What follows belongs to an exercise in optimizing a design on an open flow for small area, a short achievable clock period and few clock cycles; a production flow would make more cautious choices. Where RTL was checked, it was by simulation tests only, not by an equivalence proof against the original. Some runs may be left out. An edit can pass the tests and still lose a function that they never use. For runs 5 and 6, only the layout was checked, not whether the RTL still works. Power is estimated from default activity; no workload was simulated.

`design/flow/config.mk`:
```
export PLATFORM = sky130hd
export DESIGN_NAME = demosaic
export DESIGN_NICKNAME = demosaic
export VERILOG_FILES = /design/flow/design.v
export SDC_FILE = /design/flow/constraint.sdc
export NUM_CORES = 4
export LEC_CHECK = 0
export CAP_MARGIN = 20
export CORE_MARGIN = 2
export CORE_UTILIZATION = 40
export PLACE_DENSITY = 0.6
export SLEW_MARGIN = 20
```
`design/flow/constraint.sdc`:
```
create_clock -name core_clock -period 5.0 [get_ports {clk}]
set_input_delay 1.0000 -clock core_clock [delete_from_list [all_inputs] [get_ports {clk}]]
set_output_delay 1.0000 -clock core_clock [all_outputs]
set_load 0.01 [all_outputs]
```
`design/flow/design.v`:
```
module demosaic(clk, reset, in_en, data_in, wr_r, addr_r, wdata_r, rdata_r, wr_g, addr_g, wdata_g, rdata_g, wr_b, addr_b, wdata_b, rdata_b, done);
input clk;
input reset;
input in_en;
input [7:0] data_in;
output reg wr_r;
output reg [13:0] addr_r;
output reg [7:0] wdata_r;
input [7:0] rdata_r;
output reg wr_g;
output reg [13:0] addr_g;
output reg [7:0] wdata_g;
input [7:0] rdata_g;
output reg wr_b;
output reg [13:0] addr_b;
output reg [7:0] wdata_b;
input [7:0] rdata_b;
output reg done;
reg [2:0] Currentstate, Nextstate;
localparam CHECK_IMG_RD = 3'd0;
localparam RED_BLUE_MODE = 3'd1;
localparam GREEN_MODE= 3'd2;
localparam WRITE_IN_MEM = 3'd3;
localparam CHECK_NEXT_PIXEL = 3'd4;
localparam DONE = 3'd5;
reg [13:0] center_pixel;
reg [2:0] counter_for_2;
reg [3:0] counter_for_4;
reg [9:0] sum1, sum2;
wire [6:0] row_add1, row_minus1, col_add1, col_minus1;
assign row_add1 = center_pixel[13:7] + 7'd1;
assign row_minus1 = center_pixel[13:7] - 7'd1;
assign col_add1 = center_pixel[6:0] + 7'd1 ;
assign col_minus1 = center_pixel[6:0] - 7'd1;
always @(posedge clk) begin
	if (reset) begin
		Currentstate <= CHECK_IMG_RD;
	end
	else begin
		Currentstate <= Nextstate;
	end 
end
always @(*) begin
    case (Currentstate)
        CHECK_IMG_RD : begin
            if ((in_en) && (center_pixel == 16383)) begin 
                Nextstate <= GREEN_MODE;
            end
            else begin
                Nextstate <= CHECK_IMG_RD;
            end
        end
        GREEN_MODE : begin
            if (counter_for_2 == 2) begin
                Nextstate <= WRITE_IN_MEM;
            end 
            else begin
                Nextstate <= GREEN_MODE;
            end
        end
        RED_BLUE_MODE : begin
            if (counter_for_4 == 4) begin
                Nextstate <= WRITE_IN_MEM;
            end 
            else begin
                Nextstate <= RED_BLUE_MODE;
            end
        end
        WRITE_IN_MEM : begin
            if (center_pixel == 16383) begin
                Nextstate <= DONE;
            end
            else begin
                Nextstate <= CHECK_NEXT_PIXEL;
            end
        end
        CHECK_NEXT_PIXEL : begin
            if (center_pixel[7] == center_pixel[0]) begin
                Nextstate <= GREEN_MODE;
            end
            else begin
                Nextstate <= RED_BLUE_MODE;
            end
        end
        DONE : begin
            Nextstate <= CHECK_IMG_RD;
        end
        default: begin
            Nextstate <= CHECK_IMG_RD;
        end
    endcase
end
always @(posedge clk) begin
    if (reset) begin
		counter_for_2 <= 0;
		counter_for_4 <= 0;
        center_pixel <= 0;
        wr_r <= 0;
        wr_g <= 0;
        wr_b <= 0;
        addr_r <= 0;
        addr_g <= 0;
        addr_b <= 0;
        sum1 <= 0;  
        sum2 <= 0;  
        done <= 0;
	end
	else begin
        case (Currentstate)
            CHECK_IMG_RD : begin
                if (in_en) begin
                    case ({center_pixel[7], center_pixel[0]})
                        0, 3: begin
                            wr_g <= 1;
                            addr_g <= center_pixel;
                            wdata_g <= data_in;
                        end
                        1: begin
                            wr_r <= 1'd1;
                            addr_r <= center_pixel;
                            wdata_r <= data_in;
                        end
                        2: begin
                            wr_b <= 1'd1;
                            addr_b <= center_pixel;
                            wdata_b <= data_in;
                        end
                    endcase
                    center_pixel <= center_pixel + 1;
                end
                else begin
                end
            end
            GREEN_MODE : begin
                counter_for_2 <= counter_for_2 + 1;   
                case (counter_for_2)
                    0 : begin
                        wr_g <= 1'd0;
                        wr_r <= 1'd0;
                        wr_b <= 1'd0;
                        sum1 <= 0;
                        sum2 <= 0;
                        if ({center_pixel[7], center_pixel[0]}) begin
                            addr_r <= {row_minus1, center_pixel[6:0]};
                            addr_b <= {center_pixel[13:7], col_minus1};
                        end 
                        else begin
                            addr_r <= {center_pixel[13:7], col_minus1};
                            addr_b <= {row_minus1, center_pixel[6:0]};
                        end
                    end
                    1 : begin
                        sum1 <= rdata_r;
                        sum2 <= rdata_b;
                        if ({center_pixel[7], center_pixel[0]}) begin
                            addr_r <= {row_add1, center_pixel[6:0]};
                            addr_b <= {center_pixel[13:7], col_add1};
                        end 
                        else begin
                            addr_r <= {center_pixel[13:7], col_add1};
                            addr_b <= {row_add1, center_pixel[6:0]};
                        end
                    end
                    2 : begin
                        sum1 <= (sum1 + rdata_r) >> 1;
                        sum2 <= (sum2 + rdata_b) >> 1;
                    end
                    default: begin
                    end
                endcase
            end
            RED_BLUE_MODE : begin
                counter_for_4 <= counter_for_4 + 1;
                case (counter_for_4)
                    0 : begin
                        wr_g <= 1'd0;
                        wr_r <= 1'd0;
                        wr_b <= 1'd0;
                        sum1 <= 0;
                        sum2 <= 0;
                        addr_g <= {row_minus1, center_pixel[6:0]};
                        if ({center_pixel[7], center_pixel[0]} == 2'd1) begin
                            addr_b <= {row_minus1, col_minus1};
                        end 
                        else begin
                            addr_r <= {row_minus1, col_minus1};
                        end
                    end
                    1 : begin
                        sum1 <= rdata_g;
                        addr_g <= {center_pixel[13:7], col_minus1};
                        if ({center_pixel[7], center_pixel[0]} == 2'd1) begin
                            addr_b <= {row_minus1, col_add1};
                            sum2 <= rdata_b;
                        end 
                        else begin
                            addr_r <= {row_minus1, col_add1};
                            sum2 <= rdata_r;
                        end
                    end
                    2 : begin
                        sum1 <= sum1 + rdata_g;
                        addr_g <= {center_pixel[13:7], col_add1};
                        if ({center_pixel[7], center_pixel[0]} == 2'd1) begin
                            addr_b <= {row_add1, col_minus1};
                            sum2 <= sum2 + rdata_b;
                        end 
                        else begin
                            addr_r <= {row_add1, col_minus1};
                            sum2 <= sum2 + rdata_r;
                        end
                    end
                    3 : begin
                        sum1 <= sum1 + rdata_g; 
                        addr_g <= {row_add1, center_pixel[6:0]};
                        if ({center_pixel[7], center_pixel[0]} == 2'd1) begin
                            addr_b <= {row_add1, col_add1};
                            sum2 <= sum2 + rdata_b;
                        end 
                        else begin
                            addr_r <= {row_add1, col_add1};
                            sum2 <= sum2 + rdata_r;
                        end
                    end
                    4 : begin
                        sum1 <= (sum1 + rdata_g) >> 2;
                        if ({center_pixel[7], center_pixel[0]} == 2'd1) begin
                            sum2 <= (sum2 + rdata_b) >> 2;
                        end 
                        else begin
                            sum2 <= (sum2 + rdata_r) >> 2;
                        end
                    end
                    default: begin
                    end
                endcase
            end
            WRITE_IN_MEM : begin   
                case ({center_pixel[7], center_pixel[0]})
                    0, 3 : begin
                        wr_r <= 1'd1;
                        wr_b <= 1'd1;
                        addr_r <= center_pixel;
                        wdata_r <= sum1[7:0];
                        addr_b <= center_pixel;
                        wdata_b <= sum2[7:0];
                    end
                    1 : begin
                        wr_g <= 1'd1;
                        wr_b <= 1'd1;
                        addr_g <= center_pixel;
                        wdata_g <= sum1[7:0];
                        addr_b <= center_pixel;
                        wdata_b <= sum2[7:0];
                    end
                    2 : begin
                        wr_g <= 1'd1;
                        wr_r <= 1'd1;
                        addr_g <= center_pixel;
                        wdata_g <= sum1[7:0];
                        addr_r <= center_pixel;
                        wdata_r <= sum2[7:0];
                    end
                endcase
                counter_for_4 <= 0;
                counter_for_2 <= 0;
                sum1 <= 0;
                sum2 <= 0;
                center_pixel <= center_pixel + 1;
            end
            CHECK_NEXT_PIXEL : begin
                wr_r <= 1'd0;
                wr_g <= 1'd0;
                wr_b <= 1'd0;
            end
            DONE : begin
                done <= 1;
            end
            default: begin
            end
        endcase
    end
end
endmodule
```
`design/flow/run.sh`:
```
#!/bin/bash
# synth_recipe.tcl (not shown) runs the flow's synth.tcl, then flattens the netlist and writes it again
# the make line also repeats each setting of config.mk as NAME=value (left out here)
make -C /OpenROAD-flow-scripts/flow DESIGN_CONFIG=/design/flow/config.mk WORK_HOME=/design/flow/orfs CLKGATE_MAP_FILE= SYNTH_SCRIPT=/design/flow/synth_recipe.tcl finish
```
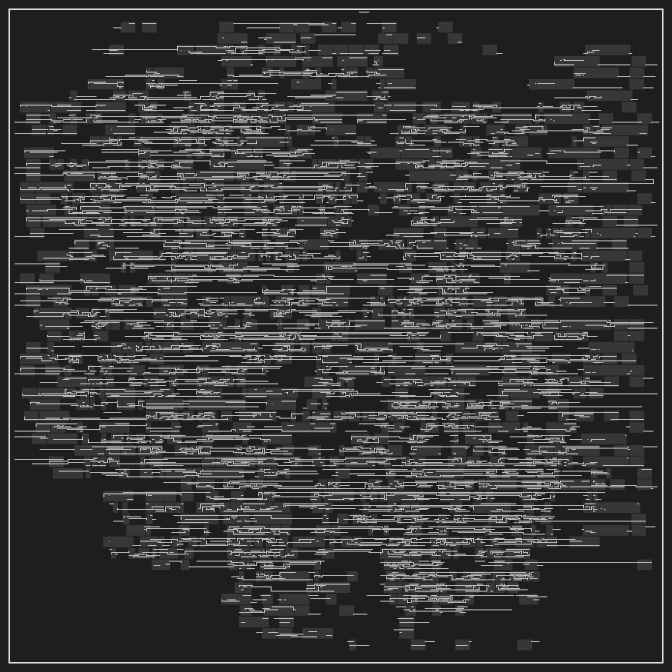
*Met1 routing, run 1*
1,212 nets have wire on it. The wires run mostly horizontal. The layer holds 43% of the routed length.

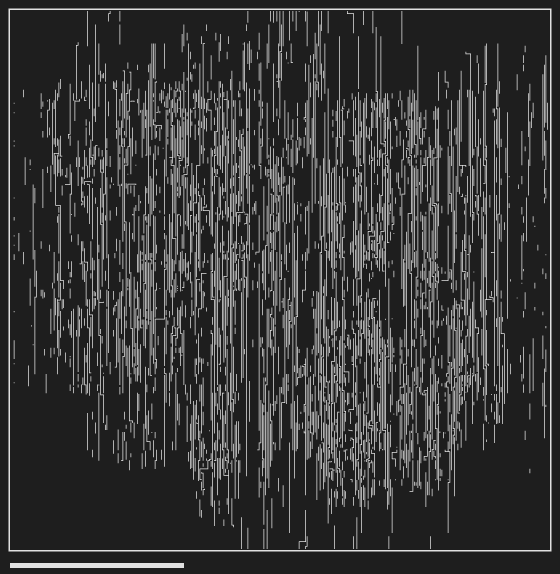
*Metal 2, run 1*
The bar under the picture is 50 um long.
1,034 nets have wire on it. The wires run mostly vertical. The layer holds 46% of the routed length. The longest straight run is 78.2 um.
routed wire length: 31.3 mm
via count: 9,382
GR Util met2: 42.7%

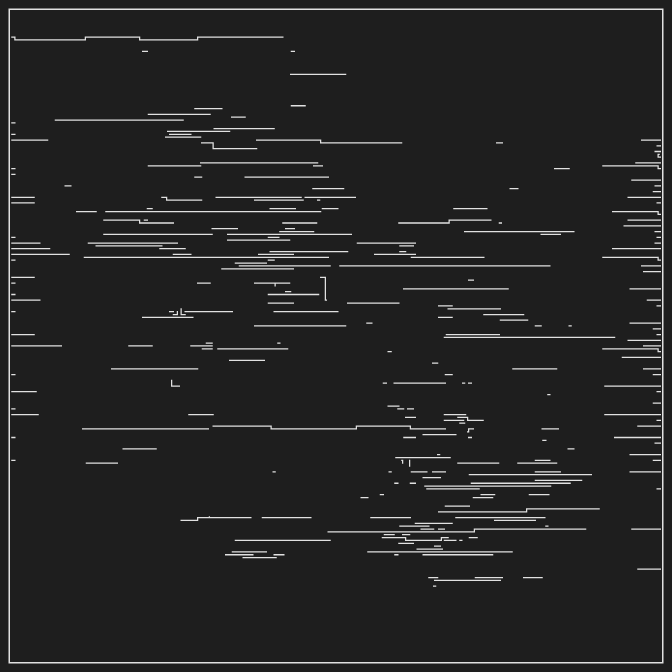
*The metal 3 layer, run 1*
The layer carries 2,240 um of wire. The layer holds 7.1% of the routed length. The longest straight run is 58.0 um.

==> run 1: metal layers <==
| layer | vias to the layer above | GRT usage [%] | wire [um] |
|---|---|---|---|
| met1 | 4409 | 33.1 | 13500 |
| met5 | - | 0 | 0 |
| met2 | 404 | 42.7 | 14400 |
| li1 | 4486 | - | - |
| met4 | 0 | 10.5 | 1180 |
| met3 | 83 | 5.77 | 2240 |
==> run 1: how the worst max path moves through the flow <==
stage               startpoint    endpoint  slack [ns]  depth (start not counted)
2_1_floorplan  center_pixel[7]  wdata_r[0]        1.90                          8
3_3_place_gp        rdata_r[1]     sum2[8]        1.51                          9
3_5_place_dp        rdata_g[0]     sum1[6]        1.51                          9
4_1_cts        center_pixel[0]  addr_b[10]        1.69                          8
5_1_grt        center_pixel[0]  addr_b[10]        1.46                          8
6_report       center_pixel[0]  addr_b[10]        1.66                          8
==> run 1: stage by stage <==
stage / power, W / setup WS [ns]
6_report: 0.00249 / 1.66
2_1_floorplan: 0.00120 / 1.90
4_1_cts: 0.00250 / 1.69
5_1_grt: 0.00259 / 1.46
3_3_place_gp: 0.00133 / 1.51
3_5_place_dp: 0.00133 / 1.51
==> run 1: area by class of cell <==
cell class                      count  area, um2  share of cell area, %
Multi-Input combinational cell    937       6140                   56.5
Sequential cell                   114       2520                   23.2
Timing Repair Buffer              124       1190                   10.9
Clock buffer                       17        425                   3.91
Tap cell                          285        357                   3.28
Clock inverter                     15        130                   1.20
Inverter                           28        105                  0.967
==> run 1: flip-flops by register name (all words and copies together), names as in the netlist, 8 cells and up <==
name          flops
addr_b           14
addr_g           14
addr_r           14
center_pixel     14
sum1             10
sum2             10
wdata_b           8
wdata_g           8
wdata_r           8
==> run 1: logic make-up (layout without fill, tap and decap cells) <==
logic type                 count (synthesis)  count (layout)
muxes                                     33              33
AOI/OAI and AO/OA                        422             422
buffers and inverters                    114             184
adders and majority gates                 52              52
DFF                                      114             114
and+or+nand+nor                          390             390
xor gates and xnor gates                  40              40
==> run 1: cells in the mapped netlist, types with 7 or more instances <==
cell	number	share of area, %
o211ai_1	17	1.4
a311oi_1	9	0.86
inv_1	28	1.2
a211oi_1	20	1.6
a211o_1	7	0.67
o21a_1	9	0.74
mux2i_1	29	3.2
nand4_1	8	0.55
xnor2_1	25	2.4
and3_1	7	0.48
a221oi_1	16	1.5
nor3_1	32	1.8
a21o_1	12	0.99
xor2_1	15	1.4
o21ai_0	110	6.0
o22ai_1	11	0.75
a31oi_1	20	1.4
a22oi_1	9	0.74
or3_1	12	0.82
ha_1	48	6.6
nand3_1	30	1.6
nand2_1	101	4.2
nor3b_1	9	0.74
nor2b_1	11	0.75
clkbuf_1	54	2.2
and2_1	12	0.82
nand2b_1	14	0.96
buf_2	16	0.88
buf_1	10	0.41
edfxtp_1	24	7.9
nor4_1	9	0.62
a21oi_1	104	5.7
nor2_1	110	4.5
dfxtp_1	90	20
o31ai_1	10	0.82
==> run 1: worst max-delay path, delay by kind of cell, from the launching register on <==
kind | cells | cell delay (ns)
buffers and inverters | 2 | 0.57
flip-flops | 1 | 0.54
adder cells (fa/ha/maj) | 1 | 0.80
AO/OA/AOI/OAI | 5 | 1.34
==> run 1: cell usage in the layout, fill, tap and decap left out, types with 25 or more instances in the layout <==
cell and n:
mux2i_1 29, xnor2_1 25, dfxtp_1 90, nand3_1 30, o21ai_0 110, nor3_1 31
a21oi_1 104, inv_1 28, clkdlybuf4s50_1 103, nor2_1 110, nand2_1 101, ha_1 48
==> run 1: power breakdown <==
part	total (W)	leakage, nW	internal (W)	switching (W)
combinational	0.000331	2.74	0.000147	0.000184
sequential	0.000986	0.948	0.000964	0.0000213
clock	0.00118	0.274	0.000685	0.000491
==> out/metrics.cfg, run 1 <==
[placed_design]
placed_area_um2 = 10300
dpl.hpwl_mm = 22.7
place_congestion = 0.957
dp.cells = 1488
port_buffers = 104

[die]
core.rowCount = 55
initial_core_util_pct = 40.5

[clocking]
insertion_delay_ns = 0.44
cts_tree = built
ctsRootBufferMaster = clkbuf_16
postCtsSetupBuffers = 0
cts_resized = 0
ctsHoldBuffers = 0
cts_buffers = 17
htreeDepth = 4

[synth]
async_flop_share_pct = 0
synthAdderAreaFrac_pct = 7.46
synthMuxAreaShare_pct = 3.80
synthSimpleGateAreaFrac_pct = 21.2
yosysSeqAreaShare_pct = 27.6
synth.avg_cell_area_um2 = 7.83
yosysWarnings = 1
synth.distinct_cells = 84
ys.flop_type = dfxtp_1
synth_top_family_by_area = compound AO/OA/AOI/OAI gates
synth_compound_area_share_pct = 30.7
synth_seq_cells = 114
synth_edf_count = 24
synth.net_count = 1252

[outcome]
status = finished clean

[pwr]
power.leakage_nw = 3.96

[hold_path]
whs_path_depth = 1

[global_route]
grt_max_degree = 38
grt_antenna_before_repair = 0
track_usage_pct = 26.0
first_global_vias = 8840
grt_pass1_wl_mm = 49.1

[cells_and_area]
finalNonFillerCells = 1520
design_area_um2 = 10900
area_growth_pct = 19.1
drive_gt1_share_pct = 6.88
diodes = 0
final_util_pct = 48.3
fillers = 2245

[setup_path]
r2r_cells = 8
max_stage_delay_ns = 0.80
crit_chain = inv_1 > ha_1 > a211o_1 > a21oi_1 > a211oi_4 > buf_4 > o21ai_0 > a41oi_1
required_ns = 5.35
r2r_slack_ns = 1.66
cp-start-kind = register
crit_path_end_kind = register
reg2reg_to = addr_b[10]

[sta]
period_minus_slack_ns = 3.34
finalClockSkew_ns = 0.0130
hold_slack_ns = 0.468
fin_crit_sh_pct = 66.9
hold_viol = 0
slew_headroom_pct = 28.4

[detailed_routing]
drt_first_pass_iters = 5
wl_per_cell_um = 20.6
drt_iter0_drc = 917
drc = 0
viasPerCell = 6.17

Testbench counts for the RTL of run 1, summed over its fixed seeds: cycles 1,835,008.
### Path with the least slack, run 1

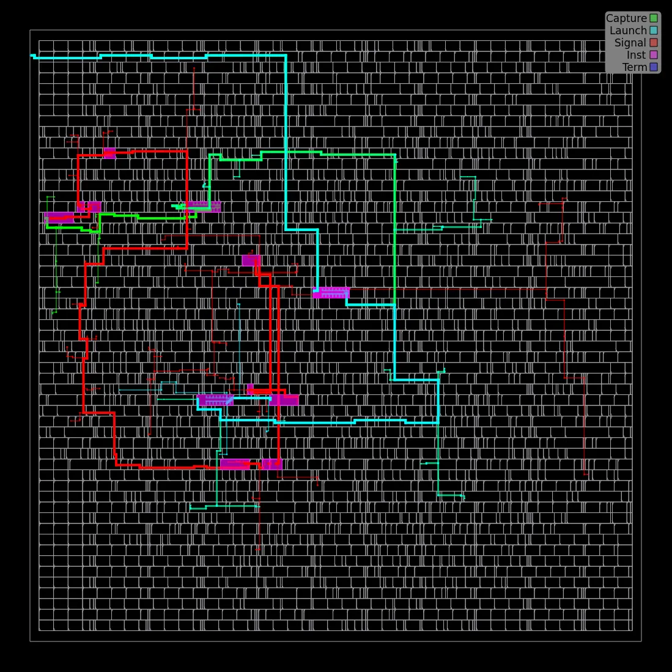

==> inputs of run 2 (changes only) <==
==> design/flow/design.v (replaced) <==
module demosaic(clk, reset, in_en, data_in, wr_r, addr_r, wdata_r, rdata_r, wr_g, addr_g, wdata_g, rdata_g, wr_b, addr_b, wdata_b, rdata_b, done);
input clk;
input reset;
input in_en;
input [7:0] data_in;
output reg wr_r;
output reg [13:0] addr_r;
output reg [7:0] wdata_r;
input [7:0] rdata_r;
output reg wr_g;
output reg [13:0] addr_g;
output reg [7:0] wdata_g;
input [7:0] rdata_g;
output reg wr_b;
output reg [13:0] addr_b;
output reg [7:0] wdata_b;
input [7:0] rdata_b;
output reg done;
reg        fill;
reg [13:0] cnt;           
reg [6:0]  r;             
reg [7:0]  q;             
reg [1:0]  ph;            
reg        first;         
reg [7:0]  xq;            
reg [9:0]  p;             
reg [8:0]  yq, yq_prev;   
reg [7:0]  xn;            
wire       odd   = r[0];
wire [7:0] rd_v  = odd ? rdata_r : rdata_b;
wire [7:0] rd_h  = odd ? rdata_b : rdata_r;
wire [6:0] rm1 = r - 7'd1;
wire [6:0] rp1 = r + 7'd1;
wire [6:0] qc  = q[6:0];
wire [6:0] qm2 = qc - 7'd2;
wire [6:0] qm1 = qc - 7'd1;
wire [6:0] qp1 = qc + 7'd1;
wire       last  = q[7];
wire [6:0] r_n   = last ? rp1 : r;
wire [7:0] q_n   = last ? {7'd0, rp1[0]} : q + 8'd2;
wire       odd_n = r_n[0];
wire [9:0] g_sum  = p + {2'b0, rdata_g};
wire [9:0] v_sum  = {1'b0, yq_prev} + {1'b0, yq};
wire [8:0] h_sum  = {1'b0, xn} + {1'b0, rd_h};
reg        v_wr, h_wr;
reg [13:0] v_addr, h_addr;
reg [7:0]  v_wdata, h_wdata;
always @(*) begin
    v_wr = 1'b0; h_wr = 1'b0;
    v_addr = {rm1, qc}; h_addr = {r, qp1};
    v_wdata = 8'd0; h_wdata = h_sum[8:1];
    case (ph)
        2'd0: begin
            v_addr = {rp1, qc};
            h_wr = !first; h_addr = {r, qc};
        end
        2'd1: begin
            v_wr = !first; v_addr = {r, qm2}; v_wdata = yq_prev[8:1];
        end
        2'd2: begin
            v_wr = !first; v_addr = {r, qm1}; v_wdata = v_sum[9:2];
        end
        default: begin
            v_addr = {(last ? r : rm1), q_n[6:0]};
            h_addr = {r_n, q_n[6:0] + 7'd1};
        end
    endcase
end
always @(posedge clk) begin
    if (reset) begin
        fill <= 1'b0;
        cnt <= 14'd0;
        r <= 7'd0;
        q <= 8'd0;
        ph <= 2'd0;
        first <= 1'b1;
        done <= 1'b0;
        wr_r <= 1'b0;
        wr_g <= 1'b0;
        wr_b <= 1'b0;
        addr_r <= 14'd0;
        addr_g <= 14'd0;
        addr_b <= 14'd0;
    end else if (!fill) begin
        wr_r <= 1'b0;
        wr_g <= 1'b0;
        wr_b <= 1'b0;
        if (in_en) begin
            addr_r <= cnt;
            addr_g <= cnt;
            addr_b <= cnt;
            wdata_r <= data_in;
            wdata_g <= data_in;
            wdata_b <= data_in;
            case ({cnt[7], cnt[0]})
                2'b00, 2'b11: wr_g <= 1'b1;
                2'b01: wr_r <= 1'b1;
                default: wr_b <= 1'b1;
            endcase
            cnt <= cnt + 14'd1;
            if (cnt == 14'h3fff) begin
                fill <= 1'b1;
                ph <= 2'd3;
                r <= 7'd127;
                q <= 8'h80;
            end
        end
    end else if (!done) begin
        ph <= ph + 2'd1;
        case (ph)
            2'd0: begin
                xq <= rdata_g;
                wdata_g <= g_sum[9:2];
                wr_g <= !first;
                addr_g <= {r, qm1};
            end
            2'd1: begin
                wr_g <= 1'b0;
                addr_g <= {rm1, qp1};
            end
            2'd2: begin
                p <= {2'b0, xq} + {2'b0, rdata_g};
                addr_g <= {rp1, qp1};
            end
            default: begin
                p <= g_sum;
                wr_g <= 1'b0;
                addr_g <= {r_n, q_n[6:0]};
            end
        endcase
        case (ph)
            2'd0: begin
                yq_prev <= yq;
                yq <= {1'b0, rd_v};
                xn <= rd_h;
            end
            2'd1: yq <= yq + {1'b0, rd_v};
            default: ;
        endcase
        if (ph == 2'd3) begin
            q <= q_n;
            r <= r_n;
            first <= last;
            if (last && r == 7'd127 && !first) done <= 1'b1;
        end
        if ((ph == 2'd3) ? odd_n : odd) begin
            wr_r <= v_wr; addr_r <= v_addr; if (v_wr) wdata_r <= v_wdata;
            wr_b <= h_wr; addr_b <= h_addr; if (h_wr) wdata_b <= h_wdata;
        end else begin
            wr_b <= v_wr; addr_b <= v_addr; if (v_wr) wdata_b <= v_wdata;
            wr_r <= h_wr; addr_r <= h_addr; if (h_wr) wdata_r <= h_wdata;
        end
        if (ph == 2'd3 && last && r == 7'd127 && !first) begin
            wr_r <= 1'b0; wr_g <= 1'b0; wr_b <= 1'b0;
        end
    end
end
endmodule
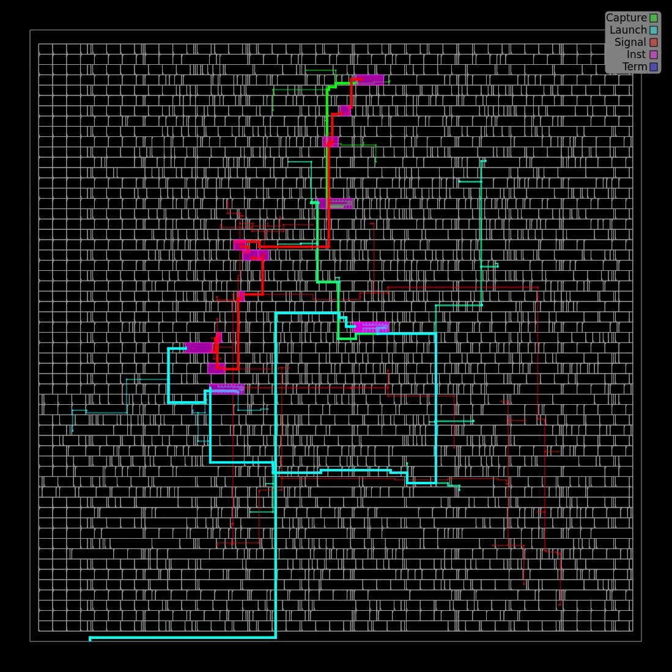
*Path with the least slack, run 2*
setup ws final: 1.40 ns
Cell Count, Final, Fillers Out: 1,539
setup TNS: 0 ns
post-route minimum period: 3.60 ns
Final Util: 48.6%

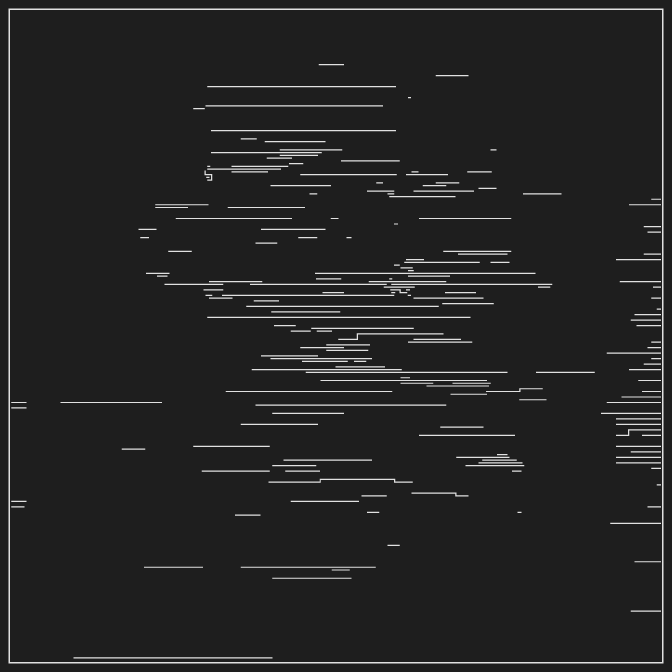
*The metal 3 layer, run 2*
The layer carries 2,230 um of wire. The longest straight run is 64.9 um. The wires run mostly horizontal. 135 nets have wire on it. The layer holds 7.2% of the routed length.
via count: 9,250
met3 Use GR: 4.11%
routed wire length: 30.8 mm

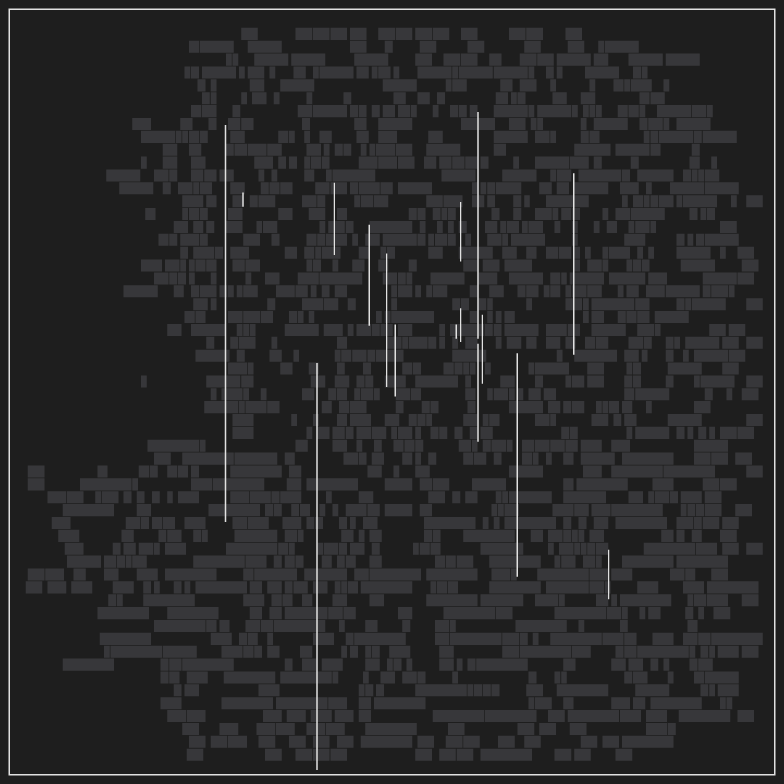
*Signal wires on met4, run 2*
The layer carries 450 um of wire. The longest straight run is 85.7 um. 13 nets have wire on it. The layer holds 1.5% of the routed length. The wires run mostly vertical.

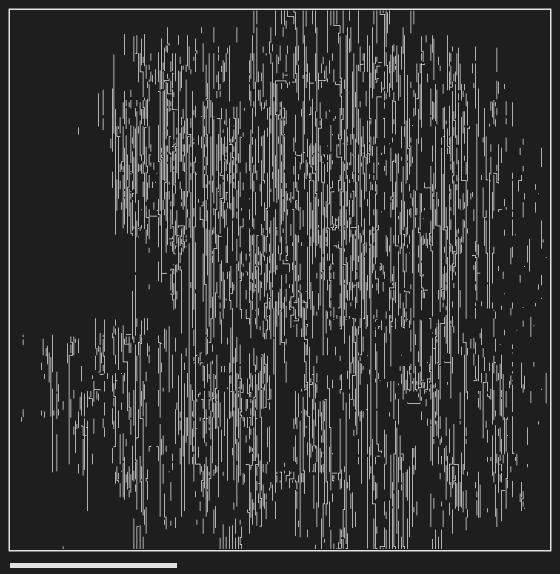
*Metal 2, run 2*
The bar under the picture is 50 um long.
The layer holds 44% of the routed length. The longest straight run is 70.7 um. The wires run mostly vertical. 1,086 nets have wire on it.

==> run 2 against run 1 <==
Compared with the run above: worst setup slack lost 0.25 ns; global-route usage shrank 2.2 points; via count down 1.4%; cell area is 8.6% higher; clock-buffer cell count grew 3; register-to-register slack worse by 0.25 ns; critical endpoint is now addr_b[3]; area after synthesis increased by 8.7%; critical path type unchanged; synthesized cell count fell by 2.7%; highest routed layer unchanged; critical path depth unchanged; sequential power rose by 31%.
==> out/metrics.cfg, run 2 <==
[outcome]
status = finished clean

[pwr]
powerDensity_nw_per_um2 = 242
power.leakage_nw = 4.31
ir_drop_v = 0.000185

[die]
core.rowCount = 57
boundaryPins = 105
dieWidth_um = 161
die_area_um2 = 26100
die_h_um = 161
initial_core_util_pct = 40.8
core-area_um2 = 24300

[sta]
finalClockSkew_ns = 0.00906
setup_viol = 0
slew_headroom_pct = 31.1
fin_crit_sh_pct = 71.9
rsz0062_at_grt = no
slew_violations = 0
hold_viol = 0
tightest_slew_ns = 1.03
max_freq_ghz = 0.278

[synth]
synth_top_area_cell = edfxtp_1
ys.flop_type = dfxtp_1
syn_inst = 1133
synth_edf_count = 68
netlist_top_cells_count = nor2_1, nand2_1, a21oi_1, dfxtp_1, edfxtp_1
async_flop_share_pct = 0
synth.net_count = 1226
yosysMostFrequentCell = nor2_1
syn_area_um2 = 9920
synth_top_area_share_pct = 20.6
synthTopCellsByArea = edfxtp_1, dfxtp_1, ha_1, nor2_1, a21oi_1
synth_seq_cells = 147
yosysSeqAreaShare_pct = 36.5
synth.avg_cell_area_um2 = 8.75
yosysWarnings = 1
synth.distinct_cells = 79

[detailed_routing]
viasPerCell = 6.01
drc = 0
drt_first_pass_iters = 6
ant_nets = 0
wl_per_cell_um = 20.0
drt_iter0_drc = 871

[placed_design]
dpl_worst_slack_ns = 1.24
port_buffers = 104
dpl.hpwl_mm = 22.1
place_congestion = 0.923

[cells_and_area]
final_common_cell = nor2_1
drive_gt1_share_pct = 9.55
layout_common_cells = nor2_1, nand2_1, clkdlybuf4s50_1, a21oi_1, dfxtp_1
area_growth_pct = 19.1
diodes = 0
finalNetCount = 1295

[global_route]
grt_overflow = 0
first_global_vias = 8436
grt_max_degree = 49
grt_pass1_wl_mm = 48.8
track_usage_pct = 23.7
grt_antenna_before_repair = 0

[clocking]
insertion_delay_ns = 0.43
ctsRootBufferMaster = clkbuf_16
postCtsSetupBuffers = 0
cts_resized = 0
cts_tree = built
cts_sinks = 147
cts_buffer_depth = 2
path_clk_slew_ns = 0.07
htreeDepth = 4
cts_buffers = 17
ctsHoldBuffers = 0

[run]
maxCapViolations = 0

[setup_path]
required_ns = 5.34
worst_ep_arrival_time_ns = 3.94
cp-start-kind = register
worstPathMaxFanout = 19
crit_path_end_kind = register
criticalPathCategory = register to register

[hold_path]
worstHoldPathType = register to register

Testbench counts for the RTL of run 2, summed over its fixed seeds: cycles 794,640.
## run 2: worst max-delay path, stage by stage, from the launching register on
cell	delay, ns
dfxtp_1	0.33
inv_1	0.11
ha_1	0.77
clkinv_1	0.96
a21o_1	0.39
o2111a_1	0.14
o31a_1	0.29
mux2_2	0.28
a211oi_1	0.24
## run 2: worst paths after layout
path	start	end	slack (ns)	depth (start not counted)
worst max-delay path	ph[0]	addr_b[3]	1.40	8
worst min-delay path	addr_b[11]	addr_b[11]	0.48	2
worst max register to register	ph[0]	addr_b[3]	1.40	8
worst min register to register	addr_b[11]	addr_b[11]	0.48	2
## run 2: cell type report
| type | instances | area, um2 |
|---|---|---|
| Sequential cell | 147 | 3620 |
| Clock buffer | 20 | 489 |
| Clock inverter | 12 | 104 |
| Inverter | 36 | 135 |
| Fill cell | 2334 | 12500 |
| Multi-Input combinational cell | 873 | 5840 |
| Timing Repair Buffer | 127 | 1210 |
| Tap cell | 324 | 405 |
## run 2: through the flow
stage | cells | util, % | hold slack, ns | total power (W) | area, um2
2_1_floorplan | 1133 | - | 0.464 | 0.00146 | 9920
3_3_place_gp | 1506 | 46.1 | 0.468 | 0.00157 | 11200
3_5_place_dp | 1506 | 46.1 | 0.475 | 0.00157 | 11200
4_1_cts | 1538 | 48.5 | 0.484 | 0.00287 | 11800
5_1_grt | 1539 | 48.6 | 0.497 | 0.00294 | 11800
6_report | 1539 | 48.6 | 0.483 | 0.00285 | 11800
## run 2: report_power, final
group	switching [W]	internal [W]	total, W	leakage [nW]
clock	0.000580	0.000725	0.00131	0.286
combinational	0.000133	0.000122	0.000255	2.76
sequential	0.0000129	0.00128	0.00129	1.26
## run 2: logic make-up (layout without fill, tap and decap cells)
kind of cell	count (synthesis)	in the layout	share of synthesized area, %
compound gates	337	337	23.0
xor+xnor	48	48	4.32
fa+ha+maj	58	58	7.62
buf+inv	113	195	4.68
flops	147	147	36.5
mux	50	50	5.49
simple gates	380	380	18.3
## run 2: per-layer routing
metal / track usage [%] / routed length (um) / vias to the layer above
li1: - / - / 4359
met1: 35.0 / 14600 / 4529
met2: 35.9 / 13500 / 325
met3: 4.11 / 2230 / 37
met4: 5.88 / 450 / 0
met5: 0 / 0 / -
### Clock nets, run 2

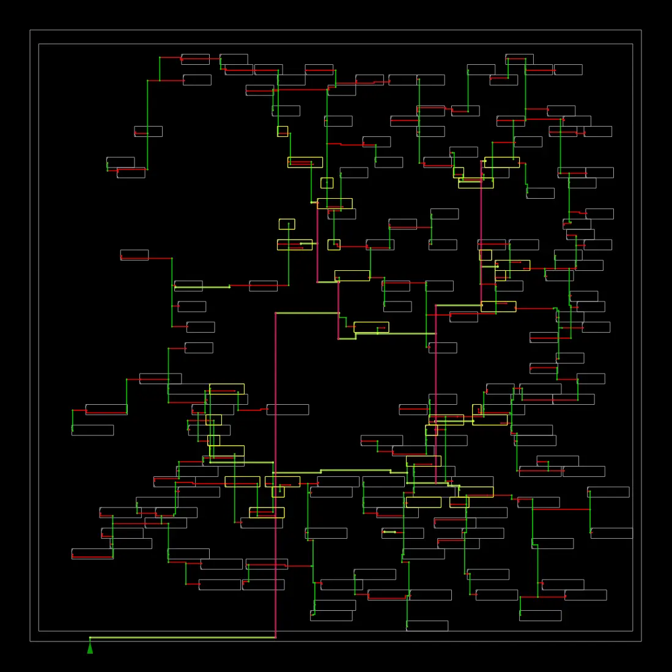

==> inputs of run 3 (changes only) <==
--- a/design/flow/design.v
+++ b/design/flow/design.v
@@ -19,3 +19,2 @@
 reg        fill;
-reg [13:0] cnt;           
 reg [6:0]  r;             
@@ -50,3 +49,3 @@
     v_addr = {rm1, qc}; h_addr = {r, qp1};
-    v_wdata = 8'd0; h_wdata = h_sum[8:1];
+    v_wdata = v_sum[9:2]; h_wdata = h_sum[8:1];
     case (ph)
@@ -60,3 +59,3 @@
         2'd2: begin
-            v_wr = !first; v_addr = {r, qm1}; v_wdata = v_sum[9:2];
+            v_wr = !first; v_addr = {r, qm1};
         end
@@ -71,3 +70,2 @@
         fill <= 1'b0;
-        cnt <= 14'd0;
         r <= 7'd0;
@@ -84,23 +82,20 @@
     end else if (!fill) begin
-        wr_r <= 1'b0;
-        wr_g <= 1'b0;
-        wr_b <= 1'b0;
+        addr_r <= {r, qc};
+        addr_g <= {r, qc};
+        addr_b <= {r, qc};
+        wdata_r <= data_in;
+        wdata_g <= data_in;
+        wdata_b <= data_in;
+        wr_g <= in_en & (r[0] == qc[0]);
+        wr_r <= in_en & !r[0] & qc[0];
+        wr_b <= in_en & r[0] & !qc[0];
         if (in_en) begin
-            addr_r <= cnt;
-            addr_g <= cnt;
-            addr_b <= cnt;
-            wdata_r <= data_in;
-            wdata_g <= data_in;
-            wdata_b <= data_in;
-            case ({cnt[7], cnt[0]})
-                2'b00, 2'b11: wr_g <= 1'b1;
-                2'b01: wr_r <= 1'b1;
-                default: wr_b <= 1'b1;
-            endcase
-            cnt <= cnt + 14'd1;
-            if (cnt == 14'h3fff) begin
-                fill <= 1'b1;
-                ph <= 2'd3;
-                r <= 7'd127;
-                q <= 8'h80;
+            q[6:0] <= qp1;
+            if (qc == 7'd127) begin
+                if (r == 7'd127) begin
+                    fill <= 1'b1;
+                    ph <= 2'd3;
+                    q <= 8'h80;
+                end else
+                    r <= rp1;
             end
@@ -109,2 +104,3 @@
         ph <= ph + 2'd1;
+        wdata_g <= g_sum[9:2];
         case (ph)
@@ -112,3 +108,2 @@
                 xq <= rdata_g;
-                wdata_g <= g_sum[9:2];
                 wr_g <= !first;
@@ -146,7 +141,7 @@
         if ((ph == 2'd3) ? odd_n : odd) begin
-            wr_r <= v_wr; addr_r <= v_addr; if (v_wr) wdata_r <= v_wdata;
-            wr_b <= h_wr; addr_b <= h_addr; if (h_wr) wdata_b <= h_wdata;
+            wr_r <= v_wr; addr_r <= v_addr; wdata_r <= v_wdata;
+            wr_b <= h_wr; addr_b <= h_addr; wdata_b <= h_wdata;
         end else begin
-            wr_b <= v_wr; addr_b <= v_addr; if (v_wr) wdata_b <= v_wdata;
-            wr_r <= h_wr; addr_r <= h_addr; if (h_wr) wdata_r <= h_wdata;
+            wr_b <= v_wr; addr_b <= v_addr; wdata_b <= v_wdata;
+            wr_r <= h_wr; addr_r <= h_addr; wdata_r <= h_wdata;
         end
--- a/design/flow/config.mk
+++ b/design/flow/config.mk
@@ -7,2 +7,3 @@
 export LEC_CHECK = 0
+export ABC_CLOCK_PERIOD_IN_PS = 2500
 export CAP_MARGIN = 20
@@ -11,2 +12,3 @@
 export PLACE_DENSITY = 0.6
+export SETUP_SLACK_MARGIN = 2.5
 export SLEW_MARGIN = 20
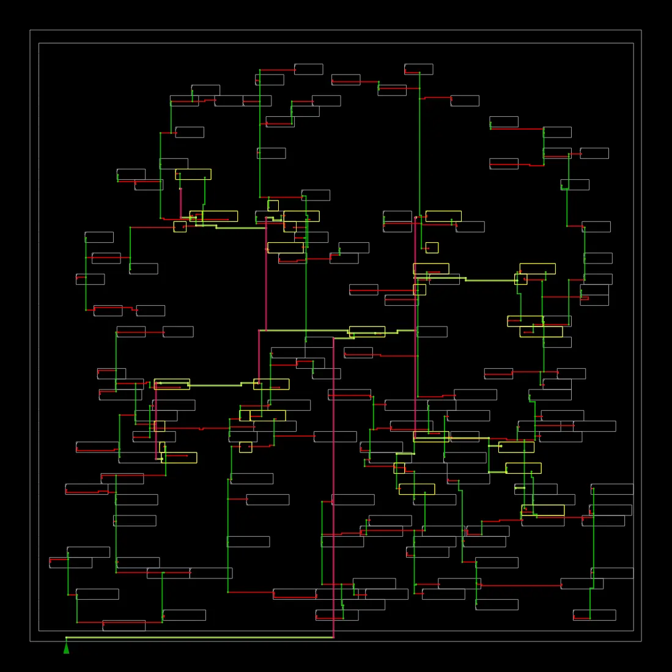
*Clock nets, run 3*
CLK BUF: 18
clock skew: 0.0119 ns

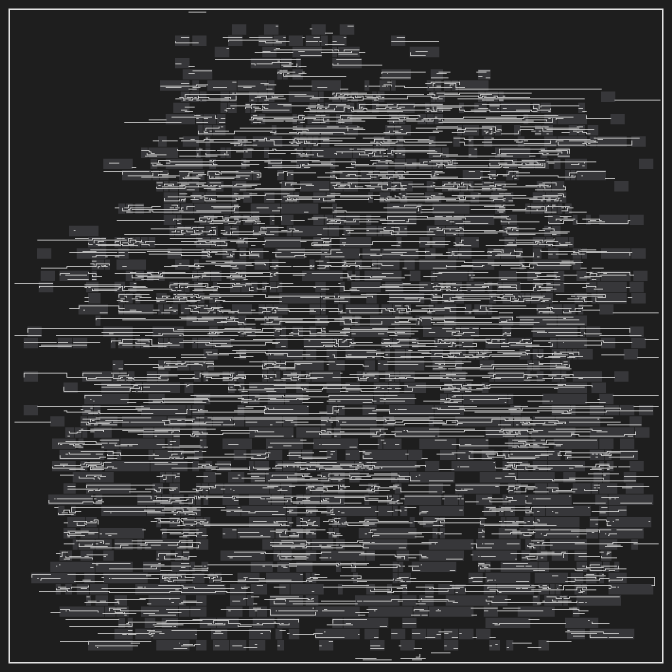
*Met1 routing, run 3*
The wires run mostly horizontal. The longest straight run is 48.3 um. The layer carries 13,800 um of wire. The layer holds 46% of the routed length.
routed wire length: 29.8 mm
via count: 8,884
met1 usage: 34.7%

==> run 3 against run 2 <==
Compared with the run above: cell count shrank 1.2%; worst setup slack better by 0.92 ns; hold slack worse by 0.0086 ns; combinational power is 23% higher; cell area grew 3.5%; non-clock buffer count up 26.
==> out/metrics.cfg, run 3 <==
[pwr]
power.switching_w = 0.000705
p_total_w = 0.00277
pwr-share-seq_pct = 42.7
clock_power_share_pct = 46.0
pwr-share-comb_pct = 11.3
ir_drop_v = 0.000183
p_int_w = 0.00206
powerDensity_nw_per_um2 = 226

[sta]
period_minus_slack_ns = 2.68
rsz0062_at_grt = yes
slew_headroom_pct = 37.7
hold_viol = 0
setup_viol = 0
tns_ns = 0
slew_violations = 0

[die]
initial_core_util_pct = 40.6
core.rowCount = 56
dieWidth_um = 158
boundaryPins = 105
die_area_um2 = 25100
die_h_um = 158

[cells_and_area]
area_growth_pct = 28.0
finalNetCount = 1280
drive_gt1_share_pct = 19.6
fillers = 2092
final_common_cell = nor2_1
layout_common_cells = nor2_1, a21oi_1, nand2_1, clkdlybuf4s50_1, edfxtp_1
final_util_pct = 52.0
diodes = 0
multi_input_area_um2 = 6290

[setup_path]
worstPathMaxFanout = 2
cp-start-kind = primary input
required_ns = 5.25
crit_chain = buf_6 > mux2_4 > ha_4 > fa_2 > a21o_1 > a21oi_2 > o21bai_2 > a2111oi_4 > o311ai_2 > o41ai_2
max_stage_delay_ns = 0.36
worst_ep_arrival_time_ns = 2.92
crit_path_start = rdata_b[0]
criticalPathCategory = primary input to register
r2r_start = r[0]

[clocking]
cts_tree = built
cts_sinks = 133
path_clk_slew_ns = 0.06
cts_buffer_depth = 2
htreeDepth = 4
insertion_delay_ns = 0.43

[synth]
synth.distinct_cells = 88
ys.flop_type = edfxtp_1
synth_edf_count = 68
synth_seq_cells = 133
synth_top_area_cell = edfxtp_1
netlist_top_cells_count = nor2_1, a21oi_1, nand2_1, edfxtp_1, dfxtp_1
yosysMostFrequentCell = nor2_1
yosysSeqAreaShare_pct = 35.0
async_flop_share_pct = 0
syn_area_um2 = 9540
syn_inst = 1097
yosysWarnings = 1

[hold_path]
worstHoldPathType = register to register
min_from = addr_b[0]

[detailed_routing]
drt_iter0_drc = 846
viasPerCell = 5.84
wl_per_cell_um = 19.6
drc = 0
ant_nets = 0
drt_first_pass_iters = 5

[placed_design]
place_congestion = 0.833
port_buffers = 104
dpl.hpwl_mm = 20.0

[global_route]
grt_pass1_wl_mm = 45.9
grt_antenna_before_repair = 0
grt_max_degree = 58
track_usage_pct = 23.8
use_met2_pct = 37.2
grt-busiest-layer = met2
grt_overflow = 0
first_global_vias = 8164

[run]
maxCapViolations = 0

[outcome]
status = finished clean

Testbench counts for the RTL of run 3, summed over its fixed seeds: cycles 794,640.
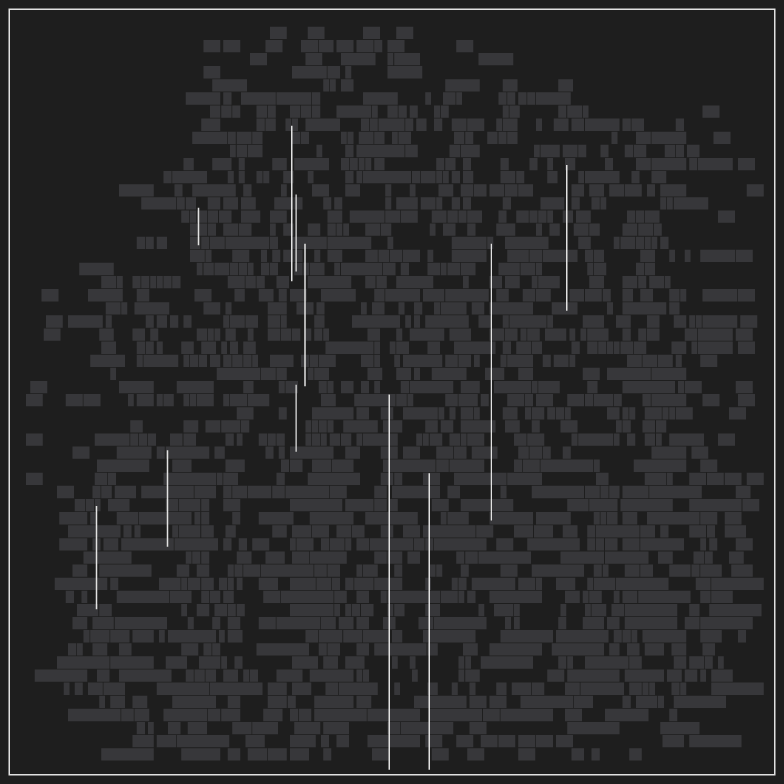
*Signal wires on met4, run 3*
The longest straight run is 77.5 um. The layer carries 365 um of wire. The layer holds 1.2% of the routed length. The wires run mostly vertical. 7 nets have wire on it.

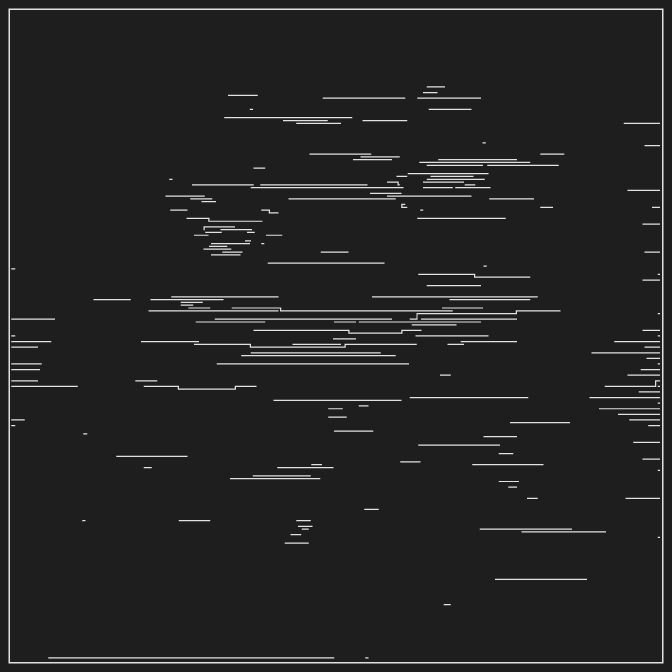
*The metal 3 layer, run 3*
The layer carries 1,990 um of wire. The layer holds 6.7% of the routed length. The wires run mostly horizontal.
met3 Use GR: 3.38%

==> run 3: power groups by stage <==
stage | clock, W | sequential [W] | combinational [W]
4_1_cts | 0.00129 | 0.00118 | 0.000300
2_1_floorplan | 0 | 0.00120 | 0.000181
6_report | 0.00127 | 0.00118 | 0.000313
3_3_place_gp | 0 | 0.00121 | 0.000281
5_1_grt | 0.00134 | 0.00118 | 0.000340
3_5_place_dp | 0 | 0.00121 | 0.000286
==> run 3: metal layers <==
metal  routed length [um]  share of wire, %
met5                    0                 0
met4                  364               1.2
met3                 1990               6.7
met2                13700                46
met1                13800                46
==> run 3: what timing repair did <==
action	CTS	global route
hold buffers	0	0
endpoints found under the setup margin	118	103
gates resized for setup	100	48
pin swaps	31	34
gates cloned	2	1
setup buffers	18	13
==> run 3: area by class of cell <==
class	count	area share [%]
clock buffer	18	3.51
timing repair buffer	153	11.7
multi-input combinational	845	51.5
sequential	133	27.5
timing repair inverter	1	0.0410
inverter	38	1.23
clock inverter	13	1.24
tap	319	3.27
==> run 3: critical path, delay by kind of cell <==
kind | cells | cell delay, ns
AO/OA/AOI/OAI | 6 | 1.01
adder cells (fa/ha/maj) | 2 | 0.52
multiplexers | 1 | 0.29
buffers and inverters | 1 | 0.09
==> run 3: final timing paths <==
path / cells past startpoint / endpoint / slack (ns)
setup / recovery: 10 / yq[8] / 2.32
hold / removal: 2 / addr_b[0] / 0.47
setup reg to reg: 10 / yq[8] / 2.38
hold reg to reg: 2 / addr_b[0] / 0.47
==> run 3: kinds of logic (layout without fill, tap and decap cells) <==
group | count (synthesis) | after routing | synth area share, %
buf+inv | 121 | 223 | 5.42
mux | 51 | 51 | 5.80
fa+ha+maj | 56 | 56 | 7.66
xor+xnor | 42 | 44 | 4.01
compound gates | 364 | 364 | 25.7
simple gates | 330 | 330 | 16.4
flops | 133 | 133 | 35.0
==> run 3: through the flow <==
step	hold slack (ns)	cell area (um2)	std cells	worst slack (ns)
6_report	0.474	12200	1520	2.32
5_1_grt	0.505	12200	1520	2.22
3_5_place_dp	0.472	10900	1455	1.50
4_1_cts	0.481	11900	1506	2.24
2_1_floorplan	0.460	9700	1097	2.11
3_3_place_gp	0.471	10900	1455	1.54
### Metal 2, run 3

The bar under the picture is 50 um long.
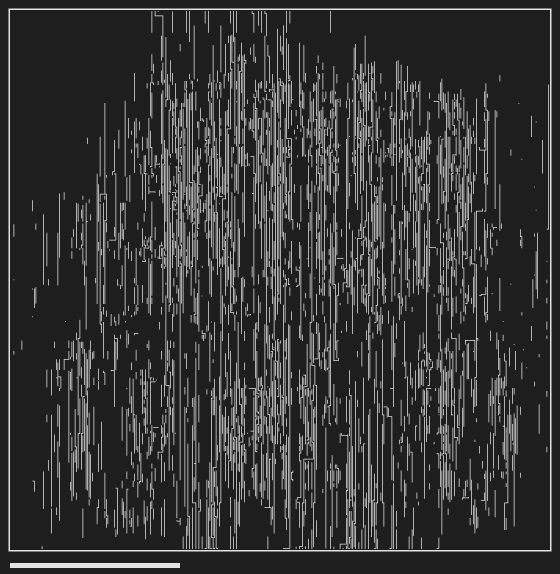

==> inputs of run 4 (changes only) <==
--- a/design/flow/config.mk
+++ b/design/flow/config.mk
@@ -7,3 +7,2 @@
 export LEC_CHECK = 0
-export ABC_CLOCK_PERIOD_IN_PS = 2500
 export CAP_MARGIN = 20
@@ -12,3 +11,2 @@
 export PLACE_DENSITY = 0.6
-export SETUP_SLACK_MARGIN = 2.5
 export SLEW_MARGIN = 20
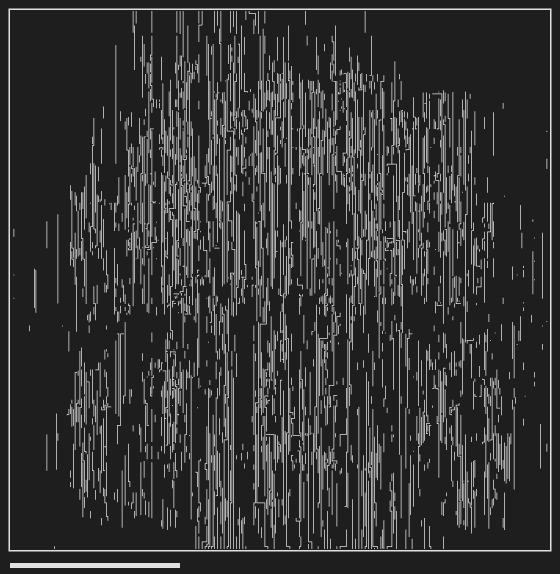
*Metal 2, run 4*
The bar under the picture is 50 um long.
The wires run mostly vertical. The layer carries 13,100 um of wire. The layer holds 46% of the routed length. The longest straight run is 56.9 um.
via count: 8,651
GR Util met2: 36.9%
routed wire length: 28.5 mm

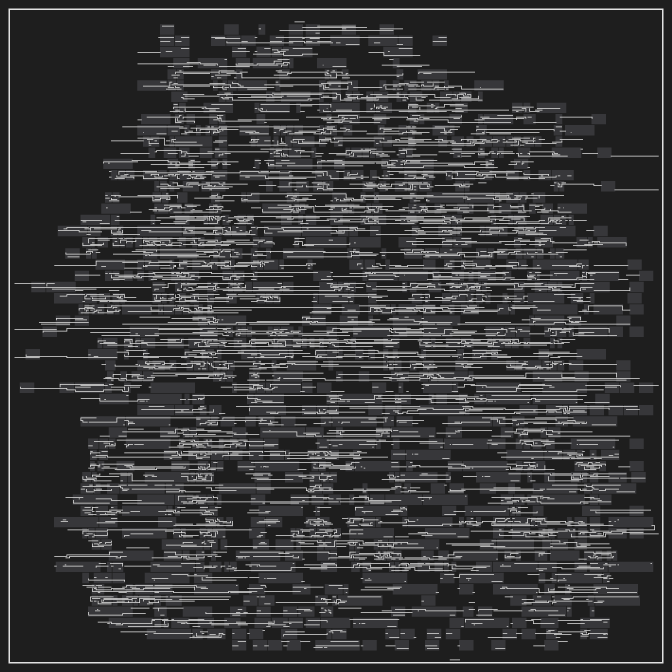
*Met1 routing, run 4*
The layer holds 46% of the routed length. The longest straight run is 51.1 um. The layer carries 13,100 um of wire. 1,154 nets have wire on it. The wires run mostly horizontal.
met1 usage: 31.8%

==> run 4 against run 3 <==
Compared with the run above: worst setup slack lost 0.76 ns; total power grew 1.1%; maximum frequency shrank 22%; clock power grew 6%; first-iteration DRC count grew 5.1%; via count shrank 2.6%; flip-flop and latch count is the same.
==> out/metrics.cfg, run 4 <==
[sta]
tns_ns = 0
hold_viol = 0
slew_headroom_pct = 34.8
fin_crit_sh_pct = 68.7
setup_viol = 0
finalClockSkew_ns = 0.0119
max_freq_ghz = 0.291
slew_violations = 0
tightest_slew_ns = 0.977
rsz0062_at_grt = no
period_minus_slack_ns = 3.43

[synth]
ys.flop_type = edfxtp_1
synth.net_count = 1188
yosysSeqAreaShare_pct = 35.0
synth_seq_cells = 133
synth.distinct_cells = 88
synth_top_area_cell = edfxtp_1
syn_inst = 1097
yosysWarnings = 1
syn_area_um2 = 9540
synth_top_area_share_pct = 21.4
yosysMostFrequentCell = nor2_1
async_flop_share_pct = 0
synthTopCellsByArea = edfxtp_1, dfxtp_1, ha_1, a21oi_1, nor2_1
netlist_top_cells_count = nor2_1, a21oi_1, nand2_1, edfxtp_1, dfxtp_1
synth.avg_cell_area_um2 = 8.70
synth_edf_count = 68

[clocking]
ctsHoldBuffers = 0
path_clk_slew_ns = 0.06
cts_tree = built
cts_resized = 0
cts_sinks = 133
ctsRootBufferMaster = clkbuf_16
cts_buffers = 17
postCtsSetupBuffers = 0
htreeDepth = 4
cts_buffer_depth = 2

[setup_path]
crit_chain = clkdlybuf4s50_1 > mux2_2 > ha_1 > fa_1 > a21o_1 > a21oi_1 > o21bai_1 > a2111oi_0 > o311ai_0 > o41ai_1
worstPathMaxFanout = 2
criticalPathCategory = primary input to register
path_buf_inv = 1
worst_ep_arrival_time_ns = 3.69
max_stage_delay_ns = 0.53
crit_family = compound AO/OA/AOI/OAI gates
required_ns = 5.26
crit_path_end_kind = register
cp-start-kind = primary input
crit_slowest_cell = a2111oi_0
r2r_slack_ns = 1.77

[global_route]
grt_overflow = 0
track_usage_pct = 23.2
first_global_vias = 8163
grt_pass1_wl_mm = 44.7
grt_max_degree = 82
grt_antenna_before_repair = 0

[detailed_routing]
wl_per_cell_um = 19.2
viasPerCell = 5.83
ant_nets = 0
drt_iter0_drc = 889
drt_first_pass_iters = 5
drc = 0

[die]
die_h_um = 158
die_area_um2 = 25100
initial_core_util_pct = 40.6
core-area_um2 = 23500
dieWidth_um = 158
boundaryPins = 105
core.rowCount = 56

[cells_and_area]
layout_common_cells = clkdlybuf4s50_1, nor2_1, a21oi_1, nand2_1, edfxtp_1
finalNetCount = 1245
largestRegisters = addr_b (14), addr_g (14), addr_r (14)
drive_gt1_share_pct = 9.70
final_common_cell = clkdlybuf4s50_1
diodes = 0
area_growth_pct = 19.3

[placed_design]
dpl_worst_slack_ns = 1.14
place_congestion = 0.867
port_buffers = 104
dpl.hpwl_mm = 19.8

[pwr]
power.leakage_nw = 4.15
powerDensity_nw_per_um2 = 246
ir_drop_v = 0.000222

[hold_path]
worstHoldPathType = register to register

[run]
maxCapViolations = 0

[outcome]
status = finished clean

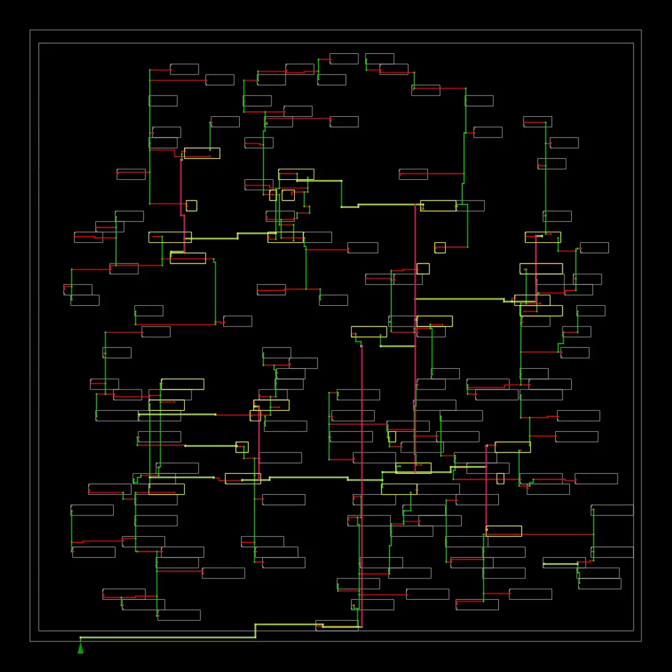
*Clock nets, run 4*
clock latency (worst-skew pair): 0.44 ns
Seq cells: 133

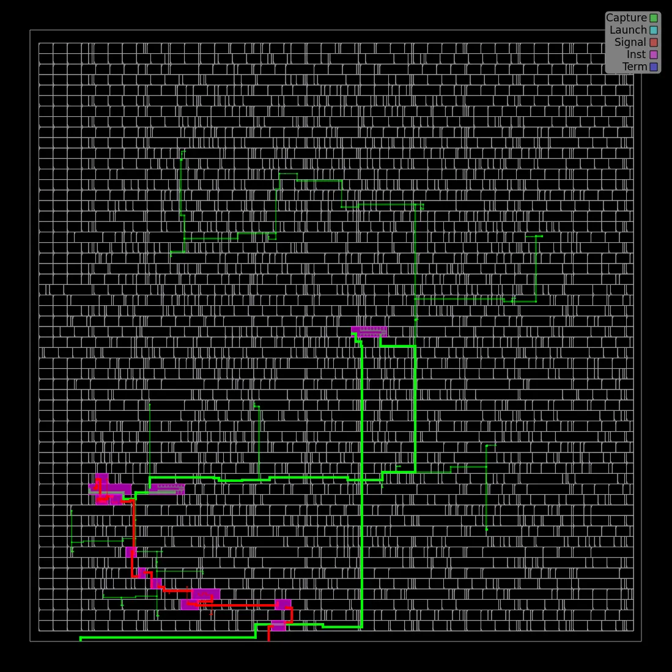
*Path with the least slack, run 4*
setup ws final: 1.57 ns
Final Util: 48.5%

-- run 4: cell types whose count changed in the layout (fill, tap and decap cells not counted), sizes merged, moves of 2 or more --
| cell | previous run | this run |
|---|---|---|
| xnor2 | 31 | 29 |
| dlygate4sd2 | 3 | 0 |
| clkbuf | 21 | 17 |
| bufinv | 2 | 4 |
| clkdlybuf4s50 | 85 | 103 |
| clkinvlp | 7 | 3 |
| clkinv | 3 | 5 |
| buf | 61 | 18 |
-- run 4: power breakdown --
part           leakage (nW)  internal, W  total [W]  switching, W
Combinational          2.70     0.000138   0.000274      0.000135
Sequential             1.16      0.00116    0.00118     0.0000180
Clock                 0.291     0.000827    0.00134      0.000514
Total                  4.15      0.00213    0.00280      0.000667
-- run 4: layout make-up --
class / count / area, um2
fillers: 2251 / 12100
multi-input cells: 843 / 5720
flip-flops and latches: 133 / 3340
repair buffers: 121 / 1160
clock buffers: 17 / 425
well taps: 319 / 399
clock inverters: 13 / 184
inverters: 38 / 143
-- run 4: kinds of logic (layout without fill, tap and decap cells) --
family	Yosys count	count (layout)	synth area share (%)
multiplexers	51	51	5.80
adder cells (fa/ha/maj)	56	56	7.66
XOR/XNOR	42	42	4.01
buffers and inverters	121	189	5.42
AND/OR/NAND/NOR	330	330	16.4
AO/OA/AOI/OAI	364	364	25.7
flip-flops	133	133	35.0
-- run 4: per-layer routing --
layer | wire, um | part of all wire [%] | GRT usage [%]
met1 | 13100 | 46 | 31.8
met2 | 13100 | 46 | 36.9
met3 | 1820 | 6.4 | 4.25
met4 | 606 | 2.1 | 7.46
met5 | 0 | 0 | 0
-- run 4: final timing paths --
kind              cells past startpoint   endpoint       start
setup / recovery                     10      yq[8]  rdata_r[0]
hold / removal                        2  addr_b[7]   addr_b[7]
setup reg to reg                      9      yq[8]        r[0]
hold reg to reg                       2  addr_b[7]   addr_b[7]
-- run 4: stage by stage --
step	power, W	cells	instance area [um2]	hold WS [ns]
floorplan	0.00137	1097	9540	0.460
global placement	0.00147	1454	10800	0.474
detailed placement	0.00148	1454	10800	0.476
CTS	0.00281	1484	11400	0.485
global route	0.00288	1484	11400	0.511
finish	0.00280	1484	11400	0.485
-- run 4: worst reg2reg max path: stages (launching register included) --
cell and delay [ns]:
dfxtp_1 0.53, buf_4 0.41, mux2_2 0.42, ha_1 0.32, a21o_1 0.19, a21oi_1 0.21
o21bai_1 0.12, a2111oi_0 0.53, o311ai_0 0.24, o41ai_1 0.10
### Signal wires on met4, run 4

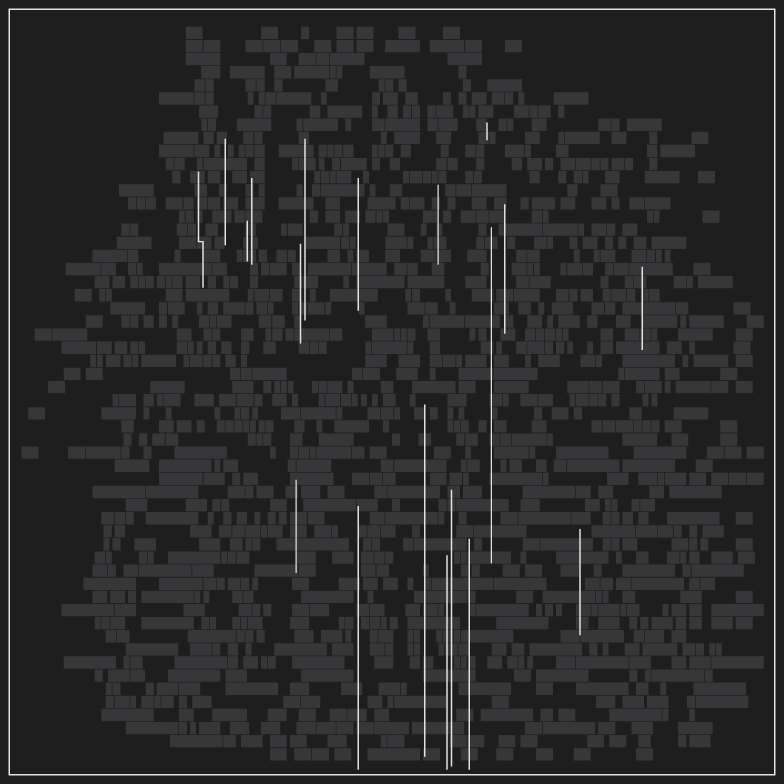

==> inputs of run 5 (changes only) <==
==> design/flow/design.v (replaced) <==
module demosaic(clk, reset, in_en, data_in, wr_r, addr_r, wdata_r, rdata_r, wr_g, addr_g, wdata_g, rdata_g, wr_b, addr_b, wdata_b, rdata_b, done);
input clk;
input reset;
input in_en;
input [7:0] data_in;
output reg wr_r;
output reg [13:0] addr_r;
output reg [7:0] wdata_r;
input [7:0] rdata_r;
output reg wr_g;
output reg [13:0] addr_g;
output reg [7:0] wdata_g;
input [7:0] rdata_g;
output reg wr_b;
output reg [13:0] addr_b;
output reg [7:0] wdata_b;
input [7:0] rdata_b;
output reg done;
reg        fill;
reg [6:0]  r;             
reg [7:0]  q;             
reg [3:0]  ph;            
reg        first;         
reg [7:0]  rg, rv, rh;    
reg [7:0]  xq;            
reg [9:0]  p;             
reg [8:0]  yq;            
reg [9:0]  d;             
reg [7:0]  xn;            
wire       odd   = r[0];
wire [6:0] rm1 = r - 7'd1;
wire [6:0] rp1 = r + 7'd1;
wire [6:0] qc  = q[6:0];
wire [6:0] qm2 = qc - 7'd2;
wire [6:0] qm1 = qc - 7'd1;
wire [6:0] qp1 = qc + 7'd1;
wire       last  = q[7];
wire [6:0] r_n   = last ? rp1 : r;
wire [7:0] q_n   = last ? {7'd0, rp1[0]} : q + 8'd2;
wire       odd_n = r_n[0];
wire [9:0] g_sum  = p + {2'b0, rg};
wire [9:0] v_sum  = {1'b0, yq} + {2'b0, rv};
wire [9:0] d_sum  = d + {2'b0, rv};
wire [8:0] h_sum  = {1'b0, xn} + {1'b0, rh};
reg        v_wr, h_wr;
reg [13:0] v_addr, h_addr;
wire [7:0] v_wdata = ph[1] ? yq[8:1] : d_sum[9:2];
wire [7:0] h_wdata = h_sum[8:1];
always @(*) begin
    v_wr = 1'b0; h_wr = 1'b0;
    v_addr = {r, qm1}; h_addr = {r, qc};
    if (ph[0]) begin
        v_addr = {rp1, qc};
    end
    if (ph[1]) begin
        v_wr = !first; v_addr = {r, qm2};
        h_wr = !first;
    end
    if (ph[2]) begin
        v_wr = !first;
    end
    if (ph[3]) begin
        v_addr = {(last ? r : rm1), q_n[6:0]};
        h_addr = {r_n, q_n[6:0] + 7'd1};
    end
end
always @(posedge clk) begin
    if (reset) begin
        fill <= 1'b0;
        r <= 7'd0;
        q <= 8'd0;
        ph <= 4'd0;
        first <= 1'b1;
        done <= 1'b0;
        wr_r <= 1'b0;
        wr_g <= 1'b0;
        wr_b <= 1'b0;
        addr_r <= 14'd0;
        addr_g <= 14'd0;
        addr_b <= 14'd0;
    end else if (!fill) begin
        addr_r <= {r, qc};
        addr_g <= {r, qc};
        addr_b <= {r, qc};
        wdata_r <= data_in;
        wdata_g <= data_in;
        wdata_b <= data_in;
        wr_g <= in_en & (r[0] == qc[0]);
        wr_r <= in_en & !r[0] & qc[0];
        wr_b <= in_en & r[0] & !qc[0];
        if (in_en) begin
            q[6:0] <= qp1;
            if (qc == 7'd127) begin
                if (r == 7'd127) begin
                    fill <= 1'b1;
                    ph <= 4'b1000;
                    q <= 8'h80;
                end else
                    r <= rp1;
            end
        end
    end else if (!done) begin
        ph <= {ph[2:0], ph[3]};
        rg <= rdata_g;
        rv <= odd ? rdata_r : rdata_b;
        rh <= odd ? rdata_b : rdata_r;
        wdata_g <= g_sum[9:2];
        if (ph[0]) begin
            p <= g_sum;
            addr_g <= {rm1, qp1};
        end
        if (ph[1]) begin
            xq <= rg;
            wr_g <= !first;
            addr_g <= {r, qm1};
        end
        if (ph[2]) begin
            p <= {2'b0, xq} + {2'b0, rg};
            wr_g <= 1'b0;
            addr_g <= {rp1, qp1};
        end
        if (ph[3]) begin
            wr_g <= 1'b0;
            addr_g <= {r_n, q_n[6:0]};
        end
        if (ph[1]) begin
            d <= v_sum;
            yq <= {1'b0, rv};
            xn <= rh;
        end
        if (ph[2]) yq <= v_sum[8:0];
        if (ph[3]) begin
            q <= q_n;
            r <= r_n;
            first <= last;
            if (last && r == 7'd127 && !first) done <= 1'b1;
        end
        if (ph[3] ? odd_n : odd) begin
            wr_r <= v_wr; addr_r <= v_addr; wdata_r <= v_wdata;
            wr_b <= h_wr; addr_b <= h_addr; wdata_b <= h_wdata;
        end else begin
            wr_b <= v_wr; addr_b <= v_addr; wdata_b <= v_wdata;
            wr_r <= h_wr; addr_r <= h_addr; wdata_r <= h_wdata;
        end
        if (ph[3] && last && r == 7'd127 && !first) begin
            wr_r <= 1'b0; wr_g <= 1'b0; wr_b <= 1'b0;
        end
    end
end
endmodule
--- a/design/flow/config.mk
+++ b/design/flow/config.mk
@@ -7,2 +7,3 @@
 export LEC_CHECK = 0
+export ABC_CLOCK_PERIOD_IN_PS = 2400
 export CAP_MARGIN = 20
@@ -11,2 +12,3 @@
 export PLACE_DENSITY = 0.6
+export SETUP_SLACK_MARGIN = 2.6
 export SLEW_MARGIN = 20
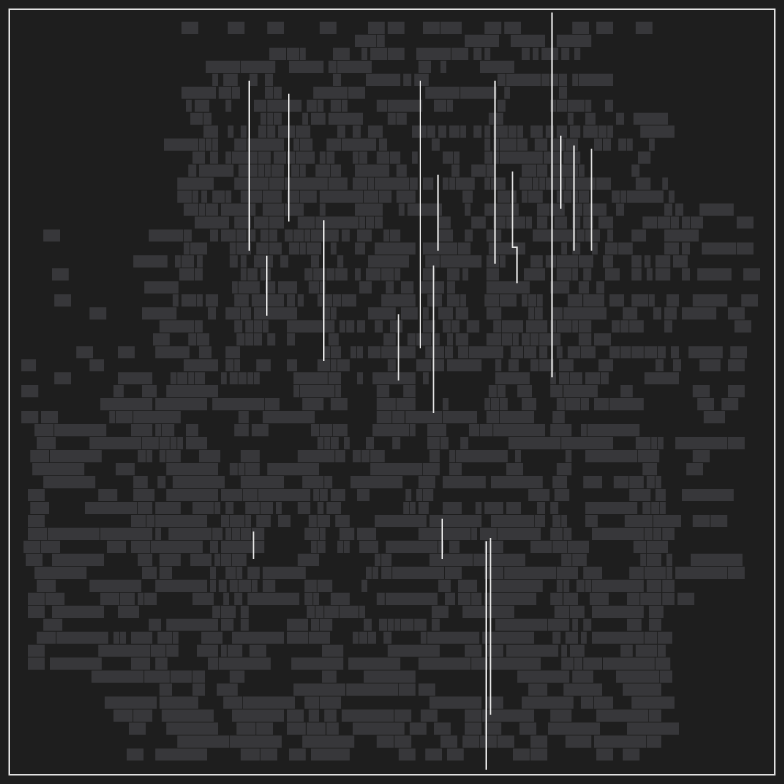
*Signal wires on met4, run 5*
routed wire length: 27.6 mm
via count: 8,289

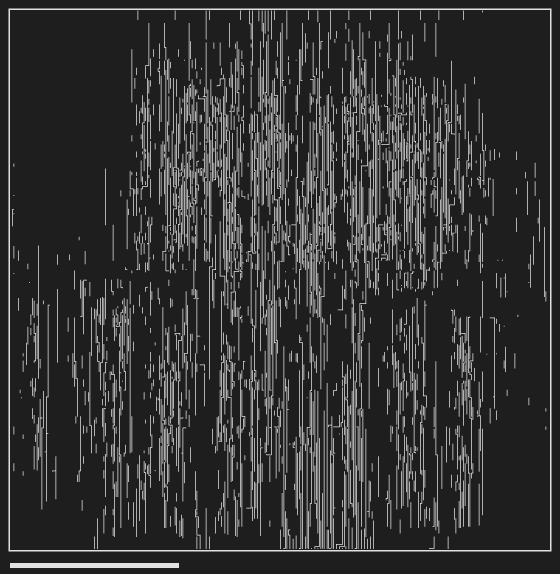
*Metal 2, run 5*
The bar under the picture is 50 um long.
GR Util met2: 33.5%

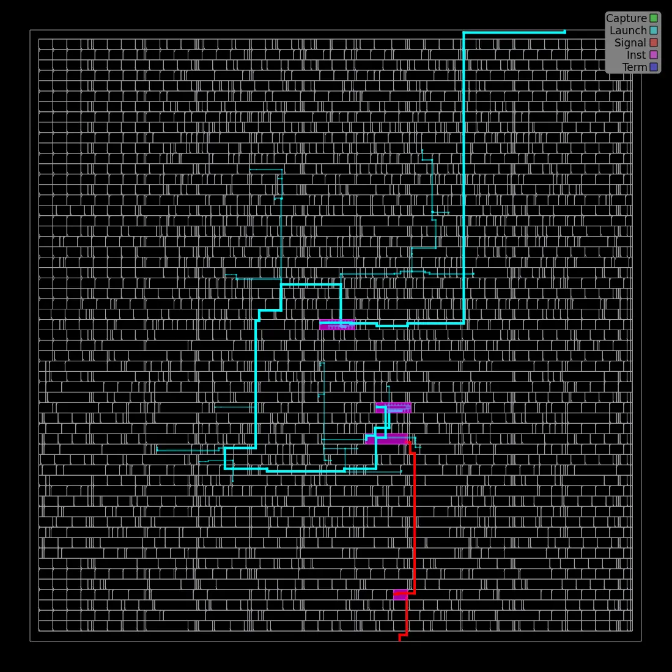
*Path with the least slack, run 5*
post-route minimum period: 2.38 ns
setup ws final: 2.62 ns
Cell Count, Final, Fillers Out: 1,454

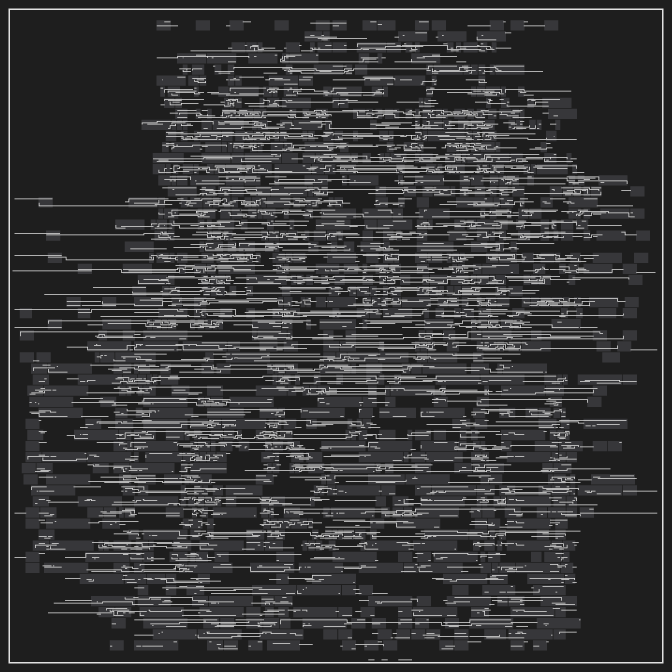
*Met1 routing, run 5*
met1 usage: 29.3%

==> run 5 against run 4 <==
Compared with the run above: global-route usage decreased by 2.1 points; register-to-register slack improved by 0.88 ns; critical endpoint is now wdata_r[5]; routed wire length decreased by 3.4%.
==> out/metrics.cfg, run 5 <==
[setup_path]
r2r_cells = 8
crit_chain = clkdlybuf4s50_1
criticalPathCategory = register to output pin
path_buf_inv = 1
r2r_slack_ns = 2.65
r2r_start = rg[0]
crit_path_start = wdata_r[5]
required_ns = 4.00
worstPathMaxFanout = 1
cp-start-kind = register
reg2reg_to = wdata_g[6]
worst_ep_arrival_time_ns = 1.38
crit_slowest_cell = clkdlybuf4s50_1
crit_family = buffers and inverters
crit_path_end_kind = output pin
max_stage_delay_ns = 0.56

[synth]
synthTopCellsByArea = edfxtp_1, dfxtp_1, ha_1, a21oi_1, xnor2_1
synth_seq_cells = 160
ys.flop_type = edfxtp_1
synth_top_area_share_pct = 28.6
syn_area_um2 = 9750
yosysWarnings = 1
synth.avg_cell_area_um2 = 9.53
yosysMostFrequentCell = edfxtp_1
synth_edf_count = 93
synth_top_area_cell = edfxtp_1
synth.distinct_cells = 85
async_flop_share_pct = 0
netlist_top_cells_count = edfxtp_1, a21oi_1, nor2_1, nand2_1, dfxtp_1
syn_inst = 1023
synth.net_count = 1108
yosysSeqAreaShare_pct = 42.4

[clocking]
insertion_delay_ns = 0.44
path_clk_slew_ns = 0.07
cts_buffer_depth = 2
cts_sinks = 160
cts_buffers = 17
cts_tree = built
ctsHoldBuffers = 0
htreeDepth = 4
ctsRootBufferMaster = clkbuf_16

[hold_path]
worstHoldPathType = register to register
min_from = addr_g[2]
whs_path_depth = 2
holdPathEnd = addr_g[2]

[detailed_routing]
drt_first_pass_iters = 5
drt_iter0_drc = 620
wl_per_cell_um = 19.0
drc = 0
ant_nets = 0
viasPerCell = 5.70

[die]
die_area_um2 = 25600
dieWidth_um = 160
die_h_um = 160
core-area_um2 = 24100
boundaryPins = 105
initial_core_util_pct = 40.5
core.rowCount = 57

[pwr]
p_total_w = 0.00293
powerDensity_nw_per_um2 = 243
power.leakage_nw = 4.28
ir_drop_v = 0.000181

[placed_design]
dpl.hpwl_mm = 19.1
place_congestion = 0.898
dp.cells = 1393
dpl_worst_slack_ns = 2.19
port_buffers = 104

[cells_and_area]
multi_input_area_um2 = 5390
drive_gt1_share_pct = 16.8
finalNetCount = 1202
fillers = 2285
ff_latch_area_um2 = 4160
diodes = 0
final_common_cell = clkdlybuf4s50_1
area_growth_pct = 23.5
layout_common_cells = clkdlybuf4s50_1, edfxtp_1, nor2_1, nand2_1, a21oi_1
largestRegisters = addr_b (14), addr_g (14), addr_r (14)

[sta]
rsz0062_at_grt = yes
tns_ns = 0
setup_viol = 0
slew_headroom_pct = 44.1
finalClockSkew_ns = 0.0129
fin_crit_sh_pct = 47.6
tightest_slew_ns = 0.834
slew_violations = 0
max_freq_ghz = 0.420
hold_viol = 0

[global_route]
grt_antenna_before_repair = 0
track_usage_pct = 21.0
grt_overflow = 0
first_global_vias = 7749
grt_pass1_wl_mm = 42.7
grt_max_degree = 39

[outcome]
status = finished clean

[run]
maxCapViolations = 0

-- run 5: cell count changes in the layout (fill, tap and decap cells not counted), sizes merged, moves of 10 or more --
cell / delta
buf: +26
edfxtp: +25
xnor2: +23
a211oi: -13
mux2i: -13
nand2: -13
nor2: -10
-- run 5: worst max-delay path by stage --
stage / to / cells past startpoint
finish: wdata_r[5] / 1
CTS: done / 1
detailed placement: r[3] / 7
floorplan: d[0] / 3
global placement: r[3] / 7
global route: addr_r[2] / 8
-- run 5: report_power, final --
part	internal (W)	switching (W)	leakage, nW	total, W
clock network	0.000717	0.000632	0.286	0.00135
logic	0.0000845	0.0000777	2.59	0.000162
registers	0.00140	0.0000153	1.40	0.00142
total	0.00220	0.000725	4.28	0.00293
-- run 5: final cells by class --
class | count | area share (%)
Timing Repair inverter | 1 | 0.0416
Clock buffer | 18 | 3.56
Sequential cell | 160 | 34.5
Timing Repair Buffer | 147 | 11.5
Clock inverter | 14 | 1.36
Multi-Input combinational cell | 766 | 44.8
Inverter | 24 | 0.842
Tap cell | 324 | 3.37
-- run 5: repair_timing --
item                       in CTS  in global routing
pin swaps                       9                 16
setup endpoints to repair     121                 97
gates resized for setup        31                 41
buffers inserted                7                 21
gates cloned                    0                  1
-- run 5: cell families after synthesis --
family | synth area share (%)
AO/OA/AOI/OAI | 21.1
AND/OR/NAND/NOR | 14.4
flip-flops | 42.4
buffers and inverters | 4.49
XOR/XNOR | 6.36
adder cells (fa/ha/maj) | 6.72
multiplexers | 4.53
-- run 5: metrics by stage --
step	cell area [um2]	util (%)	hold WS, ns
2_1_floorplan	9770	-	0.433
3_3_place_gp	11000	45.6	0.441
3_5_place_dp	11000	45.6	0.444
4_1_cts	11700	48.6	0.454
5_1_grt	12000	50.0	0.488
6_report	12000	50.0	0.453
-- run 5: metal layers --
metal  global-route usage, %  vias to the layer above  routed length [um]
met5                       0                        -                   0
met4                    6.67                        0                 512
met3                    3.66                       39                1580
met2                    33.5                      292               12800
met1                    29.3                     3944               12700
li1                        -                     4014                   -
### Clock nets, run 5

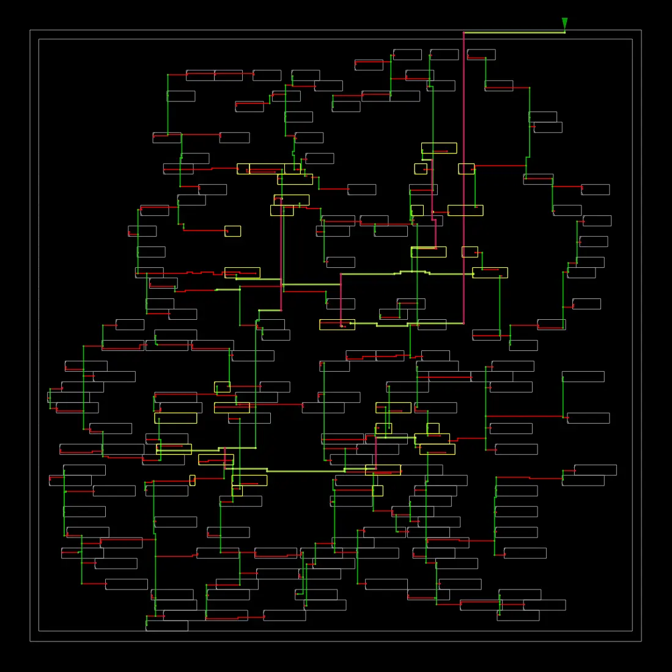

==> inputs of run 6 (changes only) <==
--- a/design/flow/config.mk
+++ b/design/flow/config.mk
@@ -7,3 +7,3 @@
 export LEC_CHECK = 0
-export ABC_CLOCK_PERIOD_IN_PS = 2400
+export ABC_CLOCK_PERIOD_IN_PS = 2100
 export CAP_MARGIN = 20
@@ -12,3 +12,3 @@
 export PLACE_DENSITY = 0.6
-export SETUP_SLACK_MARGIN = 2.6
+export SETUP_SLACK_MARGIN = 2.9
 export SLEW_MARGIN = 20
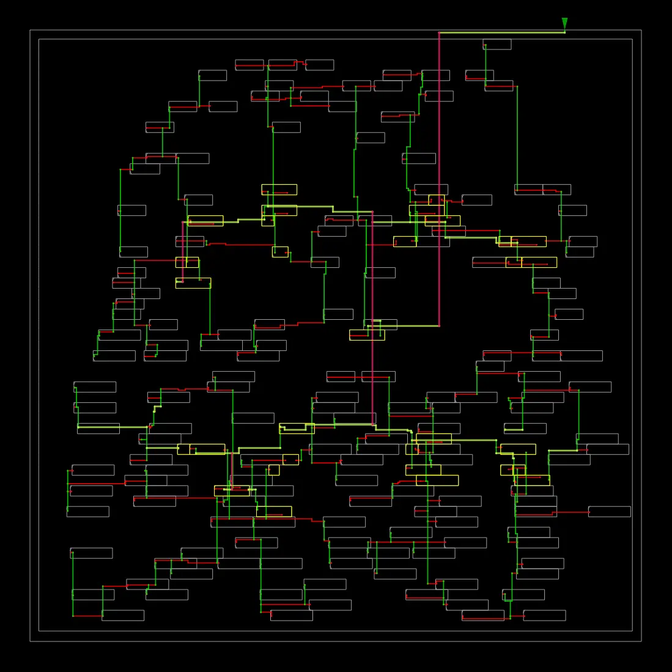
*Clock nets, run 6*
clock sink count: 160
cts bufs inserted: 17
clock skew: 0.0138 ns
Seq cells: 160

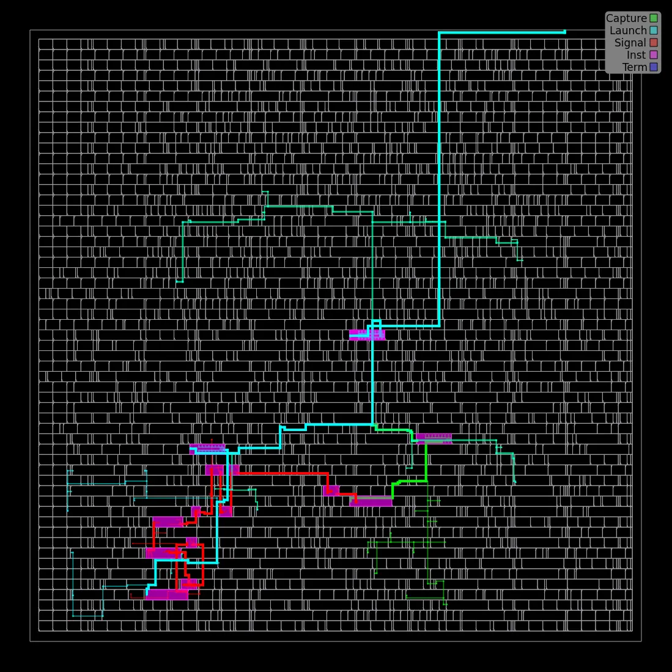
*Path with the least slack, run 6*
Final Util: 53.5%
setup ws final: 2.66 ns
Cell Count, Final, Fillers Out: 1,492
post-route minimum period: 2.34 ns

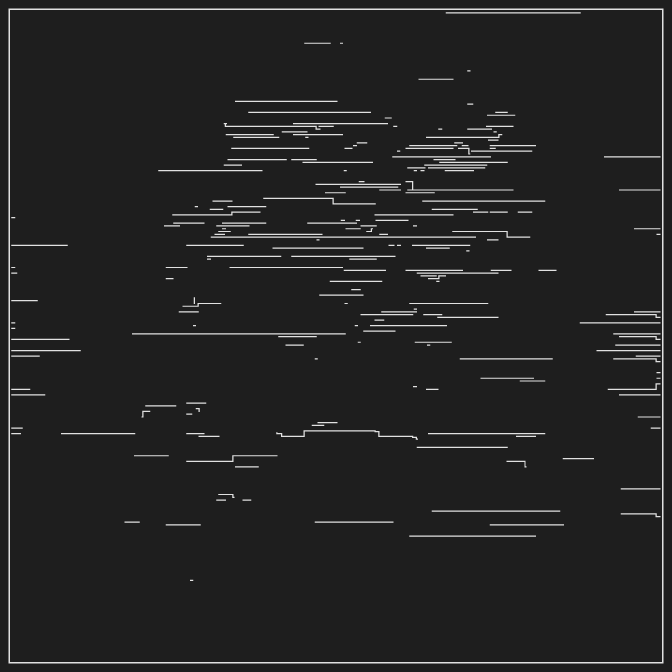
*The metal 3 layer, run 6*
routed wire length: 31.1 mm
via count: 8,816

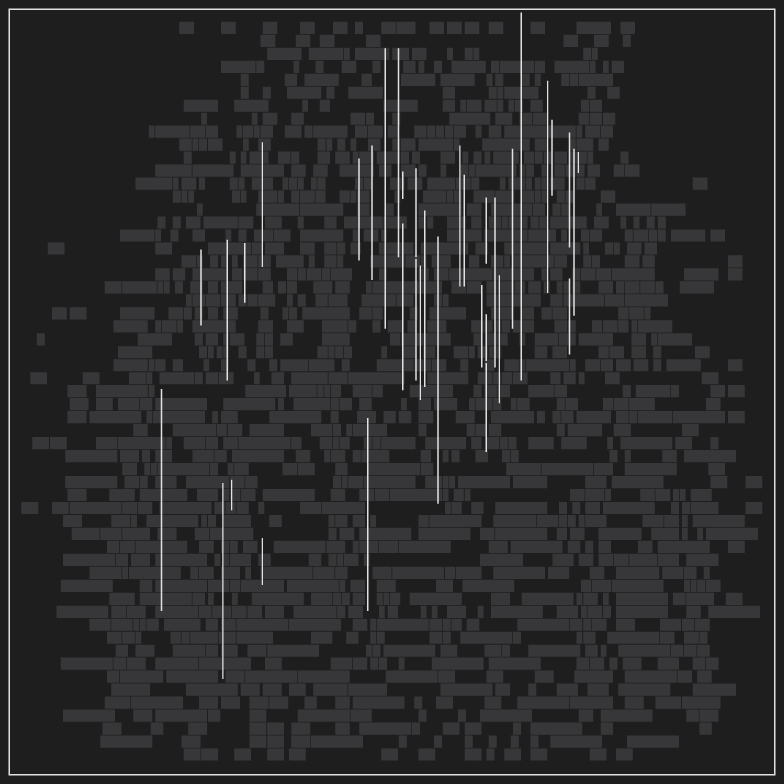
*Signal wires on met4, run 6*
The layer holds 3.2% of the routed length. The layer carries 1,010 um of wire. 28 nets have wire on it. The wires run mostly vertical. The longest straight run is 76.8 um.

==> run 6 against run 5 <==
Compared with the run above: area after synthesis unchanged; maximum frequency increased by 1.9%; clock-buffer cell count decreased by 1; largest power group unchanged; routed wire length increased by 13%; still clean on timing, DRC and antenna.
==> out/metrics.cfg, run 6 <==
[outcome]
status = finished clean

[setup_path]
r2r_start = rv[1]
r2r_slack_ns = 2.66
required_ns = 5.19
critical_path.endpoint = wdata_b[3]
crit_path_end_kind = register
reg2reg_to = wdata_b[3]
r2r_cells = 9
worstPathMaxFanout = 3
cp-start-kind = register
criticalPathCategory = register to register
worst_ep_arrival_time_ns = 2.52
crit_path_start = rv[1]

[pwr]
pwr-share-seq_pct = 48.1
power.switching_w = 0.000735
pwr-share-comb_pct = 6.0
switching_share_pct = 25.0
ir_drop_v = 0.000198
clock_power_share_pct = 45.9
powerDensity_nw_per_um2 = 227
p_int_w = 0.00220
power.leakage_nw = 4.72

[cells_and_area]
fillers = 2182
layout_common_cells = edfxtp_1, nor2_1, nand2_1, a21oi_1, buf_4
design_area_um2 = 12900
finalNetCount = 1240
final_common_cell = edfxtp_1
diodes = 0
drive_gt1_share_pct = 27.7
largestRegisters = addr_b (14), addr_g (14), addr_r (14)
area_growth_pct = 32.2

[sta]
slew_headroom_pct = 47.6
max_freq_ghz = 0.428
hold_viol = 0
tns_ns = 0
fin_crit_sh_pct = 46.7
hold_slack_ns = 0.455
setup_viol = 0
rsz0062_at_grt = yes
slew_violations = 0
tightest_slew_ns = 0.786

[global_route]
grt_overflow = 0
track_usage_pct = 23.4
grt_pass1_wl_mm = 47.3
grt_antenna_before_repair = 0
first_global_vias = 8350
grt_max_degree = 56

[die]
core-area_um2 = 24100
die_area_um2 = 25600
core.rowCount = 57
die_h_um = 160
dieWidth_um = 160
boundaryPins = 105
initial_core_util_pct = 40.5

[placed_design]
placed_area_um2 = 11000
dpl.hpwl_mm = 19.2
port_buffers = 104
place_congestion = 0.909

[detailed_routing]
drt_first_pass_iters = 5
viasPerCell = 5.91
ant_nets = 0
wl_per_cell_um = 20.9
drt_iter0_drc = 830
drc = 0

[synth]
async_flop_share_pct = 0
yosysWarnings = 1
yosysMostFrequentCell = edfxtp_1
synthTopCellsByArea = edfxtp_1, dfxtp_1, ha_1, a21oi_1, xnor2_1
synth_top_area_share_pct = 28.6
synth_seq_cells = 160
ys.flop_type = edfxtp_1
synth.distinct_cells = 85
syn_inst = 1023
yosysSeqAreaShare_pct = 42.4
synth.avg_cell_area_um2 = 9.53
syn_area_um2 = 9750
synth_edf_count = 93
synth.net_count = 1108
netlist_top_cells_count = edfxtp_1, a21oi_1, nor2_1, nand2_1, dfxtp_1
synth_top_area_cell = edfxtp_1

[clocking]
insertion_delay_ns = 0.44
path_clk_slew_ns = 0.08
ctsHoldBuffers = 0
cts_tree = built
ctsRootBufferMaster = clkbuf_16
cts_buffer_depth = 2
htreeDepth = 4

[hold_path]
whs_path_depth = 2
worstHoldPathType = register to register

[run]
maxCapViolations = 0

-- run 6: cell counts after synthesis --
No cell type changed its count.
-- run 6: per-layer routing --
metal | up-vias | track usage [%] | wire length (um)
met4 | 0 | 8.23 | 1010
met1 | 4320 | 31.3 | 13600
met5 | - | 0 | 0
met3 | 77 | 4.44 | 1910
met2 | 336 | 38.1 | 14700
li1 | 4083 | - | -
-- run 6: power groups by stage --
stage	Clock (W)	Combinational [W]	Sequential, W
floorplan	0	0.0000819	0.00145
global placement	0	0.000160	0.00145
detailed placement	0	0.000160	0.00145
CTS	0.00136	0.000163	0.00141
global route	0.00142	0.000188	0.00141
finish	0.00135	0.000175	0.00141
-- run 6: area by class of cell --
| class | instances | area (um2) | area share [%] |
|---|---|---|---|
| clock buffer | 17 | 425 | 3.30 |
| clock inverter | 15 | 168 | 1.30 |
| inverter | 24 | 114 | 0.883 |
| multi-input combinational | 769 | 5920 | 45.9 |
| sequential | 160 | 4180 | 32.5 |
| tap | 324 | 405 | 3.14 |
| timing repair buffer | 182 | 1670 | 13.0 |
| timing repair inverter | 1 | 5.00 | 0.0388 |
-- run 6: critical path, cell delays in order, from the launching register on --
cell and delay [ns]:
edfxtp_1 0.47, buf_4 0.18, buf_6 0.11, ha_4 0.22
a31oi_4 0.19, nand2_2 0.11, a31oi_2 0.20, xor2_1 0.17
o211ai_1 0.15, o221a_2 0.29
-- run 6: logic make-up (layout without fill, tap and decap cells) --
group	Yosys count	count (layout)	share of synthesized area, %
XOR/XNOR	70	70	6.36
AND/OR/NAND/NOR	292	294	14.4
buffers and inverters	97	239	4.49
AO/OA/AOI/OAI	314	315	21.1
flip-flops	160	160	42.4
adder cells (fa/ha/maj)	50	50	6.72
multiplexers	40	40	4.53
-- run 6: worst min-delay path by stage --
stage | startpoint | end
floorplan | rh[2] | xn[2]
CTS | addr_g[8] | addr_g[8]
global route | addr_g[8] | addr_g[8]
global placement | addr_g[8] | addr_g[8]
finish | addr_g[5] | addr_g[5]
detailed placement | rh[3] | xn[3]
-- run 6: timing repair --
action	4_1_cts	5_1_grt
gates cloned	6	2
pin swaps	35	25
endpoints found under the setup margin	265	123
hold endpoints to repair	0	0
setup buffers	38	23
resized for setup	250	84
-- run 6: per-stage QoR --
stage | power (W) | utilization [%] | worst slack [ns] | instances
floorplan | 0.00153 | - | 2.73 | 1023
global placement | 0.00161 | 45.8 | 2.02 | 1391
detailed placement | 0.00161 | 45.8 | 1.91 | 1391
CTS | 0.00294 | 51.6 | 2.67 | 1467
global route | 0.00302 | 53.5 | 2.55 | 1492
finish | 0.00293 | 53.5 | 2.66 | 1492
### Met1 routing, run 6

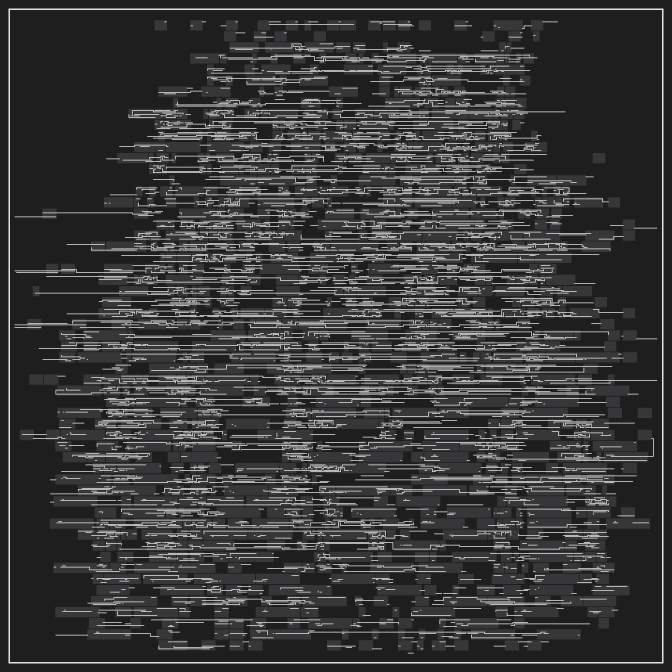

==> inputs of run 7 (changes only) <==
--- a/design/flow/design.v
+++ b/design/flow/design.v
@@ -67,2 +67,7 @@
 always @(posedge clk) begin
+    rg <= rdata_g;
+    rv <= odd ? rdata_r : rdata_b;
+    rh <= odd ? rdata_b : rdata_r;
+end
+always @(posedge clk) begin
     if (reset) begin
@@ -101,7 +106,4 @@
         end
-    end else if (!done) begin
+    end else begin
         ph <= {ph[2:0], ph[3]};
-        rg <= rdata_g;
-        rv <= odd ? rdata_r : rdata_b;
-        rh <= odd ? rdata_b : rdata_r;
         wdata_g <= g_sum[9:2];
@@ -144,3 +146,3 @@
         end
-        if (ph[3] && last && r == 7'd127 && !first) begin
+        if (done || (ph[3] && last && r == 7'd127 && !first)) begin
             wr_r <= 1'b0; wr_g <= 1'b0; wr_b <= 1'b0;
--- a/design/flow/config.mk
+++ b/design/flow/config.mk
@@ -7,3 +7,3 @@
 export LEC_CHECK = 0
-export ABC_CLOCK_PERIOD_IN_PS = 2100
+export ABC_CLOCK_PERIOD_IN_PS = 2000
 export CAP_MARGIN = 20
@@ -12,3 +12,3 @@
 export PLACE_DENSITY = 0.6
-export SETUP_SLACK_MARGIN = 2.9
+export SETUP_SLACK_MARGIN = 3.0
 export SLEW_MARGIN = 20
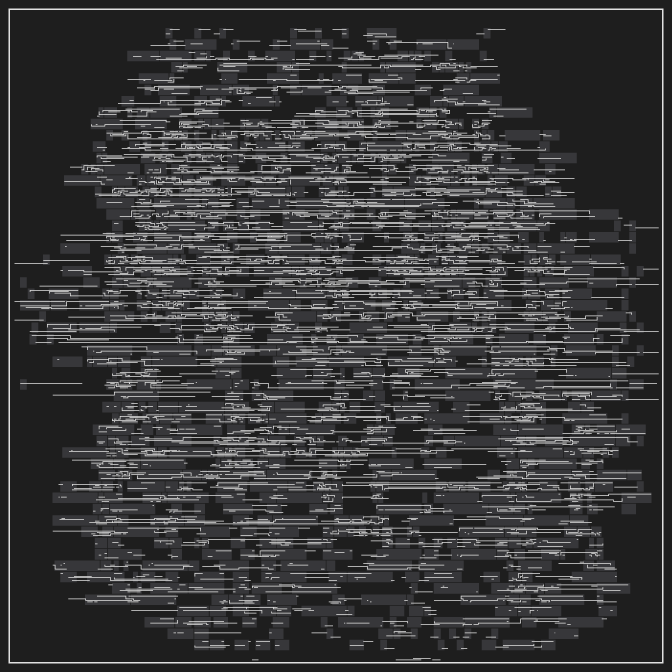
*Met1 routing, run 7*
The layer carries 12,600 um of wire. 1,131 nets have wire on it. The layer holds 44% of the routed length. The longest straight run is 46.0 um.
via count: 8,371
routed wire length: 29.0 mm
met1 usage: 31.8%

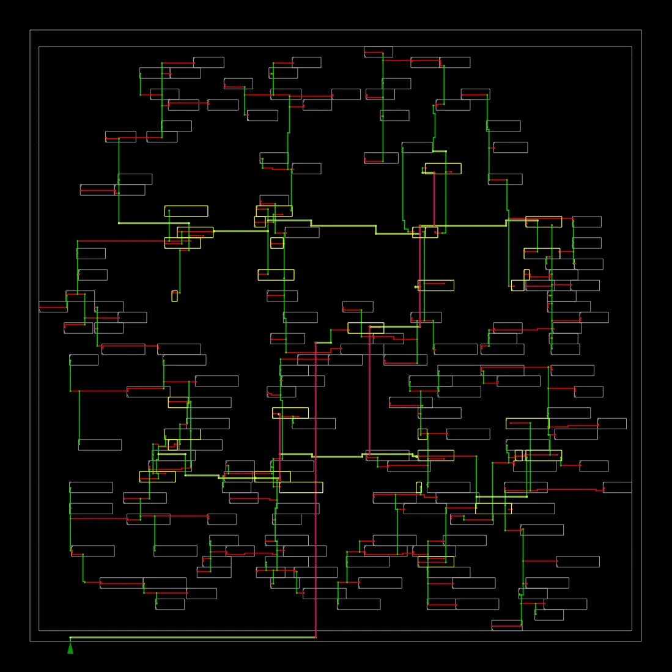
*Clock nets, run 7*
CLK BUF: 19
P_clk: 0.00136 W
clock skew: 0.0107 ns

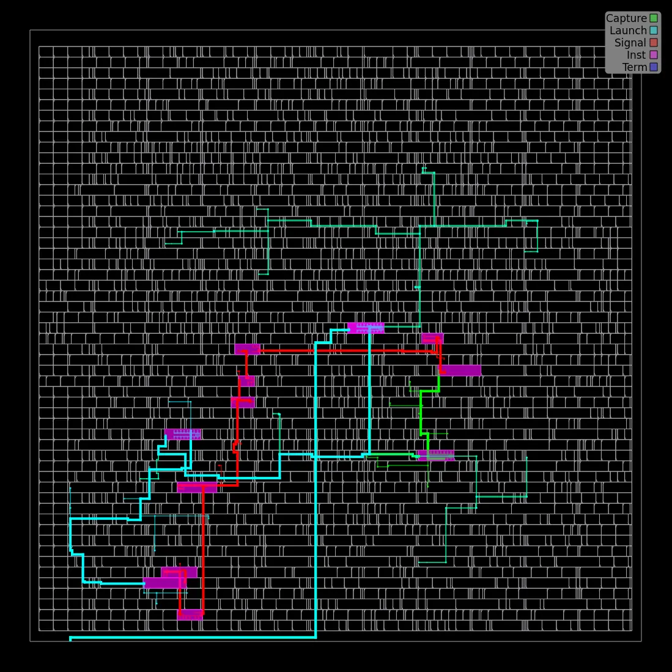
*Path with the least slack, run 7*
setup ws final: 2.54 ns
Cell Count, Final, Fillers Out: 1,436
post-route minimum period: 2.46 ns
Final Util: 54.0%

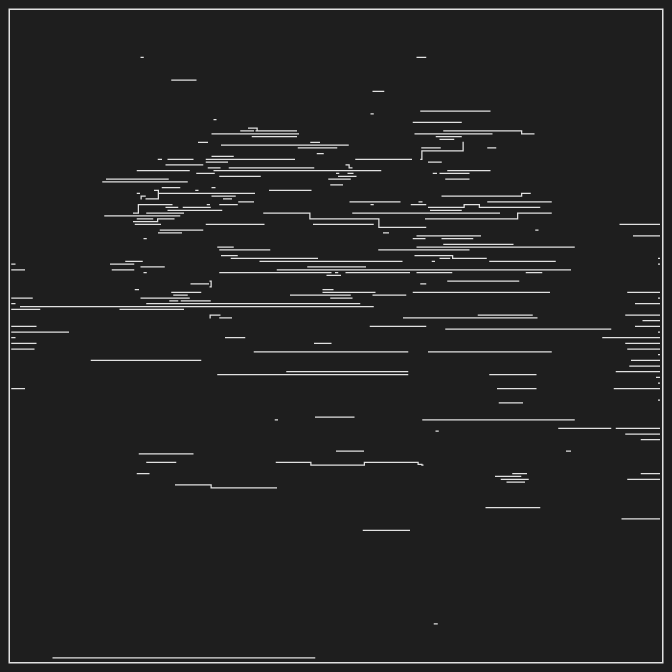
*The metal 3 layer, run 7*
The layer holds 7.7% of the routed length. The layer carries 2,230 um of wire. 151 nets have wire on it. The longest straight run is 84.6 um.
met3 Use GR: 5.01%

==> run 7 against run 6 <==
Compared with the run above: clock-buffer cell count is 2 higher; critical endpoint is now wdata_r[7]; synthesized cell count is 1.6% lower; routed wire length is 7.0% lower; still clean; cell count is 3.8% lower; via count is 5.0% lower; largest cell class unchanged; register-to-register slack worse by 0.12 ns; critical path type unchanged; highest routed layer unchanged; total power is 7.6% higher; die area is 4.4% lower; global-route usage is 0.21 points lower; non-clock buffer count is 1 higher.
==> out/metrics.cfg, run 7 <==
[outcome]
status = finished clean

[synth]
yosysMostFrequentCell = nand2_1
syn_inst = 1007
async_flop_share_pct = 0
synthTopCellsByArea = edfxtp_1, dfxtp_1, ha_1, nand2_1, xnor2_1
synth_seq_cells = 160
syn_area_um2 = 9310
synth.avg_cell_area_um2 = 9.24
synth.net_count = 1092
ys.flop_type = dfxtp_1
yosysWarnings = 1
synth_edf_count = 69
synth_top_area_cell = edfxtp_1
synth.distinct_cells = 75
synth_top_area_share_pct = 22.3
netlist_top_cells_count = nand2_1, dfxtp_1, nor2_1, edfxtp_1, a21oi_1
yosysSeqAreaShare_pct = 41.8

[setup_path]
worst_ep_arrival_time_ns = 2.72
crit_chain = ha_4 > nand3_4 > a2111oi_4 > a41oi_2 > or3_4 > a31o_4 > a221oi_2
crit_path_end_kind = register
cp-start-kind = register
max_stage_delay_ns = 0.44
criticalPathCategory = register to register
crit_slowest_cell = a2111oi_4
worstPathMaxFanout = 4
required_ns = 5.26

[cells_and_area]
area_growth_pct = 31.6
layout_common_cells = nand2_1, nor2_1, edfxtp_1, buf_4, dfxtp_1
diodes = 0
drive_gt1_share_pct = 33.1
finalNetCount = 1223
largestRegisters = addr_b (14), addr_g (14), addr_r (14)
final_common_cell = nand2_1

[die]
die_area_um2 = 24500
dieWidth_um = 157
die_h_um = 157
core-area_um2 = 22700
boundaryPins = 105
initial_core_util_pct = 41.0
core.rowCount = 55

[detailed_routing]
drc = 0
wl_per_cell_um = 20.2
drt_first_pass_iters = 6
ant_nets = 0
viasPerCell = 5.83
drt_iter0_drc = 729

[clocking]
ctsHoldBuffers = 0
cts_sinks = 160
htreeDepth = 4
ctsRootBufferMaster = clkbuf_16
cts_tree = built
cts_buffers = 17
cts_buffer_depth = 2
path_clk_slew_ns = 0.07
insertion_delay_ns = 0.44

[placed_design]
place_congestion = 0.891
dpl.hpwl_mm = 18.5
dpl_worst_slack_ns = 2.09
port_buffers = 104

[sta]
hold_viol = 0
slew_violations = 0
max_freq_ghz = 0.407
rsz0062_at_grt = yes
slew_headroom_pct = 56.3
tightest_slew_ns = 0.654
setup_viol = 0
fin_crit_sh_pct = 49.2
tns_ns = 0

[global_route]
grt_max_degree = 51
track_usage_pct = 23.2
grt_pass1_wl_mm = 43.7
grt_antenna_before_repair = 0
grt_overflow = 0
first_global_vias = 7817

[hold_path]
worstHoldPathType = register to register

[pwr]
ir_drop_v = 0.000186
power.leakage_nw = 4.72
powerDensity_nw_per_um2 = 257

[run]
maxCapViolations = 0

Testbench counts for the RTL of run 7, summed over its fixed seeds: cycles 794,640.
-- run 7: per-stage QoR --
step / cells / instance area, um2 / hold WS [ns] / total power, W
floorplan: 1007 / 9550 / 0.415 / 0.00166
detailed placement: 1337 / 10700 / 0.435 / 0.00178
finish: 1436 / 12300 / 0.448 / 0.00316
CTS: 1416 / 12000 / 0.453 / 0.00315
global route: 1436 / 12300 / 0.476 / 0.00327
global placement: 1337 / 10700 / 0.435 / 0.00177
-- run 7: worst paths after layout --
| check | startpoint | to | slack, ns | depth (start not counted) |
|---|---|---|---|---|
| min reg2reg | rh[6] | xn[6] | 0.45 | 0 |
| max reg2reg | d[1] | wdata_r[7] | 2.54 | 7 |
| min | rh[6] | xn[6] | 0.45 | 0 |
| max | d[1] | wdata_r[7] | 2.54 | 7 |
-- run 7: worst max-delay path, delay by kind of cell, from the launching register on --
| kind | cells | cell delay (ns) |
|---|---|---|
| adder cells (fa/ha/maj) | 1 | 0.30 |
| AND/OR/NAND/NOR | 2 | 0.44 |
| flip-flops | 1 | 0.41 |
| AO/OA/AOI/OAI | 4 | 1.12 |
-- run 7: metal layers --
metal	up-vias	wire length, um	global-route usage, %
li1	3956	-	-
met1	3997	12600	31.8
met2	367	13500	36.6
met3	51	2230	5.01
met4	0	589	7.51
met5	-	0	0
-- run 7: power by group --
part	leakage [nW]	switching [W]	internal [W]	total, W
clock network	0.294	0.000565	0.000799	0.00136
registers	1.41	0.0000298	0.00139	0.00142
logic	3.03	0.000188	0.000178	0.000366
-- run 7: cell type report --
class	count	area, um2
fillers	2025	10500
multi-input cells	749	5780
flip-flops and latches	160	3960
repair buffers	183	1420
clock buffers	19	443
well taps	285	357
clock inverters	13	158
inverters	27	138
-- run 7: what timing repair did --
action | 4_1_cts | 5_1_grt
gates resized for setup | 364 | 89
endpoints found under the setup margin | 204 | 117
pin swaps | 55 | 43
setup buffers | 45 | 19
gates cloned | 2 | 1
-- run 7: cell families after synthesis --
logic type      after synthesis  share of synthesized area [%]
mux                          44                           5.13
flops                       160                           41.8
xor+xnor                     66                           6.21
fa+ha+maj                    50                           7.04
compound gates              280                           20.4
simple gates                308                           15.3
buf+inv                      99                           4.15
### Metal 2, run 7

The bar under the picture is 50 um long.
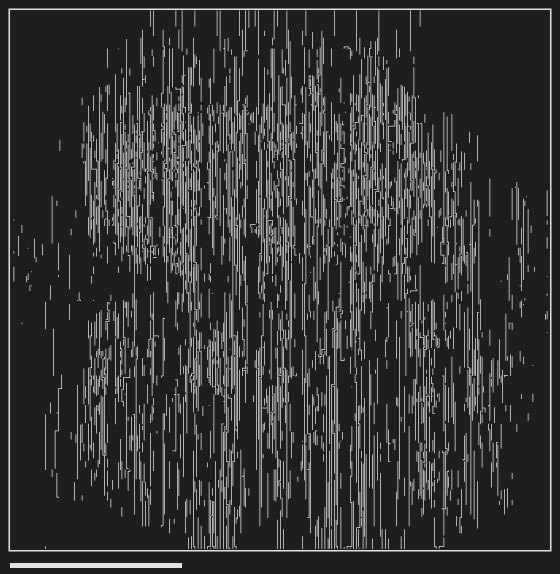

==> inputs of run 8 (changes only) <==
--- a/design/flow/config.mk
+++ b/design/flow/config.mk
@@ -7,3 +7,3 @@
 export LEC_CHECK = 0
-export ABC_CLOCK_PERIOD_IN_PS = 2000
+export ABC_CLOCK_PERIOD_IN_PS = 2300
 export CAP_MARGIN = 20
@@ -12,3 +12,3 @@
 export PLACE_DENSITY = 0.6
-export SETUP_SLACK_MARGIN = 3.0
+export SETUP_SLACK_MARGIN = 2.7
 export SLEW_MARGIN = 20
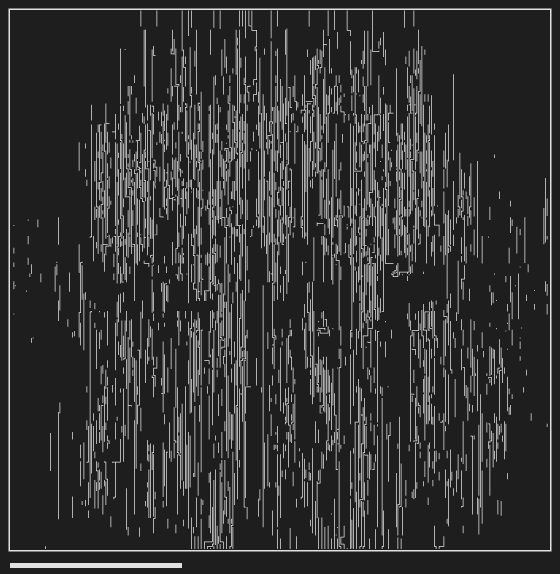
*Metal 2, run 8*
The bar under the picture is 50 um long.
The wires run mostly vertical. The longest straight run is 70.0 um. The layer carries 12,200 um of wire.

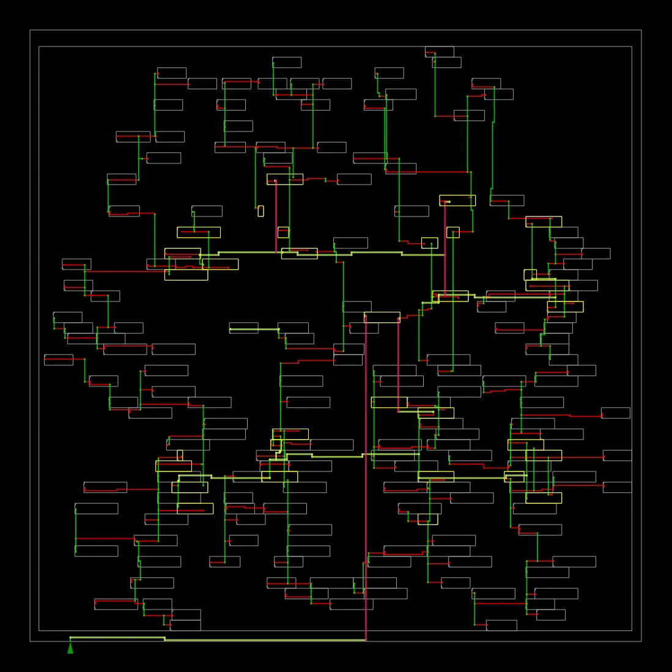
*Clock nets, run 8*
clock skew: 0.0116 ns
P_clk: 0.00149 W

==> run 8 against run 7 <==
Compared with the run above: clock-buffer cell count up 4; clock power is 9.6% higher; critical endpoint is now wdata_r[4]; clock skew is 0.00083 ns higher; cell area shrank 4.7%; first-iteration DRC count is 8.6% lower; combinational power is 13% lower; critical path depth increased by 1.
==> out/metrics.cfg, run 8 <==
[outcome]
status = finished clean

[sta]
setup_viol = 0
rsz0062_at_grt = yes
slew_violations = 0
hold_viol = 0
fin_crit_sh_pct = 49.5
max_freq_ghz = 0.404
tns_ns = 0
tightest_slew_ns = 0.865
slew_headroom_pct = 42.2
period_minus_slack_ns = 2.47

[detailed_routing]
drt_first_pass_iters = 5
viasPerCell = 5.76
drc = 0
wl_per_cell_um = 19.4
ant_nets = 0
drt_iter0_drc = 666

[setup_path]
crit_chain = ha_4 > nand3_4 > a2111oi_4 > buf_4 > o21a_1 > mux2i_1 > or3_1 > a31o_2
crit_family = compound AO/OA/AOI/OAI gates
crit_slowest_cell = edfxtp_1
worstPathMaxFanout = 3
path_buf_inv = 1
reg2reg_to = wdata_r[4]
crit_path_end_kind = register
criticalPathCategory = register to register
required_ns = 5.19
r2r_slack_ns = 2.53
r2r_cells = 8
worst_ep_arrival_time_ns = 2.66
r2r_start = d[1]
cp-start-kind = register
max_stage_delay_ns = 0.41

[global_route]
grt_antenna_before_repair = 0
grt_overflow = 0
track_usage_pct = 22.2
grt_use_met1_pct = 30.4
first_global_vias = 7686
use_met2_pct = 34.3
grt-busiest-layer = met2
grt_max_degree = 51
grt_pass1_wl_mm = 41.9

[pwr]
powerDensity_nw_per_um2 = 277
ir_drop_v = 0.000207
power.leakage_nw = 4.69

[clocking]
ctsHoldBuffers = 0
insertion_delay_ns = 0.44
cts_buffers = 17
cts_sinks = 160
htreeDepth = 4
ctsRootBufferMaster = clkbuf_16
cts_tree = built
path_clk_slew_ns = 0.07

[cells_and_area]
area_growth_pct = 25.5
diodes = 0
multi_input_area_um2 = 5370
drive_gt1_share_pct = 16.9
final_common_cell = nand2_1
ff_latch_area_um2 = 3940
layout_common_cells = nand2_1, nor2_1, dfxtp_1, edfxtp_1
fillers = 2100
finalNonFillerCells = 1381

[die]
core.rowCount = 55
initial_core_util_pct = 41.0
dieWidth_um = 157
die_h_um = 157
core-area_um2 = 22700
boundaryPins = 105
die_area_um2 = 24500

[hold_path]
worstHoldPathType = register to register
whs_path_depth = 0
holdPathEnd = xn[4]
min_from = rh[4]

[synth]
synth_top_area_cell = edfxtp_1
async_flop_share_pct = 0
synth.net_count = 1092
synth_edf_count = 69
syn_inst = 1007
synth.avg_cell_area_um2 = 9.24
yosysMostFrequentCell = nand2_1
synth_seq_cells = 160
synthTopCellsByArea = edfxtp_1, dfxtp_1, ha_1, nand2_1, xnor2_1
syn_area_um2 = 9310
netlist_top_cells_count = nand2_1, dfxtp_1, nor2_1, edfxtp_1, a21oi_1
yosysSeqAreaShare_pct = 41.8
ys.flop_type = dfxtp_1
yosysWarnings = 1
synth_top_area_share_pct = 22.3
synth.distinct_cells = 75

[placed_design]
port_buffers = 104
dp.cells = 1336
place_congestion = 0.883
dpl.hpwl_mm = 18.1

[run]
maxCapViolations = 0

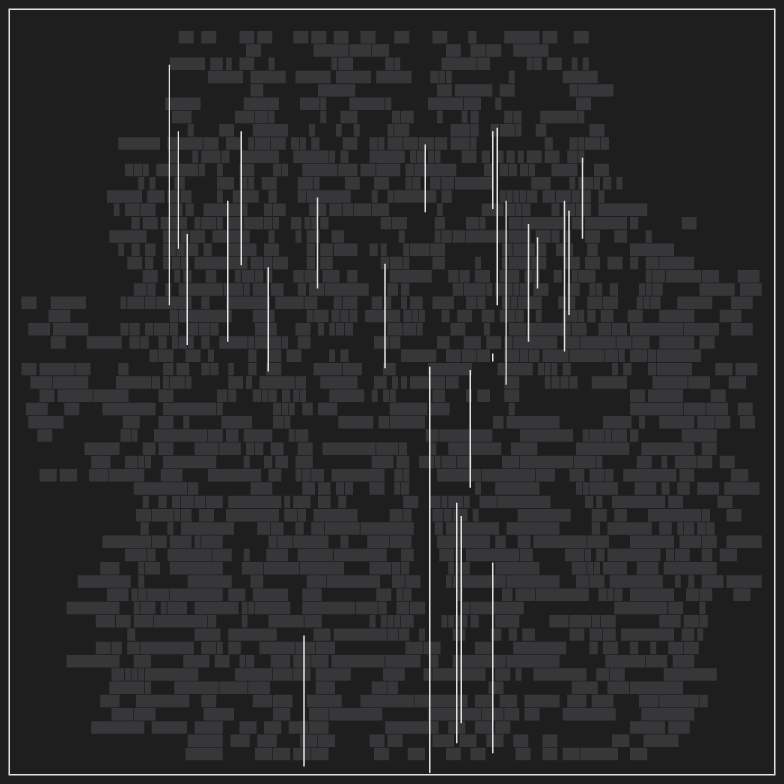
*Signal wires on met4, run 8*
The layer holds 2.5% of the routed length. The longest straight run is 83.0 um. The layer carries 681 um of wire. 20 nets have wire on it.

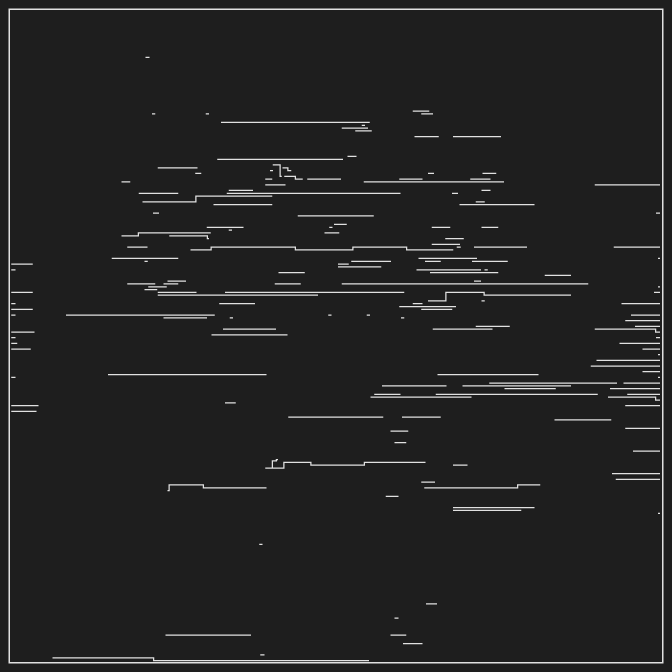
*The metal 3 layer, run 8*
The layer carries 1,700 um of wire. The layer holds 6.3% of the routed length. The longest straight run is 58.9 um. The wires run mostly horizontal.
routed wire length: 26.8 mm
met3 Use GR: 5.21%

==> run 8: cell type report <==
| cell class | count | share of cell area (%) |
|---|---|---|
| clock buffers | 23 | 4.55 |
| clock inverters | 9 | 1.18 |
| inverters | 27 | 0.964 |
| multi-input cells | 748 | 46.0 |
| flip-flops and latches | 160 | 33.7 |
| well taps | 285 | 3.05 |
| repair buffers | 129 | 10.6 |
==> run 8: per-stage QoR <==
stage               utilization [%]  worst slack [ns]  area [um2]  power [W]  hold slack (ns)
floorplan                         -              2.68        9410    0.00165            0.415
global placement               46.6              2.22       10600    0.00177            0.435
detailed placement             46.6              2.18       10600    0.00177            0.430
CTS                            50.1              2.52       11400    0.00324            0.448
global route                   51.4              2.41       11700    0.00335            0.464
finish                         51.4              2.53       11700    0.00323            0.445
==> run 8: worst max-delay path by stage <==
stage | start | end | depth (start not counted)
3_3_place_gp | in_en | r[3] | 6
6_report | d[1] | wdata_r[4] | 8
3_5_place_dp | in_en | r[0] | 6
4_1_cts | d[1] | wdata_r[4] | 8
5_1_grt | d[1] | wdata_b[7] | 7
2_1_floorplan | d[1] | wdata_r[7] | 7
==> run 8: logic make-up after synthesis <==
family          Yosys count  synth area share (%)
compound gates          280                  20.4
xor+xnor                 66                  6.21
fa+ha+maj                50                  7.04
buf+inv                  99                  4.15
flops                   160                  41.8
mux                      44                  5.13
simple gates            308                  15.3
==> run 8: power breakdown <==
group | leakage (nW) | switching [W] | total, W | internal [W]
Combinational | 2.97 | 0.000163 | 0.000319 | 0.000155
Sequential | 1.40 | 0.0000333 | 0.00143 | 0.00140
Clock | 0.321 | 0.000576 | 0.00149 | 0.000909
Total | 4.69 | 0.000773 | 0.00323 | 0.00246
==> run 8: routing by layer <==
layer	vias to the layer above	part of all wire (%)
met5	-	0
met4	0	2.5
met3	49	6.3
met2	272	45
met1	3808	46
li1	3832	-
==> run 8: timing repair <==
action	in CTS	in global routing
gates cloned	0	0
hold endpoints to repair	0	0
buffers inserted	6	7
resized for setup	98	71
pin swaps	11	7
endpoints found under the setup margin	133	71

separate check: timing with driven ports:
How much do the figures lean on ideal ports? The routed layouts below were timed once more, with nothing changed but the port constraints. Step 1, drivers: a clkbuf_16 drives clk and a buf_2 each remaining input, both assumed. Step 2, shift: input delay + t, output delay - t, t = (earliest + latest rising clock arrival at the registers) / 2. This alone moves slack from input paths to output paths. Three values: no drivers, after step 1, after step 2; two values: the first two.
run | shift t [ns] | setup slack, ns | worst register clock-pin slew, ns | pins driven straight from the clock port
run 1 | 0.473 | 1.656 / 1.656 / 1.383 | 0.06 / 0.06 | 1
run 2 | 0.475 | 1.403 / 1.403 / 1.254 | 0.07 / 0.07 | 1
run 3 | 0.474 | 2.323 / 2.340 / 1.866 | 0.07 / 0.07 | 1
run 4 | 0.484 | 1.566 / 1.592 / 1.108 | 0.07 / 0.07 | 1
run 5 | 0.478 | 2.620 / 2.572 / 2.276 | 0.08 / 0.08 | 1
run 6 | 0.480 | 2.665 / 2.665 / 2.502 | 0.08 / 0.08 | 1
run 7 | 0.482 | 2.542 / 2.542 / 2.542 | 0.07 / 0.07 | 1
run 8 | 0.478 | 2.525 / 2.525 / 2.354 | 0.07 / 0.07 | 1
After both steps every run listed still meets setup and hold. The setup slack of run 4, which loses most, moves by +0.026 ns with the drivers and by -0.458 ns with both steps.
